From an optimization exercise on the open Yosys and OpenROAD flow, aimed at small area; shortcuts taken in it are not production practice. The RTL was checked by simulation tests, not by an equivalence proof against the original design. Some runs may be left out. An edit can pass the tests and still lose a function that they never use. The clock cells of runs 6 to 11 come from the design's own scripts or RTL, not from TritonCTS. No driver is modelled on the clock port, so clock power and skew are understated where the tree is cut down; a real chip needs a root buffer or a tree.

[design/flow/design.v]
`timescale 1ns / 1ps
module uart(
    input clk,  
    input rst,  
    input rx,  
    output tx,  
    input transmit,  
    input [7:0] tx_byte,  
    output received,  
    output [7:0] rx_byte,  
    output is_receiving,  
    output is_transmitting,  
    output recv_error  
    );
parameter CLOCK_DIVIDE = 651;  
parameter RX_IDLE = 0;
parameter RX_CHECK_START = 1;
parameter RX_READ_BITS = 2;
parameter RX_CHECK_STOP = 3;
parameter RX_DELAY_RESTART = 4;
parameter RX_ERROR = 5;
parameter RX_RECEIVED = 6;
parameter TX_IDLE = 0;
parameter TX_SENDING = 1;
parameter TX_DELAY_RESTART = 2;
reg [10:0] rx_clk_divider;
reg [10:0] tx_clk_divider;
reg [2:0] recv_state;
reg [5:0] rx_countdown;
reg [3:0] rx_bits_remaining;
reg [7:0] rx_data;
reg tx_out;
reg [1:0] tx_state;
reg [5:0] tx_countdown;
reg [3:0] tx_bits_remaining;
reg [7:0] tx_data;
assign received = (recv_state == RX_RECEIVED);
assign recv_error = (recv_state == RX_ERROR);
assign is_receiving = (recv_state != RX_IDLE);
assign rx_byte = rx_data;
assign tx = tx_out;
assign is_transmitting = tx_state != TX_IDLE;
reg [10:0] rx_clk_divider_n;
reg [10:0] tx_clk_divider_n;
reg [2:0] recv_state_n;
reg [5:0] rx_countdown_n;
reg [3:0] rx_bits_remaining_n;
reg [7:0] rx_data_n;
reg tx_out_n;
reg [1:0] tx_state_n;
reg [5:0] tx_countdown_n;
reg [3:0] tx_bits_remaining_n;
reg [7:0] tx_data_n;
always @(posedge clk) begin
  rx_clk_divider_n = rx_clk_divider;
  tx_clk_divider_n = tx_clk_divider;
  recv_state_n = recv_state;
  rx_countdown_n = rx_countdown;
  rx_bits_remaining_n = rx_bits_remaining;
  rx_data_n = rx_data;
  tx_out_n = tx_out;
  tx_state_n = tx_state;
  tx_countdown_n = tx_countdown;
  tx_bits_remaining_n = tx_bits_remaining;
  tx_data_n = tx_data;
  if (rst) begin
    recv_state_n = RX_IDLE;
    tx_state_n = TX_IDLE;
    rx_clk_divider_n = CLOCK_DIVIDE;
    tx_clk_divider_n = CLOCK_DIVIDE;
    rx_countdown_n = 0;
    tx_countdown_n = 0;
    rx_bits_remaining_n = 0;
    tx_bits_remaining_n = 0;
    rx_data_n = 0;
    tx_data_n = 0;
    tx_out_n = 1;
  end else begin
  rx_clk_divider_n = rx_clk_divider_n - 1;
  if (!rx_clk_divider_n) begin
    rx_clk_divider_n = CLOCK_DIVIDE;
    rx_countdown_n = rx_countdown_n - 1;
  end
  tx_clk_divider_n = tx_clk_divider_n - 1;
  if (!tx_clk_divider_n) begin
    tx_clk_divider_n = CLOCK_DIVIDE;
    tx_countdown_n = tx_countdown_n - 1;
  end
  case (recv_state_n)
    RX_IDLE: begin
      if (!rx) begin
        rx_clk_divider_n = CLOCK_DIVIDE;
        rx_countdown_n = 8;
        recv_state_n = RX_CHECK_START;
      end
    end
    RX_CHECK_START: begin
      if (!rx_countdown_n) begin
        if (!rx) begin
          rx_countdown_n = 16;
          rx_bits_remaining_n = 8;
          recv_state_n = RX_READ_BITS;
        end else begin
          recv_state_n = RX_ERROR;
        end
      end
    end
    RX_READ_BITS: begin
      if (!rx_countdown_n) begin
        rx_data_n = {rx, rx_data_n[7:1]};
        rx_countdown_n = 16;
        rx_bits_remaining_n = rx_bits_remaining_n - 1;
        recv_state_n = rx_bits_remaining_n ? RX_READ_BITS : RX_CHECK_STOP;
      end
    end
    RX_CHECK_STOP: begin
      if (!rx_countdown_n) begin
        recv_state_n = rx ? RX_RECEIVED : RX_ERROR;
      end
    end
    RX_DELAY_RESTART: begin
      recv_state_n = rx_countdown_n ? RX_DELAY_RESTART : RX_IDLE;
    end
    RX_ERROR: begin
      rx_countdown_n = 32;
      recv_state_n = RX_DELAY_RESTART;
    end
    RX_RECEIVED: begin
      recv_state_n = RX_IDLE;
    end
    default: recv_state_n = RX_IDLE;
  endcase
  case (tx_state_n)
    TX_IDLE: begin
      if (transmit) begin
        tx_data_n = tx_byte;
        tx_clk_divider_n = CLOCK_DIVIDE;
        tx_countdown_n = 16;
        tx_out_n = 0;
        tx_bits_remaining_n = 8;
        tx_state_n = TX_SENDING;
      end
    end
    TX_SENDING: begin
      if (!tx_countdown_n) begin
        if (tx_bits_remaining_n) begin
          tx_bits_remaining_n = tx_bits_remaining_n - 1;
          tx_out_n = tx_data_n[0];
          tx_data_n = {1'b0, tx_data_n[7:1]};
          tx_countdown_n = 16;
          tx_state_n = TX_SENDING;
        end else begin
          tx_out_n = 1;
          tx_countdown_n = 32;
          tx_state_n = TX_DELAY_RESTART;
        end
      end
    end
    TX_DELAY_RESTART: begin
      tx_state_n = tx_countdown_n ? TX_DELAY_RESTART : TX_IDLE;
    end
    default: tx_state_n = TX_IDLE;
  endcase
  end
  rx_clk_divider <= rx_clk_divider_n;
  tx_clk_divider <= tx_clk_divider_n;
  recv_state <= recv_state_n;
  rx_countdown <= rx_countdown_n;
  rx_bits_remaining <= rx_bits_remaining_n;
  rx_data <= rx_data_n;
  tx_out <= tx_out_n;
  tx_state <= tx_state_n;
  tx_countdown <= tx_countdown_n;
  tx_bits_remaining <= tx_bits_remaining_n;
  tx_data <= tx_data_n;
end
endmodule
`timescale 1ns / 1ps
module lab4(
  input  clk,
  input  reset_n,
  input  [3:0] usr_btn,
  output [3:0] usr_led,
  input  uart_rx,
  output uart_tx
);
localparam [1:0] S_MAIN_INIT = 0, S_MAIN_PROMPT = 1,
                 S_MAIN_WAIT_KEY = 2, S_MAIN_HELLO = 3;
localparam [1:0] S_UART_IDLE = 0, S_UART_WAIT = 1,
                 S_UART_SEND = 2, S_UART_INCR = 3;
wire print_enable, print_done;
reg [4:0] send_counter;
reg [1:0] P, P_next;
reg [1:0] Q, Q_next;
reg [23:0] init_counter;
wire transmit;
wire received;
wire [7:0] rx_byte;
reg  [7:0] rx_temp;
wire [7:0] tx_byte;
wire is_receiving;
wire enter_pressed;
wire is_transmitting;
wire recv_error;
uart uart(
  .clk(clk),
  .rst(~reset_n),
  .rx(uart_rx),
  .tx(uart_tx),
  .transmit(transmit),
  .tx_byte(tx_byte),
  .received(received),
  .rx_byte(rx_byte),
  .is_receiving(is_receiving),
  .is_transmitting(is_transmitting),
  .recv_error(recv_error)
);
localparam MEM_SIZE = 32;
localparam PROMPT_STR = 0;
localparam HELLO_STR = 16;
reg [7:0] rom_byte;
always @(*) begin
  case (send_counter)
    5'd0:  rom_byte = 8'h0D;
    5'd1:  rom_byte = 8'h0A;
    5'd2:  rom_byte = "P";
    5'd3:  rom_byte = "r";
    5'd4:  rom_byte = "e";
    5'd5:  rom_byte = "s";
    5'd6:  rom_byte = "s";
    5'd7:  rom_byte = " ";
    5'd8:  rom_byte = "E";
    5'd9:  rom_byte = "n";
    5'd10: rom_byte = "t";
    5'd11: rom_byte = "e";
    5'd12: rom_byte = "r";
    5'd13: rom_byte = ":";
    5'd14: rom_byte = " ";
    5'd15: rom_byte = 8'h00;
    5'd16: rom_byte = "H";
    5'd17: rom_byte = "e";
    5'd18: rom_byte = "l";
    5'd19: rom_byte = "l";
    5'd20: rom_byte = "o";
    5'd21: rom_byte = ",";
    5'd22: rom_byte = " ";
    5'd23: rom_byte = "W";
    5'd24: rom_byte = "o";
    5'd25: rom_byte = "r";
    5'd26: rom_byte = "l";
    5'd27: rom_byte = "d";
    5'd28: rom_byte = "!";
    5'd29: rom_byte = 8'h0D;
    5'd30: rom_byte = 8'h0A;
    default: rom_byte = 8'h00;
  endcase
end
assign usr_led = usr_btn;
assign enter_pressed = (rx_temp == 8'h0D);
assign tx_byte = rom_byte;
always @(posedge clk) begin
  if (~reset_n) P <= S_MAIN_INIT;
  else P <= P_next;
end
always @(*) begin  
  case (P)
    S_MAIN_INIT:  
	   if (init_counter < 1000) P_next = S_MAIN_INIT;
		else P_next = S_MAIN_PROMPT;
    S_MAIN_PROMPT:  
      if (print_done) P_next = S_MAIN_WAIT_KEY;
      else P_next = S_MAIN_PROMPT;
    S_MAIN_WAIT_KEY:  
      if (enter_pressed) P_next = S_MAIN_HELLO;
      else P_next = S_MAIN_WAIT_KEY;
    S_MAIN_HELLO:  
      if (print_done) P_next = S_MAIN_INIT;
      else P_next = S_MAIN_HELLO;
  endcase
end
assign print_enable = (P != S_MAIN_PROMPT && P_next == S_MAIN_PROMPT) ||
                  (P == S_MAIN_WAIT_KEY && P_next == S_MAIN_HELLO);
assign print_done = (tx_byte == 8'h0);
always @(posedge clk) begin
  if (~reset_n) init_counter <= 0;
  else if (P == S_MAIN_INIT) init_counter <= init_counter + 1;
  else init_counter <= 0;
end
always @(posedge clk) begin
  if (~reset_n) Q <= S_UART_IDLE;
  else Q <= Q_next;
end
always @(*) begin  
  case (Q)
    S_UART_IDLE:  
      if (print_enable) Q_next = S_UART_WAIT;
      else Q_next = S_UART_IDLE;
    S_UART_WAIT:  
      if (is_transmitting == 1) Q_next = S_UART_SEND;
      else Q_next = S_UART_WAIT;
    S_UART_SEND:  
      if (is_transmitting == 0) Q_next = S_UART_INCR;  
      else Q_next = S_UART_SEND;
    S_UART_INCR:
      if (tx_byte == 8'h0) Q_next = S_UART_IDLE;  
      else Q_next = S_UART_WAIT;
  endcase
end
assign transmit = (Q_next == S_UART_WAIT || print_enable);
always @(posedge clk) begin
  if (~reset_n) send_counter <= PROMPT_STR;
  else case (P_next)
    S_MAIN_INIT: send_counter <= PROMPT_STR;
    S_MAIN_WAIT_KEY: send_counter <= HELLO_STR;
    default: send_counter <= send_counter + (Q_next == S_UART_INCR);
  endcase
end
always @(posedge clk) begin
  if (~reset_n) rx_temp <= 8'h0;
  else rx_temp <= (received)? rx_byte : 8'h0;
end
endmodule
[design/flow/config.mk]
export PLATFORM = sky130hd
export DESIGN_NAME = lab4
export DESIGN_NICKNAME = lab4
export VERILOG_FILES = /design/flow/design.v
export SDC_FILE = /design/flow/constraint.sdc
export NUM_CORES = 4
export LEC_CHECK = 0
export CAP_MARGIN = 20
export CORE_MARGIN = 2
export CORE_UTILIZATION = 40
export PLACE_DENSITY = 0.6
export SLEW_MARGIN = 20
[design/flow/run.sh]
#!/bin/bash
# synth_recipe.tcl (not shown) runs the flow's synth.tcl, then flattens the netlist and writes it again
# the make line also repeats each setting of config.mk as NAME=value (left out here)
make -C /OpenROAD-flow-scripts/flow DESIGN_CONFIG=/design/flow/config.mk WORK_HOME=/design/flow/orfs CLKGATE_MAP_FILE= SYNTH_SCRIPT=/design/flow/synth_recipe.tcl finish
[design/flow/constraint.sdc]
create_clock -name core_clock -period 10.0 [get_ports {clk}]
set_input_delay 2.0000 -clock core_clock [delete_from_list [all_inputs] [get_ports {clk}]]
set_output_delay 2.0000 -clock core_clock [all_outputs]
set_load 0.01 [all_outputs]
Run 1, port wiring:
(4 px per um)
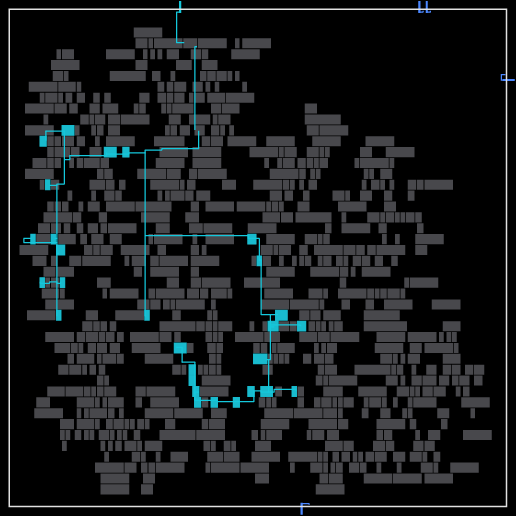
port	colour	direction	end cells	buffers	wire
usr_btn	blue	input	0	0	8.30 um
reset_n	cyan	input	28	2	321 um

Run 1, wire density map:
(3 px per um) The die is cut into 25 by 25 equal tiles; white is low, dark blue is high, scaled to the fullest tile. Values are wire area over tile area, all layers added.
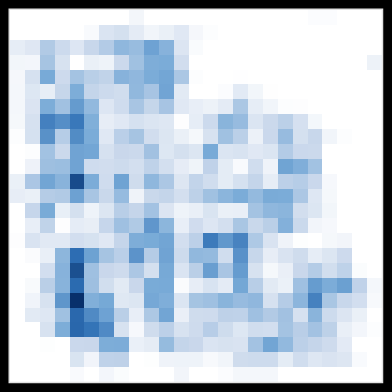
tiles over half the peak	7.8%
mean over tiles	0.12
emptiest ninth of the die	north-east
nearly empty tiles	29%
fullest tile	0.60

==> qor.csv, run 1 <==
metric;value;unit
met1 usage;21.33;%
Setup WS pre-CTS;5.153;ns
Multi-input gate area;3249;um^2
max-cap violations;0;
met3 usage;3.022;%
Worst Setup End Kind;flip-flop;
top sig layer;met4;
crit path capture;tx_byte[4]$_DFF_P_;
most numerous cell in the Yosys netlist;dfxtp_1;
Synth Area per Inst;8.338;um^2
core outline area;13990;um^2
largest cells by area after synthesis;dfxtp_1 (39%), nor2_1 (6.2%), xnor2_1 (4.6%);
share of cells above drive strength 1;6.305;%
worst hold stages;1;
vias in the first global route;4302;
metal2 WL;5469;um
HP Start;uart.tx_clk_divider[0]$_SDFF_PN1_;
commonest non-fill, non-tap cell in the layout;dfxtp_1;
post-DR wirelength/cell;13.50;um
crit-path cells;clkdlybuf4s50_1 > buf_4 > o2111ai_1 > nor2_1 > inv_1 > ha_1 > o21ai_0 > nor2_1 > a221oi_1 > nor3_1 > a21o_1;
clk sinks;111;
endpoints failing hold;0;
cts bufs inserted;9;
Tcrit/Tclk final;45.51;%
Crit path depth;11;
cell area after layout;6198;um^2
Worst Path Max Fanout;28;
Sum Neg Setup Slack;0;ns
start point of the critical path;reset_n;
# DRC;0;
Hold WC Path Type;flip-flop to flip-flop;
RSZ-0062 raised after global routing;false;
Clock Skews;0.01049;ns
hpwl dp;8290;um
Worst Reg-to-Reg Cells;9;
final setup vio count;0;
Root Driver;clkbuf_16;
Mapped Area;5753;um^2
outcome;complete, no violations;
clock slew at reported path FFs;0.07;ns
post-route ant nets;0;
largest reg by FF count;init_counter;
Hold-fix buffers, CTS;0;
Initial DRT Pass Iterations;5;
first-pass GRT wire length;19850;um
Run 1, top view of the die:
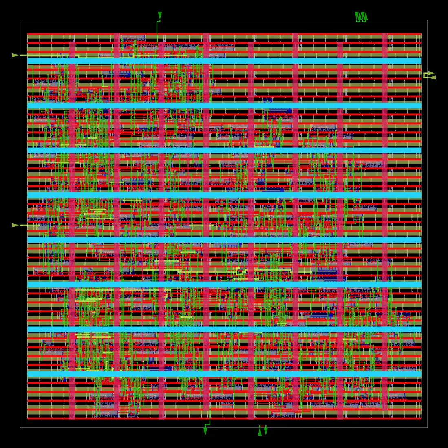
Chip Width: 123.9 um
WL final: 11,640 um
Layout Cells excl Fill: 862
# IOs: 12

Run 1, cells by drive strength:
(4 px per um)
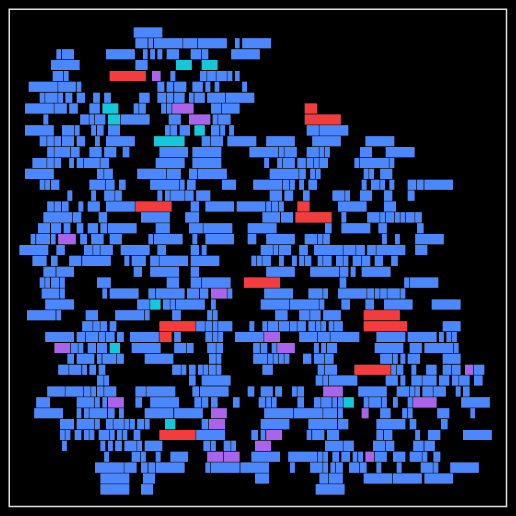
size	colour	cells
drive 2	purple	20
drive 1 or less	blue	639
drive 6 and up	red	13
drive 3 to 4	cyan	10

-- run 1: worst reg2reg max path: stages, from the launching register on --
cell	delay, ns
dfxtp_1	0.36
inv_1	0.07
ha_1	0.26
nor3b_1	0.67
nand4b_1	0.19
xor2_1	0.27
nor4bb_2	0.44
mux2i_2	0.24
o31ai_2	0.72
o221a_2	0.31
-- run 1: kinds of logic (layout without fill, tap and decap cells) --
kind of cell / count (synthesis) / in the layout / synth area share [%]
buf+inv: 68 / 60 / 5.002
fa+ha+maj: 19 / 19 / 4.132
flops: 111 / 111 / 38.63
compound gates: 136 / 136 / 16.51
simple gates: 290 / 290 / 25.18
mux: 17 / 17 / 3.088
xor+xnor: 49 / 49 / 7.460
-- run 1: per-stage QoR --
step,std cells,utilization [%],hold WS (ns)
floorplan,690,-,0.4102
detailed placement,846,42.15,0.4527
global placement,845,42.09,0.4330
finish,862,44.31,0.4622
global route,862,44.31,0.4960
CTS,862,44.31,0.4690
-- run 1: final cells by class --
cell class | instances | share of cell area (%)
multi-input cells | 511 | 52.42
flip-flops and latches | 111 | 35.85
clock buffers | 9 | 3.633
well taps | 180 | 3.633
inverters | 37 | 2.241
clock inverters | 7 | 1.252
repair buffers | 7 | 0.9689
Run 1, local utilization:
(3 px per um) The die is cut into 12 by 12 equal tiles; white is low, dark blue is high, 0 to 100% covered.
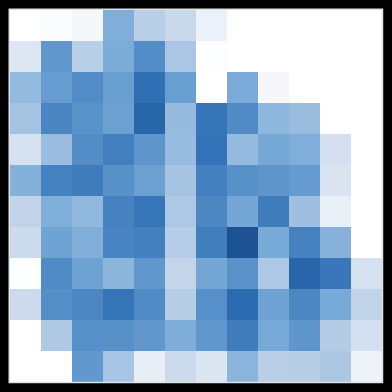

==> run 2: changes to the inputs <==
==> design/flow/design.v (replaced) <==
`timescale 1ns / 1ps
module uart(
  input  clk,
  input  reset_n,
  input  rx,
  output enter
);
localparam integer DIV  = 651;
localparam integer BIT  = 16 * DIV;
localparam integer HALF = 8 * DIV;
localparam [7:0] KEY = 8'h0D;
reg [13:0] rtm;
reg [3:0]  rc;
reg        match;
wire [2:0] ksel = rc[2:0] - 3'd1;
always @(posedge clk) begin
  if (~reset_n) begin
    rc <= 4'd15;
  end else if (rc[3:1] == 3'b111) begin
    if (~rx) begin
      rc  <= 4'd0;
      rtm <= HALF - 1;
    end else
      rc <= 4'd15;
  end else if (rc == 4'd12) begin
    rc <= 4'd14;
  end else if (rc == 4'd13) begin
    rc <= 4'd15;
  end else if (rtm == 14'd0) begin
    rtm <= BIT - 1;
    if (rc == 4'd0) begin
      rc    <= rx ? 4'd10 : 4'd1;
      match <= 1'b1;
    end else if (rc <= 4'd8) begin
      rc    <= rc + 4'd1;
      match <= match & (rx == KEY[ksel]);
    end else if (rc == 4'd9) begin
      rc <= rx ? (match ? 4'd12 : 4'd13) : 4'd10;
    end else if (rc == 4'd10) begin
      rc <= 4'd11;
    end else begin
      rc <= 4'd15;
    end
  end else begin
    rtm <= rtm - 14'd1;
  end
end
assign enter = (rc == 4'd14);
endmodule
`timescale 1ns / 1ps
module lab4(
  input  clk,
  input  reset_n,
  input  [3:0] usr_btn,
  output [3:0] usr_led,
  input  uart_rx,
  output uart_tx
);
localparam integer DIV   = 651;        
localparam integer INITD = 1000;       
localparam integer BIT   = 16 * DIV;   
assign usr_led = usr_btn;
wire enter;
uart uart(
  .clk(clk),
  .reset_n(reset_n),
  .rx(uart_rx),
  .enter(enter)
);
reg [13:0] ttm;
reg [3:0]  slot;
reg [3:0]  bidx;
reg        str;    
wire tev = (ttm == 14'd0);
always @(posedge clk) begin
  if (~reset_n) begin
    slot <= 4'd11;
    bidx <= 4'd0;
    str  <= 1'b0;
    ttm  <= INITD;
  end else if (slot == 4'd12) begin
    if (enter) begin
      slot <= 4'd0;
      ttm  <= BIT - 1;
    end
  end else if (tev) begin
    if (slot == 4'd10) begin
      if (bidx == 4'd14) begin
        bidx <= 4'd0;
        str  <= ~str;
        slot <= str ? 4'd11 : 4'd12;
        ttm  <= INITD;
      end else begin
        bidx <= bidx + 4'd1;
        slot <= 4'd0;
        ttm  <= BIT - 1;
      end
    end else begin
      slot <= (slot == 4'd11) ? 4'd0 : slot + 4'd1;
      ttm  <= (slot == 4'd9) ? BIT + 1 : BIT - 1;
    end
  end else begin
    ttm <= ttm - 14'd1;
  end
end
reg [7:0] rom_byte;
always @(*) begin
  case ({str, bidx})
    5'd0:  rom_byte = 8'h0D;
    5'd1:  rom_byte = 8'h0A;
    5'd2:  rom_byte = "P";
    5'd3:  rom_byte = "r";
    5'd4:  rom_byte = "e";
    5'd5:  rom_byte = "s";
    5'd6:  rom_byte = "s";
    5'd7:  rom_byte = " ";
    5'd8:  rom_byte = "E";
    5'd9:  rom_byte = "n";
    5'd10: rom_byte = "t";
    5'd11: rom_byte = "e";
    5'd12: rom_byte = "r";
    5'd13: rom_byte = ":";
    5'd14: rom_byte = " ";
    5'd16: rom_byte = "H";
    5'd17: rom_byte = "e";
    5'd18: rom_byte = "l";
    5'd19: rom_byte = "l";
    5'd20: rom_byte = "o";
    5'd21: rom_byte = ",";
    5'd22: rom_byte = " ";
    5'd23: rom_byte = "W";
    5'd24: rom_byte = "o";
    5'd25: rom_byte = "r";
    5'd26: rom_byte = "l";
    5'd27: rom_byte = "d";
    5'd28: rom_byte = "!";
    5'd29: rom_byte = 8'h0D;
    5'd30: rom_byte = 8'h0A;
    default: rom_byte = 8'h00;
  endcase
end
wire [2:0] bsel = slot[2:0] - 3'd1;
assign uart_tx = (slot == 4'd0) ? 1'b0 :
                 (slot <= 4'd8) ? rom_byte[bsel] : 1'b1;
endmodule
Run 2, local utilization:
(4 px per um) The die is cut into 9 by 9 equal tiles; white is low, dark blue is high, 0 to 100% covered.
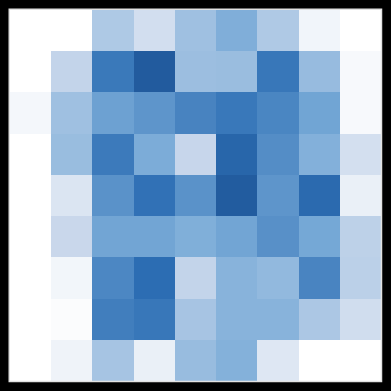
fullest tile	83%
densest ninth of the die	centre
nearly empty tiles	16%

Run 2, top view of the die:
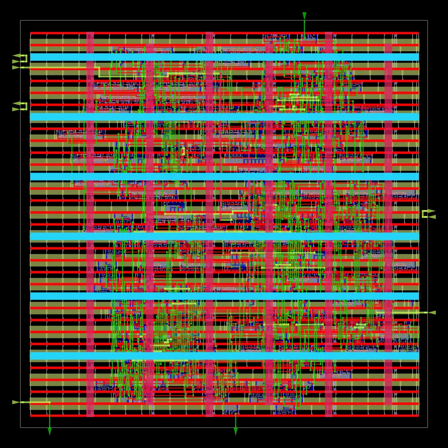
Rows: 32
WL final: 7143 um
Final Util: 42.89%
cell area after layout: 3297 um^2
Layout Cells excl Fill: 486

==> qor.csv, run 2 <==
metric;value;unit;change
final setup vio count;0;;unchanged
Tcrit/Tclk final;50.66;%;was 45.51%
top sig layer;met4;;unchanged
share of cells above drive strength 1;4.688;%;was 6.305%
Clock Skews;0.006265;ns;was 0.01049 ns
Worst Setup End Kind;primary output;;was flip-flop
vias in the first global route;2489;;was 4,302
most numerous cell in the Yosys netlist;nand2_1;;was dfxtp_1
worst hold stages;2;;was 1
Worst Reg-to-Reg Cells;7;;was 9
RSZ-0062 raised after global routing;false;;unchanged
Crit path depth;9;;was 11
# DRC;0;;unchanged
Sum Neg Setup Slack;0;ns;unchanged
Inst Count DP;478;;was 846
clk sinks;42;;was 111
first-pass GRT wire length;12140;um;was 19,850 um
clock slew at reported path FFs;0.08;ns;was 0.07 ns
Initial DRT Pass Iterations;4;;was 5
post-DR wirelength/cell;14.70;um;was 13.50 um
Hold-fix buffers, CTS;0;;unchanged
Worst Path Max Fanout;12;;was 28
metal2 WL;3247;um;was 5469 um
met1 usage;23.99;%;was 21.33%
outcome;complete, no violations;;unchanged
commonest non-fill, non-tap cell in the layout;nand2_1;;was dfxtp_1
total number of vias;2772;;was 4,716
hold_ws;0.5047;ns;was 0.4622 ns
core outline area;7687;um^2;was 13,990 um^2
hpwl dp;5181;um;was 8290 um
met3 usage;3.336;%;was 3.022%
Multi-input gate area;1963;um^2;was 3249 um^2
crit-path cells;inv_1 > ha_1 > nor2b_1 > or4_1 > a21oi_1 > o22ai_1 > a221oi_1 > a211oi_1 > clkdlybuf4s50_1;;was clkdlybuf4s50_1 > buf_4 > o2111ai_1 > nor2_1 > inv_1 > ha_1 > o21ai_0 > nor2_1 > a221oi_1 > nor3_1 > a21o_1
r2r startpoint;ttm[0]$_SDFFE_PN0P_;;was uart.tx_clk_divider[0]$_SDFF_PN1_
max-cap violations;0;;unchanged
post-route ant nets;0;;unchanged
endpoints failing hold;0;;unchanged
Root Driver;clkbuf_8;;was clkbuf_16
cts bufs inserted;5;;was 9
largest cells by area after synthesis;dfxtp_1 (17%), edfxtp_1 (14%), ha_1 (8.0%);;was dfxtp_1 (39%), nor2_1 (6.2%), xnor2_1 (4.6%)
Setup WS pre-CTS;5.273;ns;was 5.153 ns
Crit path arrival time;3.07;ns;was 4.80 ns
Run 2, cells by drive strength:
(4 px per um)
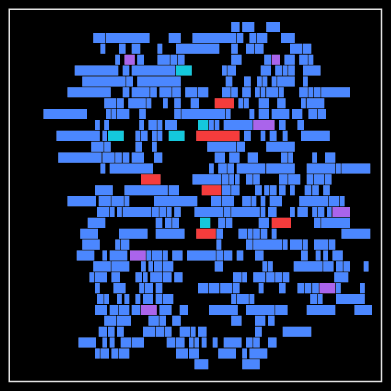
size	colour	cells
drive 2	purple	7
drive 3 to 4	cyan	5
drive 6 and up	red	6
drive 1 or less	blue	366

run 2: cell types whose count changed in the layout (fill, tap and decap cells not counted), moves of 9 or more:
cell,change
a21oi_1,-9
nand2b_1,+9
clkbuf_16,-9
nor3_1,-11
xnor2_1,-20
nor2_1,-59
edfxtp_1,+15
nand2_1,-15
and2_1,-10
mux2i_1,-11
inv_1,-19
dfxtp_1,-84
xor2_1,-16
run 2: cell type report:
class | count | share of cell area (%)
flip-flops and latches | 42 | 30.06
inverters | 18 | 2.049
repair buffers | 4 | 1.139
multi-input cells | 312 | 59.54
clock buffers | 6 | 2.201
well taps | 102 | 3.871
clock inverters | 2 | 1.139
run 2: kinds of logic (layout without fill, tap and decap cells):
kind of cell | Yosys count | in the layout | share of synthesized area, %
simple gates | 158 | 158 | 25.51
compound gates | 118 | 118 | 24.35
fa+ha+maj | 20 | 20 | 7.959
flops | 42 | 42 | 31.52
mux | 3 | 3 | 0.9948
buf+inv | 44 | 30 | 6.048
xor+xnor | 13 | 13 | 3.621
Run 2, wire density map:
(4 px per um) The die is cut into 19 by 19 equal tiles; white is low, dark blue is high, scaled to the fullest tile. Values are wire area over tile area, all layers added.
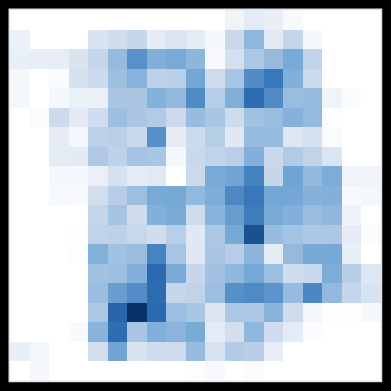

==> run 3: changes to the inputs <==
--- a/design/flow/design.v
+++ b/design/flow/design.v
@@ -5,29 +5,27 @@
   input  rx,
   output enter
 );
-localparam integer DIV  = 651;
-localparam integer BIT  = 16 * DIV;
-localparam integer HALF = 8 * DIV;
 localparam [7:0] KEY = 8'h0D;
+localparam [13:0] R_END  = 14'h1337;
+localparam [13:0] R_MASK = 14'h2FEE;
+localparam [13:0] R_HALF = 14'h23EB;    
+localparam [13:0] R_BIT  = 14'h2129;    
 reg [13:0] rtm;
 reg [3:0]  rc;
 reg        match;
+wire rev = ((rtm ^ R_END) & R_MASK) == 14'd0;
+wire [13:0] rstep = {rtm[12:0], rtm[13] ^ rtm[12]};
 wire [2:0] ksel = rc[2:0] - 3'd1;
 always @(posedge clk) begin
   if (~reset_n) begin
     rc <= 4'd15;
   end else if (rc[3:1] == 3'b111) begin
-    if (~rx) begin
-      rc  <= 4'd0;
-      rtm <= HALF - 1;
-    end else
-      rc <= 4'd15;
+    rc  <= rx ? 4'd15 : 4'd0;
   end else if (rc == 4'd12) begin
     rc <= 4'd14;
   end else if (rc == 4'd13) begin
     rc <= 4'd15;
-  end else if (rtm == 14'd0) begin
-    rtm <= BIT - 1;
+  end else if (rev) begin
     if (rc == 4'd0) begin
       rc    <= rx ? 4'd10 : 4'd1;
       match <= 1'b1;
@@ -41,9 +39,12 @@
     end else begin
       rc <= 4'd15;
     end
-  end else begin
-    rtm <= rtm - 14'd1;
   end
+end
+always @(posedge clk) begin
+  if (rc[3:1] == 3'b111) rtm <= R_HALF;
+  else if (rev) rtm <= R_BIT;
+  else rtm <= rstep;
 end
 assign enter = (rc == 4'd14);
 endmodule
@@ -56,9 +57,6 @@
   input  uart_rx,
   output uart_tx
 );
-localparam integer DIV   = 651;        
-localparam integer INITD = 1000;       
-localparam integer BIT   = 16 * DIV;   
 assign usr_led = usr_btn;
 wire enter;
 uart uart(
@@ -67,40 +65,44 @@
   .rx(uart_rx),
   .enter(enter)
 );
+localparam [13:0] T_END  = 14'h05B8;
+localparam [13:0] T_MASK = 14'h36FB;
+localparam [13:0] T_BIT  = 14'h1475;    
+localparam [13:0] T_BIT2 = 14'h351D;    
+localparam [13:0] T_INIT = 14'h3571;    
 reg [13:0] ttm;
 reg [3:0]  slot;
 reg [3:0]  bidx;
 reg        str;    
-wire tev = (ttm == 14'd0);
+wire tev = ((ttm ^ T_END) & T_MASK) == 14'd0;
+wire [13:0] tstep = {ttm[12:0], ttm[13] ^ ttm[12]};
 always @(posedge clk) begin
   if (~reset_n) begin
     slot <= 4'd11;
     bidx <= 4'd0;
     str  <= 1'b0;
-    ttm  <= INITD;
+    ttm  <= T_INIT;
   end else if (slot == 4'd12) begin
-    if (enter) begin
-      slot <= 4'd0;
-      ttm  <= BIT - 1;
-    end
+    ttm <= T_BIT;
+    if (enter) slot <= 4'd0;
   end else if (tev) begin
     if (slot == 4'd10) begin
       if (bidx == 4'd14) begin
         bidx <= 4'd0;
         str  <= ~str;
         slot <= str ? 4'd11 : 4'd12;
-        ttm  <= INITD;
+        ttm  <= T_INIT;
       end else begin
         bidx <= bidx + 4'd1;
         slot <= 4'd0;
-        ttm  <= BIT - 1;
+        ttm  <= T_BIT;
       end
     end else begin
       slot <= (slot == 4'd11) ? 4'd0 : slot + 4'd1;
-      ttm  <= (slot == 4'd9) ? BIT + 1 : BIT - 1;
+      ttm  <= (slot == 4'd9) ? T_BIT2 : T_BIT;
     end
   end else begin
-    ttm <= ttm - 14'd1;
+    ttm <= tstep;
   end
 end
 reg [7:0] rom_byte;
Run 3, wire density map:
(4 px per um) The die is cut into 17 by 17 equal tiles; white is low, dark blue is high, scaled to the fullest tile. Values are wire area over tile area, all layers added.
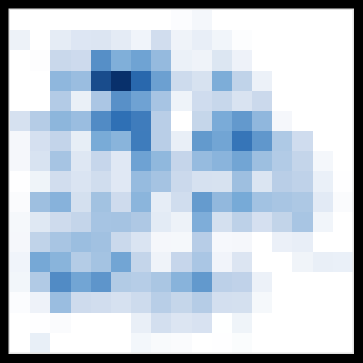
densest ninth of the die	centre
mean over tiles	0.11
nearly empty tiles	31%
tiles over half the peak	9.3%

Run 3, port wiring:
(6 px per um)
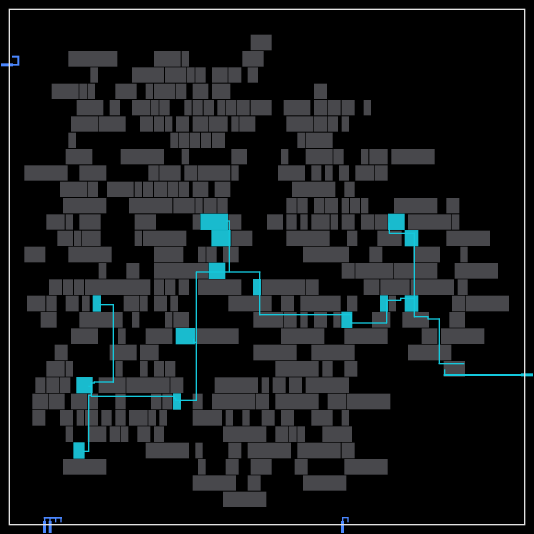
port	colour	direction	end cells	buffers	wire
reset_n	cyan	input	14	1	181 um
usr_btn	blue	input	0	0	11.9 um

Run 3, local utilization:
(4 px per um) The die is cut into 9 by 9 equal tiles; white is low, dark blue is high, 0 to 100% covered.
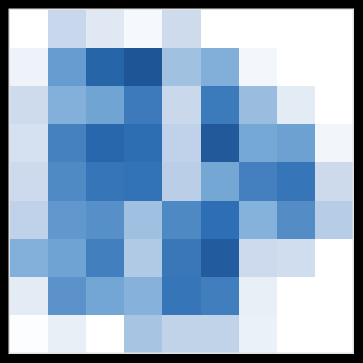
nearly empty tiles	19%
mean over tiles	36%
fullest tile	85%

==> qor.csv, run 3 <==
metric;value;unit;change
outcome;complete, no violations;;unchanged
Leading cell kind;multi-input combinational cells;;unchanged
crit-path cells;inv_2 > ha_1 > nor2_1 > a211oi_1 > a211o_1 > a32o_1 > a31oi_1 > clkdlybuf4s50_1;;was inv_1 > ha_1 > nor2b_1 > or4_1 > a21oi_1 > o22ai_1 > a221oi_1 > a211oi_1 > clkdlybuf4s50_1
flip-flop and latch count;42;;unchanged
Inst Count DP;371;;was 478
Final Util;43.30;%;was 42.89%
Hold-fix buffers, CTS;0;;unchanged
endpoints failing hold;0;;unchanged
largest cells by area after synthesis;dfxtp_1 (31%), ha_1 (8.4%), nand2_1 (3.9%);;was dfxtp_1 (17%), edfxtp_1 (14%), ha_1 (8.0%)
Chip Width;85.65;um;was 92.66 um
inverters;17;;was 18
vias in the first global route;1904;;was 2,489
clk sinks;42;;unchanged
commonest non-fill, non-tap cell in the layout;dfxtp_1;;was nand2_1
Worst Path Max Fanout;24;;was 12
Root Driver;clkbuf_8;;unchanged
start point of the critical path;bidx[2]$_SDFFE_PN0P_;;was bidx[1]$_SDFFE_PN0P_
cell area after layout;2765;um^2;was 3297 um^2
Non-CTS buffers;3;;was 4
Mapped Area;2666;um^2;was 3144 um^2
Crit path depth;8;;was 9
final setup vio count;0;;unchanged
Tcrit/Tclk final;49.67;%;was 50.66%
r2r startpoint;uart.rc[1]$_SDFFE_PN1P_;;was ttm[0]$_SDFFE_PN0P_
Setup WS pre-CTS;5.373;ns;was 5.273 ns
total number of vias;2110;;was 2,772
core outline area;6386;um^2;was 7687 um^2
multi-input gate share of total cell area;58.60;%;was 59.54%
WL final;5260;um;was 7143 um
Crit path arrival time;2.97;ns;was 3.07 ns
Initial DRT Pass Iterations;4;;unchanged
share of cells above drive strength 1;8.278;%;was 4.688%
Rows;29;;was 32
Sum Neg Setup Slack;0;ns;unchanged
Final clock-cell share;3.756;%;was 3.340%
RSZ-0062 raised after global routing;false;;unchanged
non-clk buf share;1.086;%;was 1.139%
post-DR wirelength/cell;13.88;um;was 14.70 um
n_taps;77;;was 102
clock buffer count;6;;unchanged
crit path capture;uart_tx;;unchanged
# IOs;12;;unchanged
Multi-input comb cells;232;;was 312
Hold WC Path Type;flip-flop to flip-flop;;unchanged
most numerous cell in the Yosys netlist;dfxtp_1;;was nand2_1
hold_ws;0.4165;ns;was 0.5047 ns
Multi-input gate area;1620;um^2;was 1963 um^2
cts bufs inserted;5;;unchanged
first-pass GRT wire length;9211;um;was 12,140 um
post-route ant nets;0;;unchanged
hpwl dp;3859;um;was 5181 um
## run 3: cells by family after synthesis
logic type	count (synthesis)	synth area share, %
compound gates	80	20.41
xor+xnor	5	1.642
fa+ha+maj	18	8.447
buf+inv	39	7.320
flops	42	31.91
mux	5	2.346
simple gates	124	27.92
## run 3: worst min-delay path by stage
stage                     depth (start not counted)              startpoint  slack, ns                      to
after floorplan                                   1  uart.rtm[4]$_SDFF_PP0_       0.39  uart.rtm[5]$_SDFF_PP1_
after global placement                            1      ttm[11]$_SDFF_PP0_       0.39      ttm[12]$_SDFF_PP1_
after detailed placement                          1      ttm[11]$_SDFF_PP0_       0.41      ttm[12]$_SDFF_PP1_
after CTS                                         1  uart.rtm[4]$_SDFF_PP0_       0.42  uart.rtm[5]$_SDFF_PP1_
after global routing                              1      ttm[11]$_SDFF_PP0_       0.43      ttm[12]$_SDFF_PP1_
final                                             1      ttm[11]$_SDFF_PP0_       0.42      ttm[12]$_SDFF_PP1_
## run 3: routing by layer
metal,vias up,share of wire (%),global-route usage [%]
li1,1084,-,-
met1,973,52,22.99
met2,47,43,22.30
met3,6,4.4,4.042
met4,0,0.95,3.896
met5,-,0,0
Run 3, top view of the die:
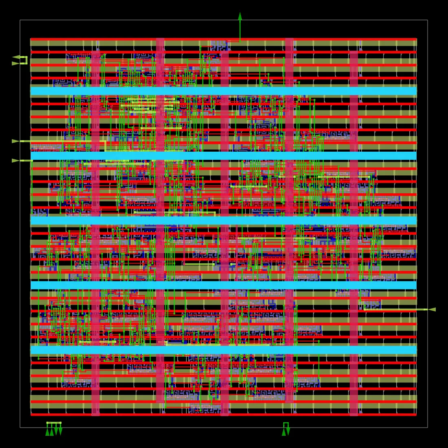

==> run 4: changes to the inputs <==
==> design/flow/flow/run.sh (new file) <==
#!/bin/bash
# Own layout flow: the standard flow (standard.sh), with two changes:
#  - synthesis maps the logic with an area-oriented ABC script (area.abc) and
#    without ORFS's adder extraction; everything else in synthesis, and so the
#    registers, their names and cell types, is synth_recipe.tcl unchanged;
#  - clock tree synthesis uses CTS_ARGS below (no dummy loads, big clusters).
# Each tool's output stays in orfs/logs/; make's own output goes to flow.log.
set -euo pipefail
W=$(pwd)
export MY_WORK=$W
export MY_ABC_SCRIPT=$W/flow/area.abc
CTS="-sink_clustering_enable -repair_clock_nets -dont_use_dummy_load"
CTS="$CTS -buf_list ${MY_CTS_BUF:-sky130_fd_sc_hd__clkbuf_8} -sink_clustering_size 60 -sink_clustering_max_diameter 300"
bash standard.sh SYNTH_SCRIPT=$W/flow/synth.tcl ADDER_MAP_FILE= "CTS_ARGS=$CTS" finish > $W/flow.log 2>&1
==> design/flow/flow/area.abc (new file) <==
strash
&get -n
&fraig -x
&put
scorr
dc2
strash
&get -n
&deepsyn -T 60 -S 1
&dch -f
&nf -p -R 1000
&put
==> design/flow/flow/synth.tcl (new file) <==
# synth_recipe.tcl with ORFS's abc call given our own script (area.abc) and no
# delay target; every other step, and the flatten/rename at the end, is
# synth_recipe.tcl's own.
proc abc {args} {
  set i [lsearch -exact $args -script]
  if { $i >= 0 } { set args [lreplace $args $i [expr {$i + 1}] -script $::env(MY_ABC_SCRIPT)] }
  set j [lsearch -exact $args -D]
  if { $j >= 0 } { set args [lreplace $args $j [expr {$j + 1}]] }
  yosys abc {*}$args
}
source $::env(MY_WORK)/synth_recipe.tcl
==> design/flow/standard.sh (new file) <==
#!/bin/bash
# synth_recipe.tcl (not shown) runs the flow's synth.tcl, then flattens the netlist and writes it again
# the make line also repeats each setting of config.mk as NAME=value (left out here)
make -C /OpenROAD-flow-scripts/flow DESIGN_CONFIG=/design/flow/config.mk WORK_HOME=/design/flow/orfs CLKGATE_MAP_FILE= SYNTH_SCRIPT=/design/flow/synth_recipe.tcl "${@:-finish}"
removed: design/flow/run.sh
Run 4, top view of the die:
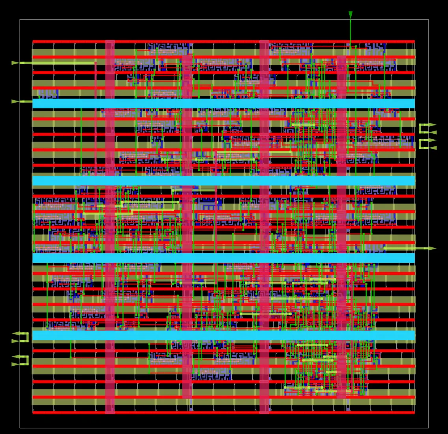
WL final: 3663 um
Chip Width: 71.90 um
chip height: 71.90 um
cell area after layout: 1986 um^2
Rows: 24

Run 4, local utilization:
(4 px per um) The die is cut into 7 by 7 equal tiles; white is low, dark blue is high, 0 to 100% covered.
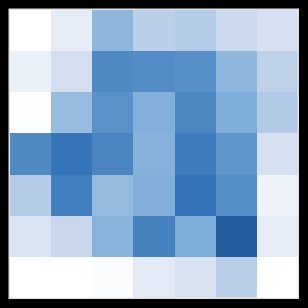
fullest tile	82%
mean over tiles	37%
densest ninth of the die	centre
nearly empty tiles	12%

==> qor.csv, run 4 <==
metric;value;unit;change
Worst Path Max Fanout;16;;was 24
Multi-input gate area;944.7;um^2;was 1620 um^2
Post-Route M1 WL;1918;um;was 2727 um
Inst Count DP;274;;was 371
Sum Neg Setup Slack;0;ns;unchanged
core outline area;4384;um^2;was 6386 um^2
largest cells by area after synthesis;dfxtp_1 (45%), nand2_1 (6.1%), o21ai_0 (5.4%);;was dfxtp_1 (31%), ha_1 (8.4%), nand2_1 (3.9%)
Setup WS pre-CTS;5.207;ns;was 5.373 ns
Synth Area in Compound Gates;19.00;%;was 20.41%
commonest non-fill, non-tap cell in the layout;dfxtp_1;;unchanged
cts bufs inserted;5;;unchanged
Initial DRT Pass Iterations;4;;unchanged
Synth Area per Inst;8.308;um^2;was 8.519 um^2
RSZ-0062 raised after global routing;false;;unchanged
outcome;complete, no violations;;unchanged
share of cells above drive strength 1;2.643;%;was 8.278%
vias in the first global route;1381;;was 1,904
GRT busiest layer;met1;;unchanged
Hold-fix buffers, CTS;0;;unchanged
# IOs;12;;unchanged
Root Driver;clkbuf_8;;unchanged
Mapped Area;1844;um^2;was 2666 um^2
max-cap violations;0;;unchanged
met3 usage;4.722;%;was 4.042%
Run 4, port wiring:
(6 px per um)
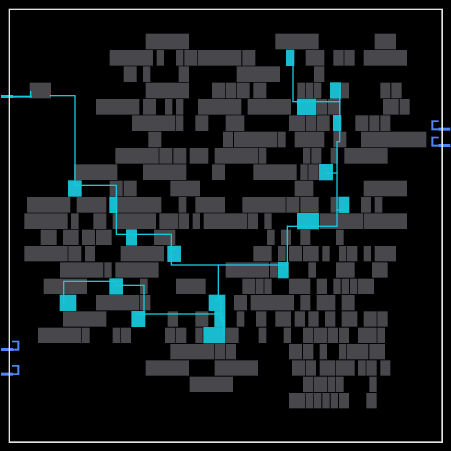
port	colour	direction	end cells	buffers	wire
usr_btn	blue	input	0	0	12.8 um
reset_n	cyan	input	18	1	182 um

[run 4: cell type report]
type | instances | area share (%)
clock buffer | 5 | 3.466
inverter | 5 | 0.9452
sequential | 42 | 42.85
timing repair buffer | 4 | 1.890
multi-input combinational | 171 | 47.57
tap | 52 | 3.277
[run 4: path summary, 6_finish.rpt]
kind	from	to	slack, ns	cells after the start
worst max-delay path	bidx[2]$_SDFFE_PN0P_	uart_tx	4.83	12
worst min-delay path	ttm[11]$_SDFF_PP0_	ttm[12]$_SDFF_PP1_	0.42	1
worst max register to register	ttm[12]$_SDFF_PP1_	bidx[2]$_SDFFE_PN0P_	7.58	8
worst min register to register	ttm[11]$_SDFF_PP0_	ttm[12]$_SDFF_PP1_	0.42	1
Run 4, wire density map:
(4 px per um) The die is cut into 14 by 14 equal tiles; white is low, dark blue is high, scaled to the fullest tile. Values are wire area over tile area, all layers added.
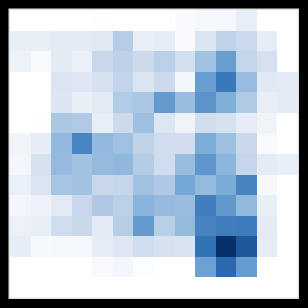

==> run 5: changes to the inputs <==
--- a/design/flow/design.v
+++ b/design/flow/design.v
@@ -78,28 +78,28 @@
 wire [13:0] tstep = {ttm[12:0], ttm[13] ^ ttm[12]};
 always @(posedge clk) begin
   if (~reset_n) begin
-    slot <= 4'd11;
-    bidx <= 4'd0;
+    slot <= 4'd14;
+    bidx <= 4'd11;
     str  <= 1'b0;
     ttm  <= T_INIT;
-  end else if (slot == 4'd12) begin
+  end else if (slot == 4'd10) begin
     ttm <= T_BIT;
-    if (enter) slot <= 4'd0;
+    if (enter) slot <= 4'd15;
   end else if (tev) begin
-    if (slot == 4'd10) begin
-      if (bidx == 4'd14) begin
-        bidx <= 4'd0;
+    if (slot == 4'd9) begin
+      if (bidx == 4'd13) begin
+        bidx <= 4'd11;
         str  <= ~str;
-        slot <= str ? 4'd11 : 4'd12;
+        slot <= str ? 4'd14 : 4'd10;
         ttm  <= T_INIT;
       end else begin
-        bidx <= bidx + 4'd1;
-        slot <= 4'd0;
+        bidx <= {bidx[2:0], ~(bidx[3] ^ bidx[0])};
+        slot <= 4'd15;
         ttm  <= T_BIT;
       end
     end else begin
-      slot <= (slot == 4'd11) ? 4'd0 : slot + 4'd1;
-      ttm  <= (slot == 4'd9) ? T_BIT2 : T_BIT;
+      slot <= slot + 4'd1;
+      ttm  <= (slot == 4'd8) ? T_BIT2 : T_BIT;
     end
   end else begin
     ttm <= tstep;
@@ -108,40 +108,38 @@
 reg [7:0] rom_byte;
 always @(*) begin
   case ({str, bidx})
-    5'd0:  rom_byte = 8'h0D;
-    5'd1:  rom_byte = 8'h0A;
-    5'd2:  rom_byte = "P";
-    5'd3:  rom_byte = "r";
-    5'd4:  rom_byte = "e";
-    5'd5:  rom_byte = "s";
-    5'd6:  rom_byte = "s";
-    5'd7:  rom_byte = " ";
-    5'd8:  rom_byte = "E";
-    5'd9:  rom_byte = "n";
-    5'd10: rom_byte = "t";
-    5'd11: rom_byte = "e";
-    5'd12: rom_byte = "r";
-    5'd13: rom_byte = ":";
-    5'd14: rom_byte = " ";
-    5'd16: rom_byte = "H";
-    5'd17: rom_byte = "e";
-    5'd18: rom_byte = "l";
-    5'd19: rom_byte = "l";
-    5'd20: rom_byte = "o";
-    5'd21: rom_byte = ",";
-    5'd22: rom_byte = " ";
-    5'd23: rom_byte = "W";
-    5'd24: rom_byte = "o";
-    5'd25: rom_byte = "r";
-    5'd26: rom_byte = "l";
-    5'd27: rom_byte = "d";
-    5'd28: rom_byte = "!";
-    5'd29: rom_byte = 8'h0D;
-    5'd30: rom_byte = 8'h0A;
+    5'd11: rom_byte = 8'h0D;
+    5'd7: rom_byte = 8'h0A;
+    5'd14: rom_byte = 8'h50;
+    5'd12: rom_byte = 8'h72;
+    5'd8: rom_byte = 8'h65;
+    5'd0: rom_byte = 8'h73;
+    5'd1: rom_byte = 8'h73;
+    5'd2: rom_byte = 8'h20;
+    5'd5: rom_byte = 8'h45;
+    5'd10: rom_byte = 8'h6E;
+    5'd4: rom_byte = 8'h74;
+    5'd9: rom_byte = 8'h65;
+    5'd3: rom_byte = 8'h72;
+    5'd6: rom_byte = 8'h3A;
+    5'd13: rom_byte = 8'h20;
+    5'd27: rom_byte = 8'h48;
+    5'd23: rom_byte = 8'h65;
+    5'd30: rom_byte = 8'h6C;
+    5'd28: rom_byte = 8'h6C;
+    5'd24: rom_byte = 8'h6F;
+    5'd16: rom_byte = 8'h2C;
+    5'd17: rom_byte = 8'h20;
+    5'd18: rom_byte = 8'h57;
+    5'd21: rom_byte = 8'h6F;
+    5'd26: rom_byte = 8'h72;
+    5'd20: rom_byte = 8'h6C;
+    5'd25: rom_byte = 8'h64;
+    5'd19: rom_byte = 8'h21;
+    5'd22: rom_byte = 8'h0D;
+    5'd29: rom_byte = 8'h0A;
     default: rom_byte = 8'h00;
   endcase
 end
-wire [2:0] bsel = slot[2:0] - 3'd1;
-assign uart_tx = (slot == 4'd0) ? 1'b0 :
-                 (slot <= 4'd8) ? rom_byte[bsel] : 1'b1;
+assign uart_tx = slot[3] ? ~&slot : rom_byte[slot[2:0]];
 endmodule
Run 5, wire density map:
(6 px per um) The die is cut into 14 by 14 equal tiles; white is low, dark blue is high, scaled to the fullest tile. Values are wire area over tile area, all layers added.
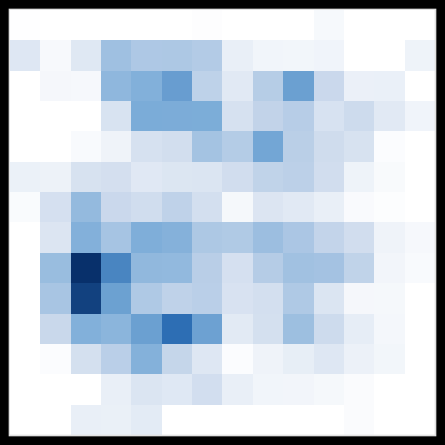
emptiest ninth of the die	south-east
fullest tile	0.63
tiles over half the peak	5.1%
mean over tiles	0.11

Run 5, top view of the die:
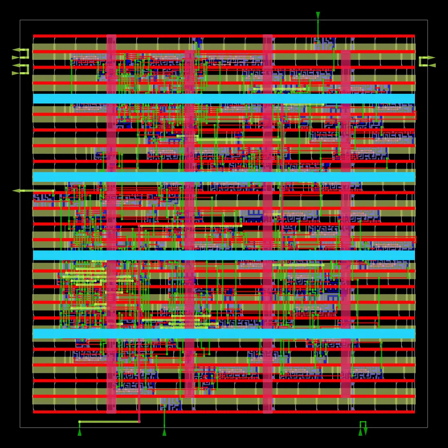
Chip Width: 70.79 um
WL final: 3463 um
Final Util: 44.36%

Run 5, cells by drive strength:
(6 px per um)
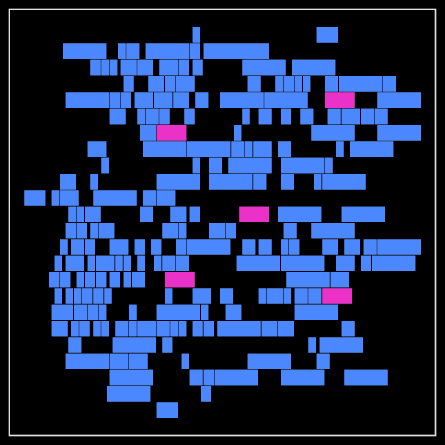
size	colour	cells
drive 6 and up	magenta	5
drive 1 or less	blue	205

==> qor.csv, run 5 <==
metric;value;unit;change
outcome;complete, no violations;;unchanged
Worst Reg-to-Reg Cells;8;;unchanged
Inst Count DP;257;;was 274
start point of the critical path;slot[0]$_SDFFE_PN0P_;;was bidx[2]$_SDFFE_PN0P_
clk sinks;42;;unchanged
Worst Path Max Fanout;14;;was 16
r2r startpoint;ttm[12]$_SDFF_PP1_;;unchanged
Seq/Total Area, Yosys;47.69;%;was 46.13%
first-pass GRT wire length;5913;um;was 6272 um
crit-path cells;clkinv_1 > nor2_1 > a2111oi_0 > a21oi_1 > nand2_1 > nor2_1 > a211oi_1 > a21o_1 > a32oi_1 > clkdlybuf4s50_1;;was nand2_1 > a21o_1 > nand2_1 > a32oi_1 > and4_1 > o32ai_1 > nand2_1 > a2111oi_0 > a22oi_1 > nor2_1 > a21oi_1 > clkdlybuf4s50_1
post-route ant nets;0;;unchanged
endpoints failing hold;0;;unchanged
Mapped Area;1784;um^2;was 1844 um^2
Min-Delay Endpoint;uart.rtm[5]$_SDFF_PP1_;;was ttm[12]$_SDFF_PP1_
cell area after layout;1918;um^2;was 1986 um^2
Hold-fix buffers, CTS;0;;unchanged
largest cells by area after synthesis;dfxtp_1 (46%), nand2_1 (6.3%), a21oi_1 (3.9%);;was dfxtp_1 (45%), nand2_1 (6.1%), o21ai_0 (5.4%)
Rows;24;;unchanged
fill count;439;;was 452
Initial DRT Pass Iterations;4;;unchanged
Tcrit/Tclk final;47.65;%;was 51.68%
post-DR vias/cell;5.546;;was 5.552
share of cells above drive strength 1;2.381;%;was 2.643%
final setup vio count;0;;unchanged
Worst Setup End Kind;primary output;;unchanged
RR Endpoint;str$_SDFFE_PN0P_;;was bidx[2]$_SDFFE_PN0P_
Sum Neg Setup Slack;0;ns;unchanged
Multi-input gate area;869.6;um^2;was 944.7 um^2
clock slew at reported path FFs;0.07;ns;was 0.06 ns
# DRC;0;;unchanged
max-cap violations;0;;unchanged
# IOs;12;;unchanged
reg2reg setup slack;7.57;ns;was 7.58 ns
Crit path arrival time;2.76;ns;was 3.17 ns
vias in the first global route;1317;;was 1,381
initial antenna violation count;0;;unchanged
total number of vias;1453;;was 1,549
hpwl dp;2393;um;was 2485 um
Synth Area per Inst;8.661;um^2;was 8.308 um^2
worst hold stages;1;;unchanged
post-DR wirelength/cell;13.22;um;was 13.13 um
crit path capture;uart_tx;;unchanged
RSZ-0062 raised after global routing;false;;unchanged
core outline area;4324;um^2;was 4384 um^2
cts bufs inserted;5;;unchanged
HP Start;uart.rtm[4]$_SDFF_PP0_;;was ttm[11]$_SDFF_PP0_
most numerous cell in the Yosys netlist;dfxtp_1;;unchanged
Root Driver;clkbuf_8;;unchanged
commonest non-fill, non-tap cell in the layout;dfxtp_1;;unchanged
synth warn;2;;unchanged
Setup WS pre-CTS;5.569;ns;was 5.207 ns
hold_ws;0.4075;ns;was 0.4190 ns
Hold WC Path Type;flip-flop to flip-flop;;unchanged
Layout Cells excl Fill;262;;was 279
Clock Skews;0.01879;ns;was 0.01962 ns
achievable frequency;209.9;MHz;was 193.5 MHz
==> run 5: cell families (layout without fill, tap and decap cells) <==
kind of cell / after synthesis / in the layout / share of synthesized area, %
flops: 42 / 42 / 47.69
buf+inv: 13 / 17 / 3.576
xor+xnor: 6 / 6 / 2.946
compound gates: 61 / 61 / 22.44
simple gates: 84 / 84 / 23.35
==> run 5: critical path: cells and delay by family (launching register included) <==
| kind | cells | cell delay (ns) |
|---|---|---|
| DFF | 1 | 0.62 |
| AOI/OAI and AO/OA | 5 | 0.70 |
| buffers and inverters | 2 | 0.79 |
| and+or+nand+nor | 3 | 0.39 |
==> run 5: area by class of cell <==
type / count / share of cell area (%)
inverters: 9 / 1.761
well taps: 52 / 3.392
flip-flops and latches: 42 / 44.36
clock buffers: 5 / 3.588
repair buffers: 3 / 1.566
multi-input cells: 151 / 45.34
==> run 5: per-layer routing <==
metal	vias up	routed length (um)	part of all wire, %	track usage, %
met5	-	0	0	0
met4	0	61	1.8	6.499
met3	6	174	5.0	5.128
met2	40	1400	40	20.98
met1	651	1826	53	20.19
li1	756	-	-	-
Run 5, local utilization:
(6 px per um) The die is cut into 7 by 7 equal tiles; white is low, dark blue is high, 0 to 100% covered.
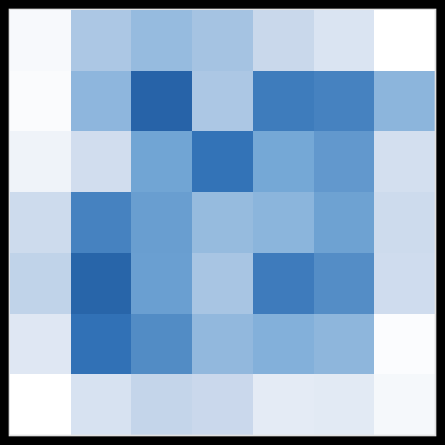

==> run 6: changes to the inputs <==
==> design/flow/flow/run.sh (replaced) <==
#!/bin/bash
# Own layout flow: the standard flow (standard.sh), with these changes:
#  - synthesis maps the logic with an area-oriented ABC script (area.abc) and
#    without ORFS's adder extraction; everything else in synthesis, and so the
#    registers, their names and cell types, is synth_recipe.tcl unchanged;
#  - the clock tree is a flat one made by cts.tcl (a few buffers from the
#    clock port, each driving a group of flip-flops) instead of TritonCTS;
#  - port buffers are buf_1 cells.
# Each tool's output stays in orfs/logs/; make's own output goes to flow.log.
set -euo pipefail
W=$(pwd)
export MY_WORK=$W
export MY_ABC_SCRIPT=$W/flow/area.abc
export MY_CTS_BUF=${MY_CTS_BUF:-sky130_fd_sc_hd__clkbuf_8}
export MY_CTS_N=${MY_CTS_N:-3}
export PRE_CTS_TCL=$W/flow/cts.tcl
bash standard.sh SYNTH_SCRIPT=$W/flow/synth.tcl ADDER_MAP_FILE= \
  "BUFFER_PORTS_ARGS=-inputs -outputs -buffer_cell sky130_fd_sc_hd__buf_1" \
  finish > $W/flow.log 2>&1
==> design/flow/flow/cts.tcl (new file) <==
# PRE_CTS_TCL: replaces TritonCTS for this small design with a flat clock
# tree: the clock port drives MY_CTS_N buffers (MY_CTS_BUF), each placed at
# the centre of the flip-flops it drives, the flip-flops cut into groups by
# x position. The rest of ORFS's cts step (placement legalisation, timing
# repair) runs as usual.
proc manual_cts {buf n} {
  set items {}
  foreach p [get_pins -of_objects [get_nets clk]] {
    if {[get_property $p direction] == "input"} {
      set inst [[sta::sta_to_db_pin $p] getInst]
      set loc [$inst getLocation]
      lappend items [list [lindex $loc 0] [lindex $loc 1] $p]
    }
  }
  set items [lsort -integer -index 0 $items]
  set per [expr {int(ceil([llength $items] / double($n)))}]
  for {set g 0} {$g < $n} {incr g} {
    set grp [lrange $items [expr {$g * $per}] [expr {($g + 1) * $per - 1}]]
    if {[llength $grp] == 0} { continue }
    set sx 0
    set sy 0
    set lp {}
    foreach it $grp {
      set sx [expr {$sx + [lindex $it 0]}]
      set sy [expr {$sy + [lindex $it 1]}]
      lappend lp [lindex $it 2]
    }
    set cx [expr {$sx / [llength $grp] / 1000.0}]
    set cy [expr {$sy / [llength $grp] / 1000.0}]
    puts "manual_cts: $buf for [llength $grp] sinks at $cx $cy"
    insert_buffer -buffer_cell $buf -net clk -load_pins $lp -location [list $cx $cy] \
      -buffer_name clkbuf_m$g -net_name clknet_m$g
  }
}
rename clock_tree_synthesis tritoncts_clock_tree_synthesis
proc clock_tree_synthesis {args} {
  manual_cts $::env(MY_CTS_BUF) $::env(MY_CTS_N)
  set_propagated_clock [all_clocks]
}
Run 6, local utilization:
(6 px per um) The die is cut into 7 by 7 equal tiles; white is low, dark blue is high, 0 to 100% covered.
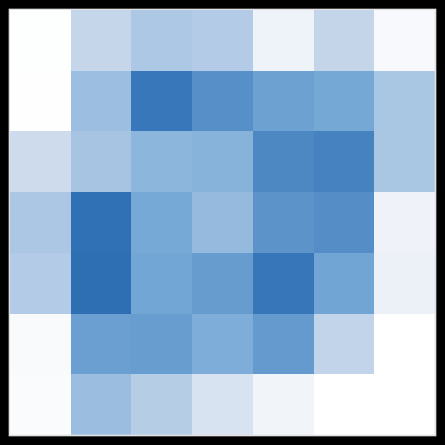
densest ninth of the die	centre
nearly empty tiles	10%
emptiest ninth of the die	south-east
fullest tile	75%

Run 6, port wiring:
(6 px per um)
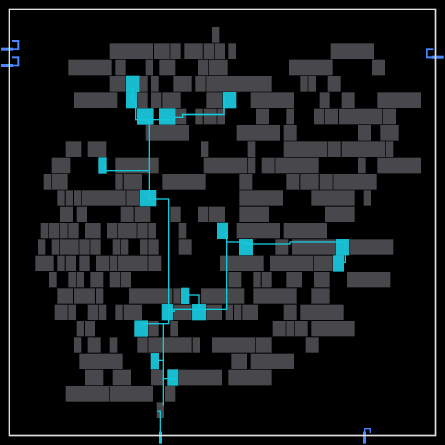
port	colour	direction	end cells	buffers	wire
reset_n	cyan	input	17	1	149 um
usr_btn	blue	input	0	0	11.9 um

==> qor.csv, run 6 <==
metric;value;unit;change
outcome;complete, no violations;;unchanged
most numerous cell in the Yosys netlist;dfxtp_1;;unchanged
Chip Width;70.79;um;unchanged
hold_ws;0.4125;ns;was 0.4075 ns
WL final;3230;um;was 3463 um
Min-Delay Endpoint;uart.rtm[5]$_SDFF_PP1_;;unchanged
first-pass GRT wire length;5899;um;was 5913 um
Post-Route M1 WL;1661;um;was 1826 um
worst hold stages;1;;unchanged
met2 usage in global routing;22.01;%;was 20.98%
Seq/Total Area, Yosys;47.69;%;unchanged
largest cells by area after synthesis;dfxtp_1 (46%), nand2_1 (6.3%), a21oi_1 (3.9%);;unchanged
HP Start;uart.rtm[4]$_SDFF_PP0_;;unchanged
Clock Skews;0.009114;ns;was 0.01879 ns
Worst Setup End Kind;primary output;;unchanged
Crit path arrival time;2.22;ns;was 2.76 ns
Rows;24;;unchanged
reg2reg setup slack;7.52;ns;was 7.57 ns
Worst Path Buf+Inv;2;;unchanged
final setup vio count;0;;unchanged
Synth cell types;38;;unchanged
RSZ-0062 raised after global routing;false;;unchanged
top sig layer;met4;;unchanged
share of cells above drive strength 1;1.442;%;was 2.381%
endpoints failing hold;0;;unchanged
hpwl dp;2329;um;was 2393 um
# DRC;0;;unchanged
vias in the first global route;1296;;was 1,317
Layout Cells excl Fill;260;;was 262
met1 usage;20.11;%;was 20.19%
post-DR wirelength/cell;12.42;um;was 13.22 um
Synth Area per Inst;8.661;um^2;unchanged
total number of vias;1441;;was 1,453
Worst Reg-to-Reg Cells;8;;unchanged
met3 wire length;110;um;was 174 um
met3 usage;1.140;%;was 5.128%
Final Util;43.29;%;was 44.36%
initial antenna violation count;0;;unchanged
commonest non-fill, non-tap cell in the layout;dfxtp_1;;unchanged
post-route ant nets;0;;unchanged
synth warn;2;;unchanged
clock slew at reported path FFs;0.09;ns;was 0.07 ns
Initial DRT Pass Iterations;4;;unchanged
Multi-input gate area;869.6;um^2;unchanged
CP delay by family, top;compound AO/OA/AOI/OAI gates;;was buffers and inverters
cell area after layout;1872;um^2;was 1918 um^2
Hold-fix buffers, CTS;0;;unchanged
Worst Path Max Fanout;14;;unchanged
crit-path cells;clkinv_1 > nor2_1 > a2111oi_0 > a21oi_1 > nand2_1 > nor2_1 > a211oi_1 > a21o_1 > a32oi_1 > buf_1;;was clkinv_1 > nor2_1 > a2111oi_0 > a21oi_1 > nand2_1 > nor2_1 > a211oi_1 > a21o_1 > a32oi_1 > clkdlybuf4s50_1
# IOs;12;;unchanged
area added between synthesis and finish;4.909;%;was 7.504%
Setup WS pre-CTS;5.950;ns;was 5.569 ns
Sum Neg Setup Slack;0;ns;unchanged
Inst Count DP;257;;unchanged
Run 6, wire density map:
(6 px per um) The die is cut into 14 by 14 equal tiles; white is low, dark blue is high, scaled to the fullest tile. Values are wire area over tile area, all layers added.
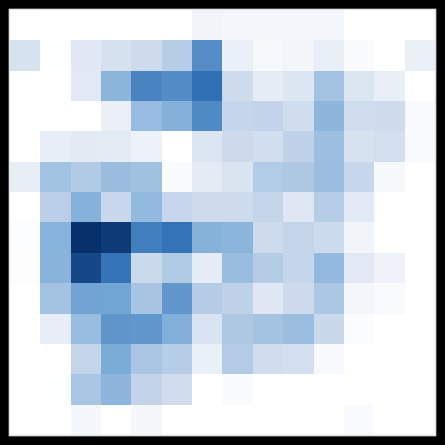
tiles over half the peak	8.2%
mean over tiles	0.10
fullest tile	0.51
densest ninth of the die	west
emptiest ninth of the die	south-east
nearly empty tiles	30%

## run 6: cell counts after synthesis
Identical to the previous run, type by type.
## run 6: worst max path at each step
stage,start,slack [ns],endpoint,depth (start not counted)
finish,slot[0]$_SDFFE_PN0P_,5.78,uart_tx,10
global route,slot[0]$_SDFFE_PN0P_,5.51,uart_tx,10
CTS,slot[0]$_SDFFE_PN0P_,5.76,uart_tx,10
detailed placement,slot[0]$_SDFFE_PN0P_,5.95,uart_tx,10
global placement,slot[0]$_SDFFE_PN0P_,5.98,uart_tx,10
floorplan,usr_btn[0],5.88,usr_led[0],1
## run 6: cell type report, without the clock buffers
class / instances / area share [%]
Multi-Input combinational cell: 151 / 46.46
Sequential cell: 42 / 45.45
Tap cell: 52 / 3.476
Inverter: 9 / 1.805
Timing Repair Buffer: 3 / 0.6016
## run 6: cell families after synthesis
logic type	Yosys count	synth area share (%)
flip-flops	42	47.69
buffers and inverters	13	3.576
AO/OA/AOI/OAI	61	22.44
AND/OR/NAND/NOR	84	23.35
XOR/XNOR	6	2.946
Run 6, cells by drive strength:
(6 px per um)
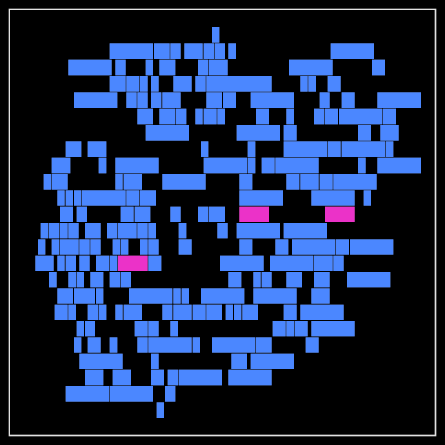

## Run 7: files that changed since run 6, shown whole
removed: design/flow/flow/area.abc
==> design/flow/design.v <==
`timescale 1ns / 1ps
module uart(
  input  clk,
  input  reset_n,
  input  rx,
  output enter
);
localparam [7:0] KEY = 8'h0D;
localparam [13:0] R_END  = 14'h1337;
localparam [13:0] R_MASK = 14'h2FEE;
localparam [13:0] R_HALF = 14'h23EB;    
localparam [13:0] R_BIT  = 14'h2129;    
localparam [13:0] R_INV  = 14'h2AAA;
reg [13:0] rtm;
reg [3:0]  rc;
reg        match;
wire [13:0] rval = rtm ^ R_INV;    
wire rev = ((rval ^ R_END) & R_MASK) == 14'd0;
wire [13:0] rstep = {rval[12:0], rval[13] ^ rval[12]} ^ R_INV;
wire [2:0] ksel = rc[2:0] - 3'd1;
always @(posedge clk) begin
  if (~reset_n) begin
    rc <= 4'd15;
  end else if (rc[3:1] == 3'b111) begin
    rc  <= rx ? 4'd15 : 4'd0;
  end else if (rc == 4'd12) begin
    rc <= 4'd14;
  end else if (rc == 4'd13) begin
    rc <= 4'd15;
  end else if (rev) begin
    if (rc == 4'd0) begin
      rc    <= rx ? 4'd10 : 4'd1;
    end else if (rc <= 4'd8) begin
      rc    <= rc + 4'd1;
    end else if (rc == 4'd9) begin
      rc <= rx ? (match ? 4'd12 : 4'd13) : 4'd10;
    end else if (rc == 4'd10) begin
      rc <= 4'd11;
    end else begin
      rc <= 4'd15;
    end
  end
end
always @(posedge clk) begin
  if (rc[3:1] == 3'b111) rtm <= R_HALF ^ R_INV;
  else if (rev) rtm <= R_BIT ^ R_INV;
  else rtm <= rstep;
end
wire chk_ev  = rev & (rc == 4'd0);
wire miss_ev = rev & (rc != 4'd0) & (rc <= 4'd8) & (rx != KEY[ksel]);
always @(posedge clk)
  match <= chk_ev | (match & ~miss_ev);
assign enter = (rc == 4'd14);
endmodule
`timescale 1ns / 1ps
module lab4(
  input  clk,
  input  reset_n,
  input  [3:0] usr_btn,
  output [3:0] usr_led,
  input  uart_rx,
  output uart_tx
);
assign usr_led = usr_btn;
wire enter;
uart uart(
  .clk(clk),
  .reset_n(reset_n),
  .rx(uart_rx),
  .enter(enter)
);
localparam [13:0] T_END  = 14'h05B8;
localparam [13:0] T_MASK = 14'h36FB;
localparam [13:0] T_BIT  = 14'h1475;    
localparam [13:0] T_BIT2 = 14'h351D;    
localparam [13:0] T_INIT = 14'h3571;    
localparam [13:0] T_INV  = 14'h2AAA;
reg [13:0] ttm;
reg [3:0]  slot;
reg [3:0]  bidx;
reg        str;    
wire [13:0] tval = ttm ^ T_INV;    
wire tev = ((tval ^ T_END) & T_MASK) == 14'd0;
wire [13:0] tstep = {tval[12:0], tval[13] ^ tval[12]} ^ T_INV;
always @(posedge clk) begin
  if (~reset_n) begin
    slot <= 4'd14;
    bidx <= 4'd11;
    str  <= 1'b0;
    ttm  <= T_INIT ^ T_INV;
  end else if (slot == 4'd10) begin
    ttm <= T_BIT ^ T_INV;
    if (enter) slot <= 4'd15;
  end else if (tev) begin
    if (slot == 4'd9) begin
      bidx <= {bidx[2:0], ~(bidx[3] ^ bidx[0])};
      if (bidx == 4'd13) begin
        str  <= ~str;
        slot <= str ? 4'd14 : 4'd10;
        ttm  <= T_INIT ^ T_INV;
      end else begin
        slot <= 4'd15;
        ttm  <= T_BIT ^ T_INV;
      end
    end else begin
      slot <= slot + 4'd1;
      ttm  <= ((slot == 4'd8) ? T_BIT2 : T_BIT) ^ T_INV;
    end
  end else begin
    ttm <= tstep;
  end
end
reg [7:0] rom_byte;
always @(*) begin
  case ({str, bidx})
    5'd11: rom_byte = 8'h0D;
    5'd7: rom_byte = 8'h0A;
    5'd14: rom_byte = 8'h50;
    5'd12: rom_byte = 8'h72;
    5'd8: rom_byte = 8'h65;
    5'd0: rom_byte = 8'h73;
    5'd1: rom_byte = 8'h73;
    5'd2: rom_byte = 8'h20;
    5'd5: rom_byte = 8'h45;
    5'd10: rom_byte = 8'h6E;
    5'd4: rom_byte = 8'h74;
    5'd9: rom_byte = 8'h65;
    5'd3: rom_byte = 8'h72;
    5'd6: rom_byte = 8'h3A;
    5'd13: rom_byte = 8'h20;
    5'd27: rom_byte = 8'h48;
    5'd23: rom_byte = 8'h65;
    5'd30: rom_byte = 8'h6C;
    5'd28: rom_byte = 8'h6C;
    5'd24: rom_byte = 8'h6F;
    5'd16: rom_byte = 8'h2C;
    5'd17: rom_byte = 8'h20;
    5'd18: rom_byte = 8'h57;
    5'd21: rom_byte = 8'h6F;
    5'd26: rom_byte = 8'h72;
    5'd20: rom_byte = 8'h6C;
    5'd25: rom_byte = 8'h64;
    5'd19: rom_byte = 8'h21;
    5'd22: rom_byte = 8'h0D;
    5'd29: rom_byte = 8'h0A;
    default: rom_byte = 8'h00;
  endcase
end
assign uart_tx = slot[3] ? ~&slot : rom_byte[slot[2:0]];
endmodule
==> design/flow/flow/run.sh <==
#!/bin/bash
# Own layout flow: the standard flow (standard.sh), with these changes:
#  - synthesis maps the logic with several area-oriented ABC scripts
#    (abc_*.abc), keeps the smallest result, and skips ORFS's adder
#    extraction; everything else in synthesis, and so the registers, their
#    names and cell types, is synth_recipe.tcl unchanged;
#  - the clock tree is a flat one made by cts.tcl (a few buffers from the
#    clock port, each driving a group of flip-flops) instead of TritonCTS;
#  - port buffers are buf_1 cells, and synthesis puts no buffer between the
#    buttons and the LEDs (the standard flow removes those buffers later).
# Each tool's output stays in orfs/logs/; make's own output goes to flow.log.
set -euo pipefail
W=$(pwd)
export MY_WORK=$W
export MY_ABC_SCRIPTS="$(ls $W/flow/abc_*.abc)"
export MY_CTS_BUF=${MY_CTS_BUF:-sky130_fd_sc_hd__clkbuf_8}
export MY_CTS_N=${MY_CTS_N:-2}
export PRE_CTS_TCL=$W/flow/cts.tcl
bash standard.sh SYNTH_SCRIPT=$W/flow/synth.tcl ADDER_MAP_FILE= SYNTH_INSBUF=0 \
  "BUFFER_PORTS_ARGS=-inputs -outputs -buffer_cell sky130_fd_sc_hd__buf_1" \
  finish > $W/flow.log 2>&1
==> design/flow/flow/abc_s1.abc <==
strash
&get -n
&fraig -x
&put
scorr
dc2
strash
&get -n
&deepsyn -T 45 -S 1
&nf -p -R 1000
&put
==> design/flow/flow/abc_s3.abc <==
strash
&get -n
&fraig -x
&put
scorr
dc2
strash
&get -n
&deepsyn -T 45 -S 3
&nf -p -R 1000
&put
==> design/flow/flow/abc_s6.abc <==
strash
&get -n
&fraig -x
&put
scorr
dc2
strash
&get -n
&deepsyn -T 45 -S 6
&nf -p -R 1000
&put
==> design/flow/flow/abc_s6d.abc <==
strash
&get -n
&fraig -x
&put
scorr
dc2
strash
&get -n
&deepsyn -T 45 -S 6
&dch -f
&nf -p -R 1000
&put
==> design/flow/flow/synth.tcl <==
# synth_recipe.tcl with ORFS's abc call replaced: the logic is mapped with
# each of our area-oriented ABC scripts (MY_ABC_SCRIPTS, no delay target) and
# the smallest result is kept. Every other step, and the flatten/rename at
# the end, is synth_recipe.tcl's own, so the registers are the standard ones.
proc abc {args} {
  set i [lsearch -exact $args -script]
  if { $i >= 0 } { set args [lreplace $args $i [expr {$i + 1}]] }
  set j [lsearch -exact $args -D]
  if { $j >= 0 } { set args [lreplace $args $j [expr {$j + 1}]] }
  set libs {}
  for {set n 0} {$n < [llength $args]} {incr n} {
    if { [lindex $args $n] eq "-liberty" } { lappend libs -liberty [lindex $args [expr {$n + 1}]] }
  }
  yosys design -save my_pre_abc
  set best -1
  set k 0
  foreach s $::env(MY_ABC_SCRIPTS) {
    yosys design -load my_pre_abc
    yosys abc {*}$args -script $s
    set f $::env(MY_WORK)/abc_stat_$k.txt
    yosys tee -q -o $f stat {*}$libs
    set fh [open $f r]
    set txt [read $fh]
    close $fh
    regexp {Chip area for module[^:]*:\s*([0-9.]+)} $txt -> area
    puts "abc with [file tail $s]: area $area"
    if { $best < 0 || $area < $best } {
      set best $area
      yosys design -save my_best_abc
    }
    incr k
  }
  puts "abc: kept area $best"
  yosys design -load my_best_abc
}
source $::env(MY_WORK)/synth_recipe.tcl
==> design/flow/config.mk <==
export PLATFORM = sky130hd
export DESIGN_NAME = lab4
export DESIGN_NICKNAME = lab4
export VERILOG_FILES = /design/flow/design.v
export SDC_FILE = /design/flow/constraint.sdc
export NUM_CORES = 4
export LEC_CHECK = 0
export CAP_MARGIN = 20
export CORE_AREA = 2 2 60 60
export DIE_AREA = 0 0 62 62
export GPL_TIMING_DRIVEN = 0
export PLACE_DENSITY = 0.8
export SLEW_MARGIN = 20
Run 7, cells by drive strength:
(8 px per um)
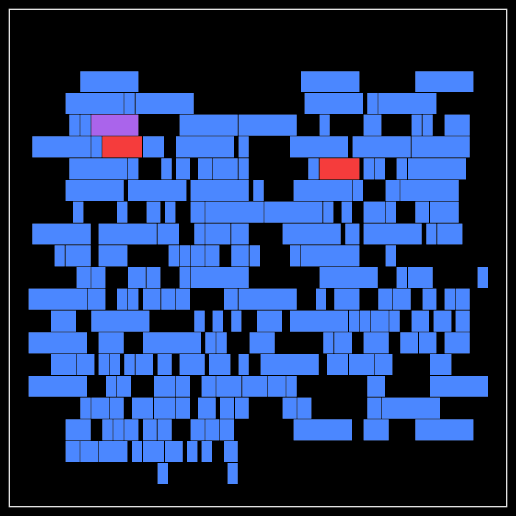
size	colour	cells
drive 6 and up	red	2
drive 1 or less	blue	197
drive 2	purple	1

Run 7, wire density map:
(6 px per um) The die is cut into 12 by 12 equal tiles; white is low, dark blue is high, scaled to the fullest tile. Values are wire area over tile area, all layers added.
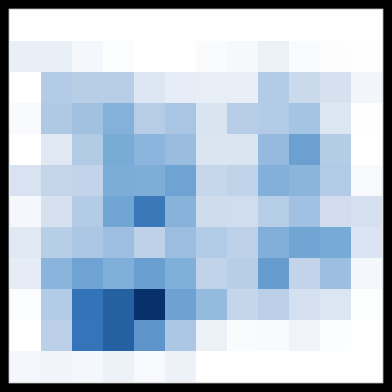
tiles over half the peak	10%
fullest tile	0.53
nearly empty tiles	22%
mean over tiles	0.12

==> qor.csv, run 7 <==
metric;value;unit;change
post-DR vias/cell;5.780;;was 5.542
Mapped Area;1680;um^2;was 1784 um^2
cell area after layout;1783;um^2;was 1872 um^2
Synth Area per Inst;8.617;um^2;was 8.661 um^2
area added between synthesis and finish;6.106;%;was 4.909%
post-DR wirelength/cell;12.39;um;was 12.42 um
WL final;3048;um;was 3230 um
first-pass GRT wire length;5209;um;was 5899 um
final setup vio count;0;;unchanged
crit path capture;uart_tx;;unchanged
hpwl dp;2228;um;was 2329 um
RSZ-0062 raised after global routing;false;;unchanged
Worst Setup End Kind;primary output;;unchanged
Multi-input gate area;812.0;um^2;was 869.6 um^2
Synth Area in Compound Gates;20.03;%;was 22.44%
total number of vias;1422;;was 1,441
outcome;complete, no violations;;unchanged
Clock Skews;0.002745;ns;was 0.009114 ns
Worst Reg-to-Reg Cells;9;;was 8
vias in the first global route;1255;;was 1,296
Crit path arrival time;2.18;ns;was 2.22 ns
Seq/Total Area, Yosys;50.04;%;was 47.69%
r2r startpoint;ttm[13]$_SDFF_PN0_;;was ttm[12]$_SDFF_PP1_
largest family of logic cells by synthesized area;simple AND/OR/NAND/NOR gates;;unchanged
adder-cell share of the synthesized area;0;%;unchanged
Sum Neg Setup Slack;0;ns;unchanged
worst hold stages;1;;unchanged
simple logic cell fraction of the synthesized area;24.80;%;was 23.35%
Final Util;54.29;%;was 43.29%
Hold-fix buffers, CTS;0;;unchanged
most numerous cell in the Yosys netlist;dfxtp_1;;unchanged
RR Endpoint;slot[2]$_SDFFE_PN1P_;;was ttm[8]$_SDFF_PN1_
# IOs;12;;unchanged
largest cells by area after synthesis;dfxtp_1 (50%), nor2_1 (6.3%), a21oi_1 (5.1%);;was dfxtp_1 (46%), nand2_1 (6.3%), a21oi_1 (3.9%)
reg2reg setup slack;7.07;ns;was 7.52 ns
commonest non-fill, non-tap cell in the layout;dfxtp_1;;unchanged
Run 7, port wiring:
(8 px per um)
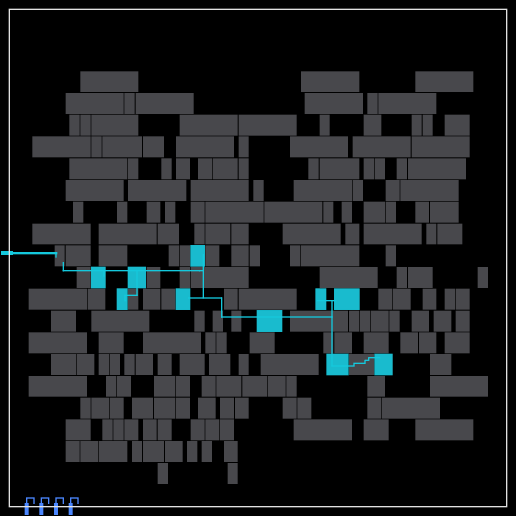
port	colour	direction	end cells	buffers	wire
reset_n	cyan	input	10	1	73.5 um
usr_btn	blue	input	0	0	9.10 um

-- run 7: cell count changes in the layout (fill, tap and decap cells not counted), sizes merged, moves of 3 or more --
| cell | delta |
|---|---|
| o21a | -3 |
| nor2b | -3 |
| a21oi | +3 |
| and3 | -6 |
| a21o | -4 |
| or3 | -3 |
| nand2 | -8 |
| nor2 | +17 |
-- run 7: cell families (layout without fill, tap and decap cells) --
logic type,after synthesis,count (layout)
flip-flops,42,42
XOR/XNOR,6,6
AND/OR/NAND/NOR,85,85
buffers and inverters,9,14
AO/OA/AOI/OAI,53,53
-- run 7: metal layers --
layer	global-route usage (%)	routed length (um)	vias up
met2	30.51	1389	30
met3	1.242	124	2
met4	0.6079	10	0
li1	-	-	734
met5	0	0	-
met1	23.17	1523	656
-- run 7: cell type report, without the clock buffers --
class                      count  share of cell area, %
inverter                       9                  1.895
timing repair buffer           3                 0.6316
sequential                    42                  47.16
multi-input combinational    144                  45.54
tap                           46                  3.228
Run 7, local utilization:
(6 px per um) The die is cut into 6 by 6 equal tiles; white is low, dark blue is high, 0 to 100% covered.
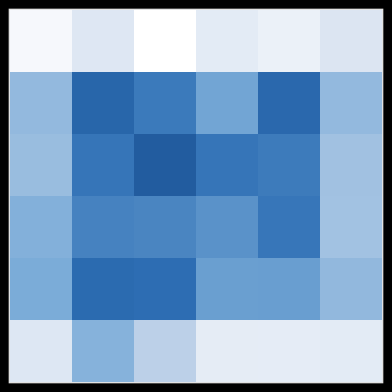

==> run 8: changes to the inputs <==
==> design/flow/design.v (replaced) <==
`timescale 1ns / 1ps
module uart(
  input  clk,
  input  reset_n,
  input  rx,
  output enter
);
localparam [13:0] R_END  = 14'h3555;
localparam [13:0] R_MASK = 14'h1FFD;
localparam [13:0] R_HALF = 14'h21A2;    
localparam [13:0] R_BIT  = 14'h2426;    
localparam [13:0] R_INV  = 14'h2AAA;
localparam [3:0] R_CHK = 4'd13;
localparam [3:0] R_D0 = 4'd0;
localparam [3:0] R_D1 = 4'd1;
localparam [3:0] R_D2 = 4'd2;
localparam [3:0] R_D3 = 4'd3;
localparam [3:0] R_D4 = 4'd4;
localparam [3:0] R_D5 = 4'd5;
localparam [3:0] R_D6 = 4'd6;
localparam [3:0] R_D7 = 4'd7;
localparam [3:0] R_STOP = 4'd8;
localparam [3:0] R_E1 = 4'd9;
localparam [3:0] R_E2 = 4'd10;
localparam [3:0] R_RCVE = 4'd11;
localparam [3:0] R_RCVO = 4'd12;
localparam [3:0] R_IDLEE = 4'd14;
localparam [3:0] R_IDLE = 4'd15;
reg [13:0] rtm;
reg [3:0]  rc;
reg        match;    
wire [13:0] rval = rtm ^ R_INV;    
wire rev = ((rval ^ R_END) & R_MASK) == 14'd0;
wire [13:0] rstep = {rval[12:0], rval[13] ^ rval[12]} ^ R_INV;
wire idle = (rc == R_IDLE) || (rc == R_IDLEE);
always @(posedge clk) begin
  if (~reset_n) begin
    rc <= R_IDLE;
  end else if (idle) begin
    rc <= rx ? R_IDLE : R_CHK;
  end else if (rc == R_RCVE) begin
    rc <= R_IDLEE;
  end else if (rc == R_RCVO) begin
    rc <= R_IDLE;
  end else if (rev) begin
    case (rc)
      R_CHK:  rc <= rx ? R_E1 : R_D0;
      R_D0:   rc <= R_D1;
      R_D1:   rc <= R_D2;
      R_D2:   rc <= R_D3;
      R_D3:   rc <= R_D4;
      R_D4:   rc <= R_D5;
      R_D5:   rc <= R_D6;
      R_D6:   rc <= R_D7;
      R_D7:   rc <= R_STOP;
      R_STOP: rc <= rx ? (match ? R_RCVE : R_RCVO) : R_E1;
      R_E1: rc <= R_E2;
      default: rc <= R_IDLE;  
    endcase
  end
end
always @(posedge clk) begin
  if (idle) rtm <= R_HALF ^ R_INV;
  else if (rev) rtm <= R_BIT ^ R_INV;
  else rtm <= rstep;
end
reg miss;
always @(*) begin
  case (rc)
    R_D0, R_D2, R_D3: miss = ~rx;
    R_D1, R_D4, R_D5, R_D6, R_D7: miss = rx;
    default: miss = 1'b0;
  endcase
end
always @(posedge clk)
  match <= (rev & (rc == R_CHK)) | (match & ~(rev & miss));
assign enter = (rc == R_IDLEE);
endmodule
`timescale 1ns / 1ps
module lab4(
  input  clk,
  input  reset_n,
  input  [3:0] usr_btn,
  output [3:0] usr_led,
  input  uart_rx,
  output uart_tx
);
assign usr_led = usr_btn;
wire enter;
uart uart(
  .clk(clk),
  .reset_n(reset_n),
  .rx(uart_rx),
  .enter(enter)
);
localparam [13:0] T_END  = 14'h2BAE;
localparam [13:0] T_MASK = 14'h36FB;
localparam [13:0] T_BIT  = 14'h1540;    
localparam [13:0] T_BIT2 = 14'h0550;    
localparam [13:0] T_INIT = 14'h3A51;    
localparam [13:0] T_INV  = 14'h2AAA;
localparam [3:0] S_D0 = 4'd0;
localparam [3:0] S_D1 = 4'd1;
localparam [3:0] S_D2 = 4'd2;
localparam [3:0] S_D3 = 4'd3;
localparam [3:0] S_D4 = 4'd4;
localparam [3:0] S_D5 = 4'd5;
localparam [3:0] S_D6 = 4'd6;
localparam [3:0] S_D7 = 4'd7;
localparam [3:0] S_START = 4'd15;
localparam [3:0] S_STOP1 = 4'd8;
localparam [3:0] S_STOP2 = 4'd9;
localparam [3:0] S_WAIT = 4'd10;
localparam [3:0] S_INIT = 4'd14;
reg [13:0] ttm;
reg [3:0]  slot;
reg [3:0]  bidx;
reg        str;    
wire [13:0] tval = ttm ^ T_INV;    
wire tev = ((tval ^ T_END) & T_MASK) == 14'd0;
wire [13:0] tstep = {tval[12:0], tval[13] ^ tval[12]} ^ T_INV;
always @(posedge clk) begin
  if (~reset_n) begin
    slot <= S_INIT;
    bidx <= 4'd11;
    str  <= 1'b0;
    ttm  <= T_INIT ^ T_INV;
  end else if (slot == S_WAIT) begin
    ttm <= T_BIT ^ T_INV;
    if (enter) slot <= S_START;
  end else if (tev) begin
    ttm <= T_BIT ^ T_INV;
    case (slot)
      S_INIT:  slot <= S_START;
      S_START: slot <= S_D0;
      S_D0:    slot <= S_D1;
      S_D1:    slot <= S_D2;
      S_D2:    slot <= S_D3;
      S_D3:    slot <= S_D4;
      S_D4:    slot <= S_D5;
      S_D5:    slot <= S_D6;
      S_D6:    slot <= S_D7;
      S_D7:    slot <= S_STOP1;
      S_STOP1: begin
        slot <= S_STOP2;
        ttm  <= T_BIT2 ^ T_INV;
      end
      default: begin  
        bidx <= {bidx[2:0], ~(bidx[3] ^ bidx[0])};
        if (bidx == 4'd13) begin
          str  <= ~str;
          slot <= str ? S_INIT : S_WAIT;
          ttm  <= T_INIT ^ T_INV;
        end else begin
          slot <= S_START;
        end
      end
    endcase
  end else begin
    ttm <= tstep;
  end
end
reg [7:0] rom_byte;
always @(*) begin
  case ({str, bidx})
    5'd11: rom_byte = 8'h0D;
    5'd7: rom_byte = 8'h0A;
    5'd14: rom_byte = 8'h50;
    5'd12: rom_byte = 8'h72;
    5'd8: rom_byte = 8'h65;
    5'd0: rom_byte = 8'h73;
    5'd1: rom_byte = 8'h73;
    5'd2: rom_byte = 8'h20;
    5'd5: rom_byte = 8'h45;
    5'd10: rom_byte = 8'h6E;
    5'd4: rom_byte = 8'h74;
    5'd9: rom_byte = 8'h65;
    5'd3: rom_byte = 8'h72;
    5'd6: rom_byte = 8'h3A;
    5'd13: rom_byte = 8'h20;
    5'd27: rom_byte = 8'h48;
    5'd23: rom_byte = 8'h65;
    5'd30: rom_byte = 8'h6C;
    5'd28: rom_byte = 8'h6C;
    5'd24: rom_byte = 8'h6F;
    5'd16: rom_byte = 8'h2C;
    5'd17: rom_byte = 8'h20;
    5'd18: rom_byte = 8'h57;
    5'd21: rom_byte = 8'h6F;
    5'd26: rom_byte = 8'h72;
    5'd20: rom_byte = 8'h6C;
    5'd25: rom_byte = 8'h64;
    5'd19: rom_byte = 8'h21;
    5'd22: rom_byte = 8'h0D;
    5'd29: rom_byte = 8'h0A;
    default: rom_byte = 8'h00;
  endcase
end
reg tx;
always @(*) begin
  case (slot)
    S_D0, S_D1, S_D2, S_D3, S_D4, S_D5, S_D6, S_D7: tx = rom_byte[slot[2:0]];
    S_START: tx = 1'b0;
    default: tx = 1'b1;
  endcase
end
assign uart_tx = tx;
endmodule
==> design/flow/flow/abc_j1000_s3.abc (new file) <==
strash
&get -n
&fraig -x
&put
scorr
dc2
strash
&get -n
&deepsyn -J 1000 -S 3
&nf -p -R 1000
&put
==> design/flow/flow/abc_j1000_s4.abc (new file) <==
strash
&get -n
&fraig -x
&put
scorr
dc2
strash
&get -n
&deepsyn -J 1000 -S 4
&nf -p -R 1000
&put
removed: design/flow/flow/abc_s1.abc
removed: design/flow/flow/abc_s3.abc
removed: design/flow/flow/abc_s6.abc
removed: design/flow/flow/abc_s6d.abc
Run 8, local utilization:
(6 px per um) The die is cut into 6 by 6 equal tiles; white is low, dark blue is high, 0 to 100% covered.
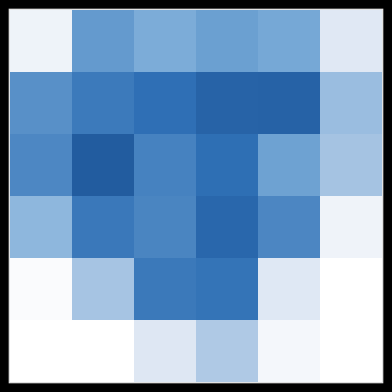
emptiest ninth of the die	south-east
nearly empty tiles	11%
mean over tiles	44%
densest ninth of the die	centre
fullest tile	82%
tiles over 75% full	11%

Run 8, top view of the die:
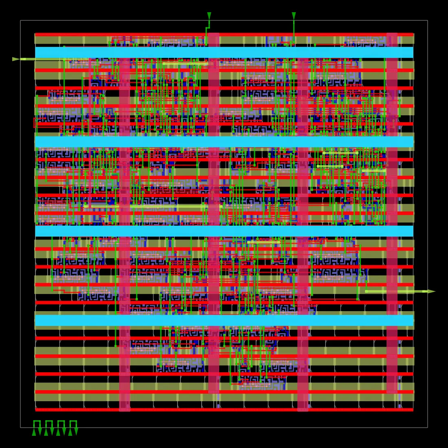
Final Util: 53.45%
Layout Cells excl Fill: 243
die area: 3844 um^2
Chip Width: 62 um
chip height: 62 um

==> qor.csv, run 8 <==
metric;value;unit;change
outcome;complete, no violations;;unchanged
Hold-fix buffers, CTS;0;;unchanged
Worst Reg-to-Reg Cells;8;;was 9
top sig layer;met4;;unchanged
Worst Setup End Kind;primary output;;unchanged
# DRC;0;;unchanged
largest family of logic cells by synthesized area;simple AND/OR/NAND/NOR gates;;unchanged
area added between synthesis and finish;5.807;%;was 6.106%
Tcrit/Tclk final;41.05;%;was 41.85%
RR Endpoint;ttm[10]$_SDFF_PN0_;;was slot[2]$_SDFFE_PN1P_
Worst Path Max Fanout;13;;was 8
Synth Area in Compound Gates;22.02;%;was 20.03%
worst hold stages;1;;unchanged
Crit path arrival time;2.11;ns;was 2.18 ns
Initial DRT Pass Iterations;4;;unchanged
reg2reg setup slack;7.11;ns;was 7.07 ns
Synth cell types;34;;was 38
post-DR vias/cell;5.514;;was 5.780
metal2 WL;1318;um;was 1389 um
post-DR wirelength/cell;11.67;um;was 12.39 um
adder-cell share of the synthesized area;0;%;unchanged
met3 wire length;63;um;was 124 um
HP Start;ttm[2]$_SDFF_PP0_;;was ttm[11]$_SDFF_PP1_
met2 usage in global routing;25.45;%;was 30.51%
Hold WC Path Type;flip-flop to flip-flop;;unchanged
final setup vio count;0;;unchanged
Run 8, port wiring:
(8 px per um)
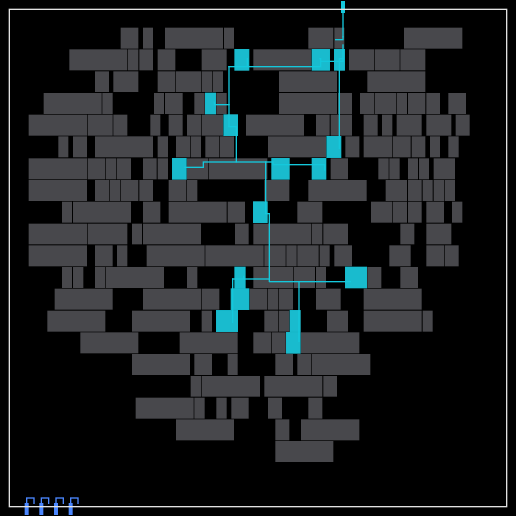
port	colour	direction	end cells	buffers	wire
reset_n	cyan	input	16	1	112 um
usr_btn	blue	input	0	0	9.10 um

## run 8: critical path, delay by kind of cell (launching register included)
kind	cells	cell delay (ns)
AO/OA/AOI/OAI	7	0.85
flip-flops	1	0.59
AND/OR/NAND/NOR	3	0.32
buffers and inverters	1	0.17
## run 8: cell families (layout without fill, tap and decap cells)
logic type	Yosys count	in the layout
DFF	42	42
AOI/OAI and AO/OA	58	58
buffers and inverters	4	9
xor gates and xnor gates	4	4
and+or+nand+nor	84	84
## run 8: per-stage QoR
stage / util [%] / hold WS [ns] / setup slack [ns]
finish: 53.45 / 0.3761 / 5.895
CTS: 53.45 / 0.3844 / 5.880
global placement: 52.61 / 0.3466 / 6.000
global route: 53.45 / 0.3995 / 5.689
floorplan: - / 0.3434 / 6.000
detailed placement: 52.61 / 0.3623 / 6.000
## run 8: cell type report, without the clock buffers
class,instances,area [um^2]
inverters,4,15.01
repair buffers,3,11.26
flip-flops and latches,42,840.8
multi-input cells,146,803.3
well taps,46,57.56
fillers,321,1529
Run 8, wire density map:
(6 px per um) The die is cut into 12 by 12 equal tiles; white is low, dark blue is high, scaled to the fullest tile. Values are wire area over tile area, all layers added.
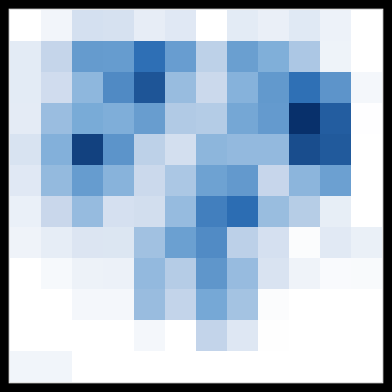

==> run 9: changes to the inputs <==
--- a/design/flow/design.v
+++ b/design/flow/design.v
@@ -99,19 +99,19 @@
 localparam [13:0] T_BIT2 = 14'h0550;    
 localparam [13:0] T_INIT = 14'h3A51;    
 localparam [13:0] T_INV  = 14'h2AAA;
-localparam [3:0] S_D0 = 4'd0;
-localparam [3:0] S_D1 = 4'd1;
-localparam [3:0] S_D2 = 4'd2;
-localparam [3:0] S_D3 = 4'd3;
-localparam [3:0] S_D4 = 4'd4;
-localparam [3:0] S_D5 = 4'd5;
-localparam [3:0] S_D6 = 4'd6;
-localparam [3:0] S_D7 = 4'd7;
-localparam [3:0] S_START = 4'd15;
-localparam [3:0] S_STOP1 = 4'd8;
-localparam [3:0] S_STOP2 = 4'd9;
-localparam [3:0] S_WAIT = 4'd10;
-localparam [3:0] S_INIT = 4'd14;
+localparam [3:0] S_D0 = 4'd10;
+localparam [3:0] S_D1 = 4'd11;
+localparam [3:0] S_D2 = 4'd8;
+localparam [3:0] S_D3 = 4'd9;
+localparam [3:0] S_D4 = 4'd14;
+localparam [3:0] S_D5 = 4'd15;
+localparam [3:0] S_D6 = 4'd12;
+localparam [3:0] S_D7 = 4'd13;
+localparam [3:0] S_START = 4'd5;
+localparam [3:0] S_STOP1 = 4'd2;
+localparam [3:0] S_STOP2 = 4'd3;
+localparam [3:0] S_WAIT = 4'd0;
+localparam [3:0] S_INIT = 4'd4;
 reg [13:0] ttm;
 reg [3:0]  slot;
 reg [3:0]  bidx;
@@ -163,35 +163,35 @@
 reg [7:0] rom_byte;
 always @(*) begin
   case ({str, bidx})
-    5'd11: rom_byte = 8'h0D;
+    5'd11: rom_byte = 8'h07;
     5'd7: rom_byte = 8'h0A;
     5'd14: rom_byte = 8'h50;
-    5'd12: rom_byte = 8'h72;
-    5'd8: rom_byte = 8'h65;
-    5'd0: rom_byte = 8'h73;
-    5'd1: rom_byte = 8'h73;
-    5'd2: rom_byte = 8'h20;
-    5'd5: rom_byte = 8'h45;
-    5'd10: rom_byte = 8'h6E;
-    5'd4: rom_byte = 8'h74;
-    5'd9: rom_byte = 8'h65;
-    5'd3: rom_byte = 8'h72;
-    5'd6: rom_byte = 8'h3A;
-    5'd13: rom_byte = 8'h20;
-    5'd27: rom_byte = 8'h48;
-    5'd23: rom_byte = 8'h65;
-    5'd30: rom_byte = 8'h6C;
-    5'd28: rom_byte = 8'h6C;
-    5'd24: rom_byte = 8'h6F;
-    5'd16: rom_byte = 8'h2C;
-    5'd17: rom_byte = 8'h20;
-    5'd18: rom_byte = 8'h57;
-    5'd21: rom_byte = 8'h6F;
-    5'd26: rom_byte = 8'h72;
-    5'd20: rom_byte = 8'h6C;
-    5'd25: rom_byte = 8'h64;
-    5'd19: rom_byte = 8'h21;
-    5'd22: rom_byte = 8'h0D;
+    5'd12: rom_byte = 8'hD8;
+    5'd8: rom_byte = 8'h95;
+    5'd0: rom_byte = 8'hDC;
+    5'd1: rom_byte = 8'hDC;
+    5'd2: rom_byte = 8'h80;
+    5'd5: rom_byte = 8'h15;
+    5'd10: rom_byte = 8'h9B;
+    5'd4: rom_byte = 8'hD1;
+    5'd9: rom_byte = 8'h95;
+    5'd3: rom_byte = 8'hD8;
+    5'd6: rom_byte = 8'hCA;
+    5'd13: rom_byte = 8'h80;
+    5'd27: rom_byte = 8'h12;
+    5'd23: rom_byte = 8'h95;
+    5'd30: rom_byte = 8'h93;
+    5'd28: rom_byte = 8'h93;
+    5'd24: rom_byte = 8'h9F;
+    5'd16: rom_byte = 8'h83;
+    5'd17: rom_byte = 8'h80;
+    5'd18: rom_byte = 8'h5D;
+    5'd21: rom_byte = 8'h9F;
+    5'd26: rom_byte = 8'hD8;
+    5'd20: rom_byte = 8'h93;
+    5'd25: rom_byte = 8'h91;
+    5'd19: rom_byte = 8'h84;
+    5'd22: rom_byte = 8'h07;
     5'd29: rom_byte = 8'h0A;
     default: rom_byte = 8'h00;
   endcase
==> design/flow/flow/abc_j1000_s2.abc (new file) <==
strash
&get -n
&fraig -x
&put
scorr
dc2
strash
&get -n
&deepsyn -J 1000 -S 2
&nf -p -R 1000
&put
removed: design/flow/flow/abc_j1000_s4.abc
Run 9, wire density map:
(6 px per um) The die is cut into 12 by 12 equal tiles; white is low, dark blue is high, scaled to the fullest tile. Values are wire area over tile area, all layers added.
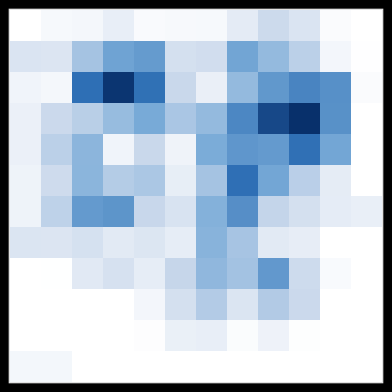
tiles over half the peak	17%
fullest tile	0.54
nearly empty tiles	24%

Run 9, local utilization:
(6 px per um) The die is cut into 6 by 6 equal tiles; white is low, dark blue is high, 0 to 100% covered.
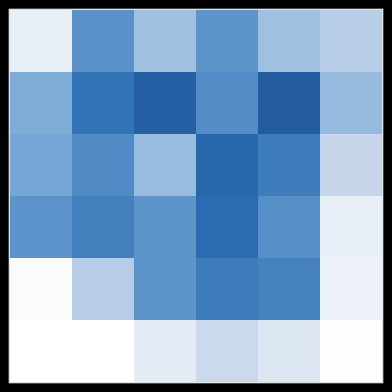
mean over tiles	44%
fullest tile	83%
nearly empty tiles	8.3%
emptiest ninth of the die	south-west
tiles over 75% full	11%

Run 9, port wiring:
(8 px per um)
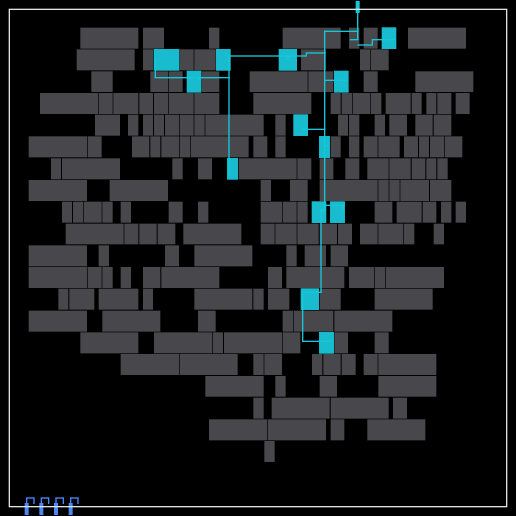
port	colour	direction	end cells	buffers	wire
usr_btn	blue	input	0	0	9.10 um
reset_n	cyan	input	13	1	108 um

==> qor.csv, run 9 <==
metric;value;unit;change
outcome;complete, no violations;;unchanged
Worst Path Buf+Inv;2;;was 1
WL final;2979;um;was 2835 um
vias in the first global route;1112;;was 1,102
r2r startpoint;ttm[0]$_SDFF_PN1_;;was ttm[10]$_SDFF_PN0_
most numerous cell in the Yosys netlist;dfxtp_1;;unchanged
die area;3844;um^2;unchanged
Synth Area per Inst;8.537;um^2;was 8.641 um^2
Chip Width;62;um;unchanged
Sum Neg Setup Slack;0;ns;unchanged
chip height;62;um;unchanged
commonest non-fill, non-tap cell in the layout;dfxtp_1;;unchanged
RSZ-0062 raised after global routing;false;;unchanged
endpoints failing hold;0;;unchanged
Initial DRT Pass Iterations;4;;unchanged
share of cells above drive strength 1;1.015;%;unchanged
Synth cell types;34;;unchanged
initial antenna violation count;0;;unchanged
final setup vio count;0;;unchanged
Rows;21;;unchanged
Crit path arrival time;2.29;ns;was 2.11 ns
cell area after layout;1735;um^2;was 1755 um^2
max-cap violations;0;;unchanged
crit-path cells;clkinv_1 > nand2_1 > nor2_1 > a211oi_1 > nor2_1 > nor2_1 > o21ai_0 > a221o_1 > a32oi_1 > buf_1;;was nor2b_1 > nand2_1 > o31ai_1 > a31oi_1 > o21ai_0 > nand4_1 > o2111ai_1 > a21oi_1 > a211oi_1 > a31oi_1 > buf_1
synth warn;2;;unchanged
# DRC;0;;unchanged
# IOs;12;;unchanged
Tcrit/Tclk final;42.85;%;was 41.05%
achievable frequency;233.4;MHz;was 243.6 MHz
Hold WC Path Type;flip-flop to flip-flop;;unchanged
setup slack after layout;5.715;ns;was 5.895 ns
Final Util;52.84;%;was 53.45%
largest cells by area after synthesis;dfxtp_1 (51%), o21ai_0 (5.8%), nand2_1 (5.7%);;was dfxtp_1 (51%), o21ai_0 (6.3%), nand2_1 (6.1%)
## run 9: cell count changes after synthesis, sizes merged, moves of 3 or more
cell | before | now
nand3 | 9 | 4
nor2 | 19 | 22
nor3 | 2 | 8
clkinv | 4 | 7
## run 9: cell type report, without the clock buffers
type                       instances  area (um^2)
multi-input combinational        143        772.0
tap                               46        57.56
fill                             305         1549
timing repair buffer               3        11.26
inverter                           7        26.28
sequential                        42        840.8
## run 9: path summary, 6_finish.rpt
path | cells past startpoint | endpoint
hold / removal | 1 | ttm[3]$_SDFF_PP1_
setup reg to reg | 9 | ttm[13]$_SDFF_PN0_
hold reg to reg | 1 | ttm[3]$_SDFF_PP1_
setup / recovery | 10 | uart_tx
## run 9: cells by family after synthesis
logic type / after synthesis / synth area share (%)
and+or+nand+nor: 83 / 23.97
DFF: 42 / 51.30
AOI/OAI and AO/OA: 57 / 21.53
buffers and inverters: 7 / 1.603
xor gates and xnor gates: 3 / 1.603
## run 9: routing by layer
layer | track usage [%] | vias up | share of wire, %
met2 | 24.55 | 22 | 45
li1 | - | 710 | -
met3 | 1.449 | 4 | 3.2
met1 | 23.81 | 613 | 51
met4 | 3.040 | 0 | 1.4
met5 | 0 | - | 0
Run 9, cells by drive strength:
(8 px per um)
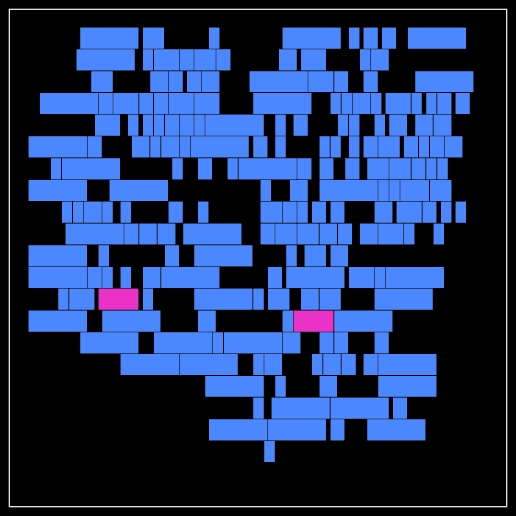

==> run 10: changes to the inputs <==
--- a/design/flow/flow/run.sh
+++ b/design/flow/flow/run.sh
@@ -14,7 +14,7 @@
 export MY_WORK=$W
 export MY_ABC_SCRIPTS="$(ls $W/flow/abc_*.abc)"
 export MY_CTS_BUF=${MY_CTS_BUF:-sky130_fd_sc_hd__clkbuf_8}
-export MY_CTS_N=${MY_CTS_N:-2}
+export MY_CTS_N=${MY_CTS_N:-3}
 export PRE_CTS_TCL=$W/flow/cts.tcl
 bash standard.sh SYNTH_SCRIPT=$W/flow/synth.tcl ADDER_MAP_FILE= SYNTH_INSBUF=0 \
   "BUFFER_PORTS_ARGS=-inputs -outputs -buffer_cell sky130_fd_sc_hd__buf_1" \
Run 10, cells by drive strength:
(8 px per um)
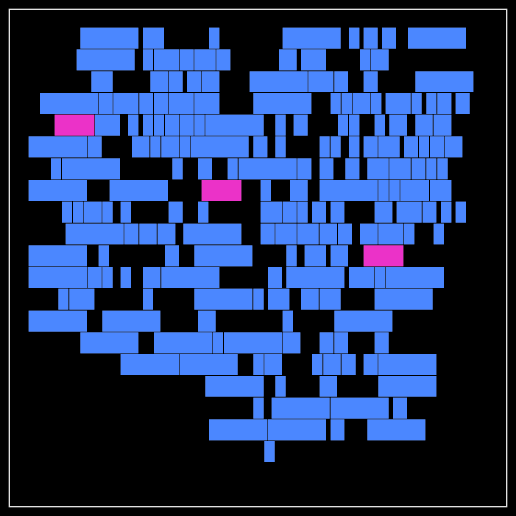
size	colour	cells
drive 6 and up	magenta	3
drive 1 or less	blue	195

Run 10, wire density map:
(6 px per um) The die is cut into 12 by 12 equal tiles; white is low, dark blue is high, scaled to the fullest tile. Values are wire area over tile area, all layers added.
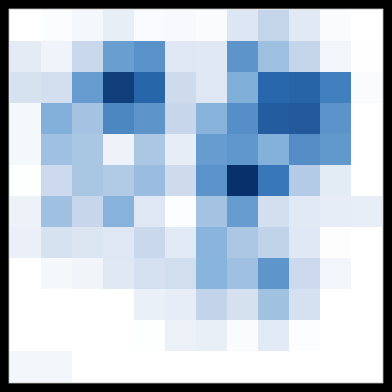
nearly empty tiles	26%
emptiest ninth of the die	south-west
fullest tile	0.52

==> qor.csv, run 10 <==
metric;value;unit;change
outcome;complete, no violations;;unchanged
Worst Path Max Fanout;11;;unchanged
mux contribution to synthesized area;0;%;unchanged
initial antenna violation count;0;;unchanged
final setup vio count;0;;unchanged
Synth cell types;34;;unchanged
max-cap violations;0;;unchanged
sequential cell area share;48.07;%;was 48.45%
GRT busiest layer;met2;;unchanged
die area;3844;um^2;unchanged
commonest non-fill, non-tap cell in the layout;dfxtp_1;;unchanged
fill count;308;;was 305
hold_ws;0.3723;ns;was 0.3857 ns
Multi-input gate area;772.0;um^2;unchanged
share of cells above drive strength 1;1.515;%;was 1.015%
Worst Reg-to-Reg Cells;9;;unchanged
r2r startpoint;ttm[10]$_SDFF_PN0_;;was ttm[0]$_SDFF_PN1_
most numerous cell in the Yosys netlist;dfxtp_1;;unchanged
setup slack after layout;5.765;ns;was 5.715 ns
Multi-input comb cells;143;;unchanged
area added between synthesis and finish;6.718;%;was 5.878%
Hold-fix buffers, CTS;0;;unchanged
Hold WC Path Type;flip-flop to flip-flop;;unchanged
endpoints failing hold;0;;unchanged
Sum Neg Setup Slack;0;ns;unchanged
adder-cell share of the synthesized area;0;%;unchanged
vias in the first global route;1121;;was 1,112
simple logic cell fraction of the synthesized area;23.97;%;unchanged
top sig layer;met4;;unchanged
# IOs;12;;unchanged
clock slew at reported path FFs;0.09;ns;was 0.12 ns
Synth Area in Compound Gates;21.53;%;unchanged
Post-Route M1 WL;1473;um;was 1513 um
Min-Delay Endpoint;ttm[5]$_SDFF_PP1_;;was ttm[3]$_SDFF_PP1_
Synth Area per Inst;8.537;um^2;unchanged
reg2reg setup slack;7.13;ns;was 7.12 ns
HP Start;ttm[4]$_SDFF_PN1_;;was ttm[2]$_SDFF_PP0_
post-DR vias/cell;5.598;;was 5.551
Leading cell kind;flip-flops and latches;;unchanged
Crit path arrival time;2.23;ns;was 2.29 ns
register area;840.8;um^2;unchanged
total number of vias;1366;;was 1,349
Setup WS pre-CTS;5.940;ns;unchanged
Inst Count DP;241;;unchanged
Initial DRT Pass Iterations;4;;unchanged
WL final;2950;um;was 2979 um
inverters;7;;unchanged
multi-input gate share of total cell area;44.13;%;was 44.48%
achievable frequency;236.1;MHz;was 233.4 MHz
Tcrit/Tclk final;42.35;%;was 42.85%
Chip Width;62;um;unchanged
core outline area;3284;um^2;unchanged
Run 10, top view of the die:
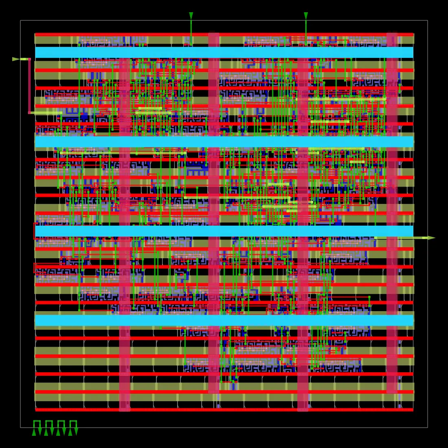
Final Util: 53.26%
Rows: 21

-- run 10: cell counts after synthesis --
No cell type changed its count.
-- run 10: worst max path at each step --
stage               slack [ns]  cells past startpoint                  from         end
floorplan                 6.00                      0            usr_btn[0]  usr_led[0]
global placement          5.98                     10  bidx[0]$_SDFFE_PN1P_     uart_tx
detailed placement        5.94                     10  bidx[0]$_SDFFE_PN1P_     uart_tx
CTS                       5.75                     10  bidx[0]$_SDFFE_PN1P_     uart_tx
global route              5.54                     10  bidx[0]$_SDFFE_PN1P_     uart_tx
finish                    5.77                     10  bidx[0]$_SDFFE_PN1P_     uart_tx
-- run 10: per-stage QoR --
step / cell area, um^2
floorplan: 1639
global route: 1749
detailed placement: 1708
CTS: 1749
finish: 1749
global placement: 1708
-- run 10: worst max-delay path: cells and delay by family, from the launching register on --
| kind | cells | cell delay [ns] |
|---|---|---|
| compound gates | 4 | 0.88 |
| flops | 1 | 0.54 |
| simple gates | 4 | 0.33 |
| buf+inv | 2 | 0.31 |
Run 10, local utilization:
(6 px per um) The die is cut into 6 by 6 equal tiles; white is low, dark blue is high, 0 to 100% covered.
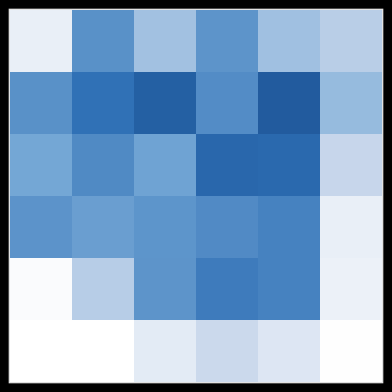

==> run 11: changes to the inputs <==
--- a/design/flow/flow/run.sh
+++ b/design/flow/flow/run.sh
@@ -14,7 +14,7 @@
 export MY_WORK=$W
 export MY_ABC_SCRIPTS="$(ls $W/flow/abc_*.abc)"
 export MY_CTS_BUF=${MY_CTS_BUF:-sky130_fd_sc_hd__clkbuf_8}
-export MY_CTS_N=${MY_CTS_N:-3}
+export MY_CTS_N=${MY_CTS_N:-2}
 export PRE_CTS_TCL=$W/flow/cts.tcl
 bash standard.sh SYNTH_SCRIPT=$W/flow/synth.tcl ADDER_MAP_FILE= SYNTH_INSBUF=0 \
   "BUFFER_PORTS_ARGS=-inputs -outputs -buffer_cell sky130_fd_sc_hd__buf_1" \
--- a/design/flow/config.mk
+++ b/design/flow/config.mk
@@ -9,5 +9,5 @@
 export CORE_AREA = 2 2 60 60
 export DIE_AREA = 0 0 62 62
 export GPL_TIMING_DRIVEN = 0
-export PLACE_DENSITY = 0.8
+export PLACE_DENSITY = 0.92
 export SLEW_MARGIN = 20
Run 11, local utilization:
(6 px per um) The die is cut into 6 by 6 equal tiles; white is low, dark blue is high, 0 to 100% covered.
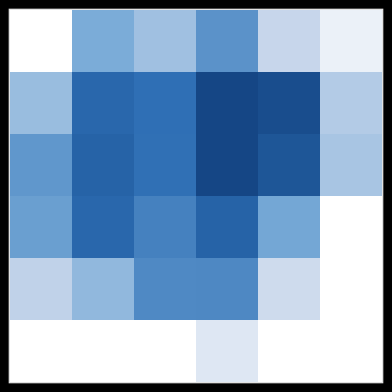
nearly empty tiles	22%
densest ninth of the die	centre
fullest tile	91%
tiles over 75% full	22%
emptiest ninth of the die	south-east

Run 11, top view of the die:
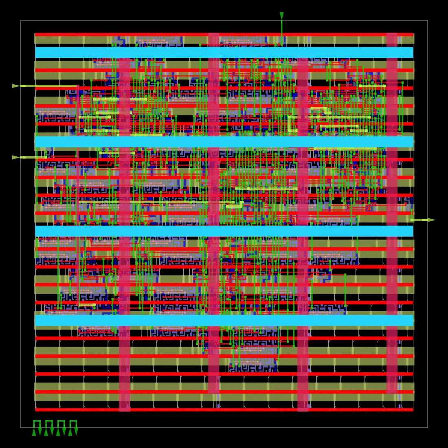
WL final: 3204 um
cell area after layout: 1735 um^2

Run 11, cells by drive strength:
(8 px per um)
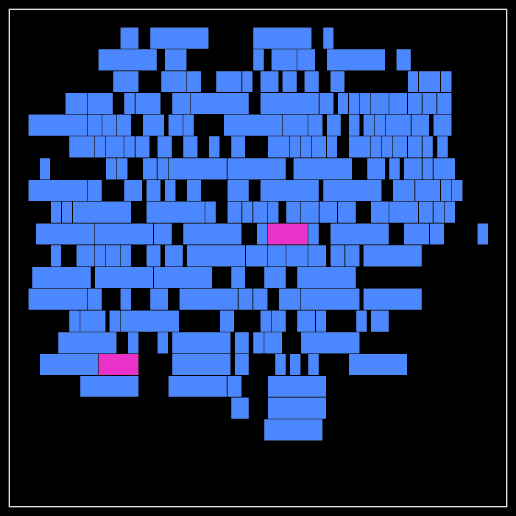
size	colour	cells
drive 1 or less	blue	195
drive 6 and up	magenta	2

==> qor.csv, run 11 <==
metric;value;unit;change
inverters;7;;unchanged
Worst Setup End Kind;primary output;;unchanged
share of cells above drive strength 1;1.015;%;was 1.515%
Worst Reg-to-Reg Cells;9;;unchanged
Chip Width;62;um;unchanged
initial antenna violation count;0;;unchanged
Leading cell kind;flip-flops and latches;;unchanged
Inst Count DP;241;;unchanged
hold_ws;0.3904;ns;was 0.3723 ns
Clock Skews;0.004452;ns;was 0.01088 ns
start point of the critical path;bidx[0]$_SDFFE_PN1P_;;unchanged
Rows;21;;unchanged
Multi-input gate area;772.0;um^2;unchanged
clock slew at reported path FFs;0.11;ns;was 0.09 ns
synth warn;2;;unchanged
register area;840.8;um^2;unchanged
post-route ant nets;0;;unchanged
r2r startpoint;ttm[0]$_SDFF_PN1_;;was ttm[10]$_SDFF_PN0_
Synth Area per Inst;8.537;um^2;unchanged
chip height;62;um;unchanged
hpwl dp;2327;um;was 2143 um
fill count;317;;was 308
Hold WC Path Type;flip-flop to flip-flop;;unchanged
outcome;complete, no violations;;unchanged
Cell Area, Placed;1708;um^2;unchanged
flip-flop and latch count;42;;unchanged
die area;3844;um^2;unchanged
crit path capture;uart_tx;;unchanged
Setup WS pre-CTS;5.956;ns;was 5.940 ns
commonest non-fill, non-tap cell in the layout;dfxtp_1;;unchanged
# DRC;0;;unchanged
core outline area;3284;um^2;unchanged
most numerous cell in the Yosys netlist;dfxtp_1;;unchanged
Worst Path Buf+Inv;2;;unchanged
sequential cell area share;48.45;%;was 48.07%
max-cap violations;0;;unchanged
endpoints failing hold;0;;unchanged
post-DR wirelength/cell;13.19;um;was 12.09 um
vias in the first global route;1193;;was 1,121
reg2reg setup slack;6.96;ns;was 7.13 ns
area added between synthesis and finish;5.878;%;was 6.718%
## run 11: kinds of logic (layout without fill, tap and decap cells)
family          Yosys count  after routing  share of synthesized area (%)
flops                    42             42                          51.30
buf+inv                   7             12                          1.603
xor+xnor                  3              3                          1.603
simple gates             83             83                          23.97
compound gates           57             57                          21.53
## run 11: how the worst min path moves through the flow
stage,end,startpoint
6_report,ttm[3]$_SDFF_PP1_,ttm[2]$_SDFF_PP0_
5_1_grt,ttm[3]$_SDFF_PP1_,ttm[2]$_SDFF_PP0_
4_1_cts,ttm[3]$_SDFF_PP1_,ttm[2]$_SDFF_PP0_
3_5_place_dp,ttm[3]$_SDFF_PP1_,ttm[2]$_SDFF_PP0_
3_3_place_gp,ttm[3]$_SDFF_PP1_,ttm[2]$_SDFF_PP0_
2_1_floorplan,ttm[3]$_SDFF_PP1_,ttm[2]$_SDFF_PP0_
## run 11: layer usage
layer | wire [um] | GRT usage [%] | vias up
met5 | 0 | 0 | -
met4 | 33 | 2.128 | 0
met3 | 128 | 0.8282 | 3
met2 | 1554 | 31.10 | 39
met1 | 1489 | 22.61 | 643
li1 | - | - | 715

==> gallery <==
Port wiring.
image #1
(8 px per um)
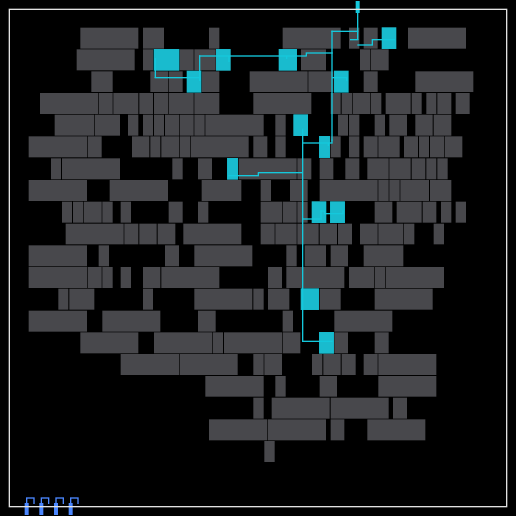
image #2
(6 px per um)
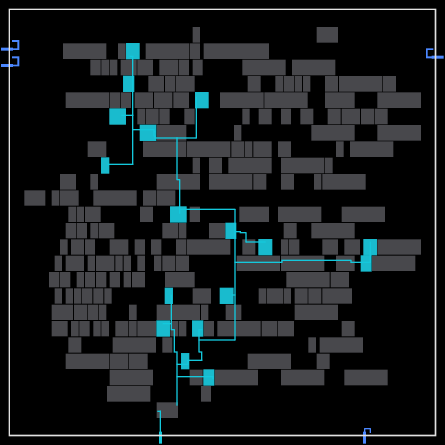
image #3
(4 px per um)
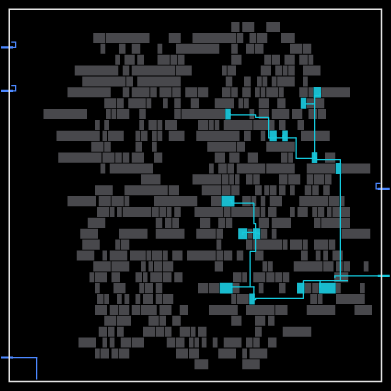
Of these, smallest die: image #1
Of these, largest die: image #3
Run 5 is image #2.
Run 2 is image #3.
Run 10 is image #1.

Key to image #1:
port	colour	direction	end cells	buffers	wire
reset_n	cyan	input	13	1	109 um
usr_btn	blue	input	0	0	9.10 um


==> layout pictures side by side <==
Cells by drive strength.
shot_01.png
(8 px per um)
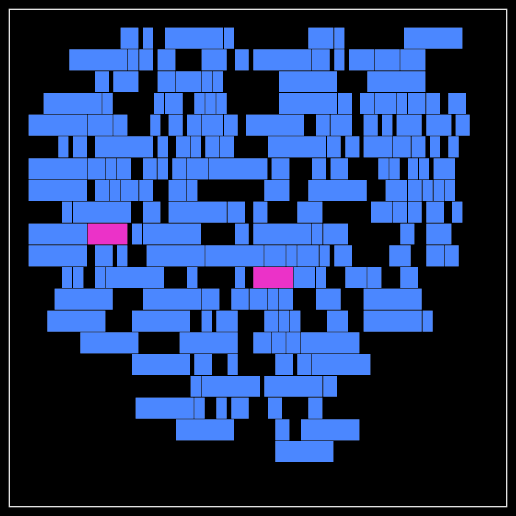
shot_02.png
(6 px per um)
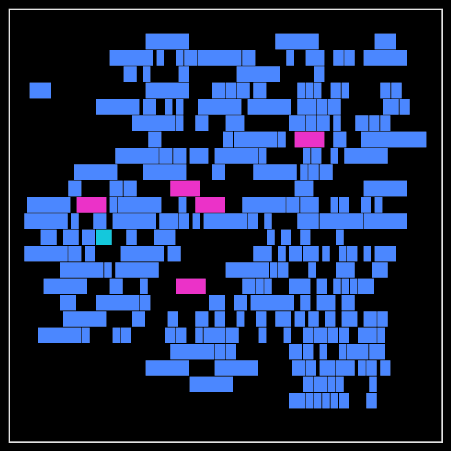
shot_03.png
(6 px per um)
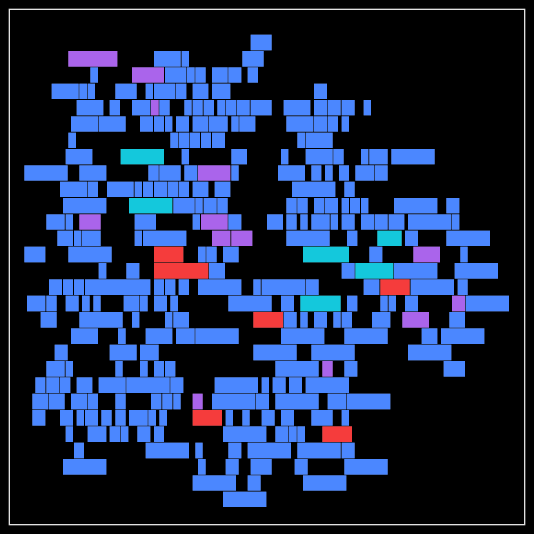
shot_01.png: run 8
shot_02.png: run 4
shot_03.png: run 3

port drivers added, routing unchanged:
How much do the figures lean on ideal ports? The routed layouts below were timed once more, with nothing changed but the port constraints.
Step 1, drivers: a clkbuf_16 drives clk and a buf_2 each remaining input, both assumed.
Step 2, shift: input delay + t, output delay - t, t = (earliest + latest rising clock arrival at the registers) / 2. This alone moves slack from input paths to output paths.
a / b / c = ideal ports / drivers / drivers and shift; a / b = the first two.
run	t, ns	slack for setup (ns)	hold slack, ns	slew at the worst register clock pin (ns)	worst data-port slew with drivers (ns)
run 1	0.388	5.449 / 5.464 / 5.077	0.462 / 0.462 / 0.462	0.08 / 0.08	0.06
run 2	0.323	4.934 / 4.902 / 5.225	0.505 / 0.505 / 0.505	0.09 / 0.09	0.06
run 3	0.324	5.033 / 5.005 / 5.328	0.417 / 0.417 / 0.417	0.08 / 0.08	0.06
run 4	0.309	4.832 / 4.806 / 5.116	0.419 / 0.419 / 0.419	0.09 / 0.09	0.06
run 5	0.315	5.235 / 5.207 / 5.522	0.408 / 0.408 / 0.408	0.08 / 0.08	0.06
run 6	0.188	5.776 / 5.735 / 5.922	0.412 / 0.412 / 0.412	0.09 / 0.09	0.06
run 7	0.196	5.815 / 5.785 / 5.959	0.375 / 0.375 / 0.375	0.11 / 0.11	0.06
run 8	0.197	5.895 / 5.862 / 5.959	0.376 / 0.376 / 0.376	0.12 / 0.12	0.06
run 9	0.201	5.715 / 5.681 / 5.882	0.386 / 0.386 / 0.386	0.12 / 0.12	0.06
run 10	0.182	5.765 / 5.726 / 5.908	0.372 / 0.372 / 0.372	0.09 / 0.09	0.06
run 11	0.201	5.739 / 5.705 / 5.905	0.390 / 0.390 / 0.390	0.12 / 0.12	0.06
After both steps every run listed still meets setup and hold. For run 1, which loses most, drivers alone change the setup slack by +0.015 ns; drivers and shift together by -0.372 ns.
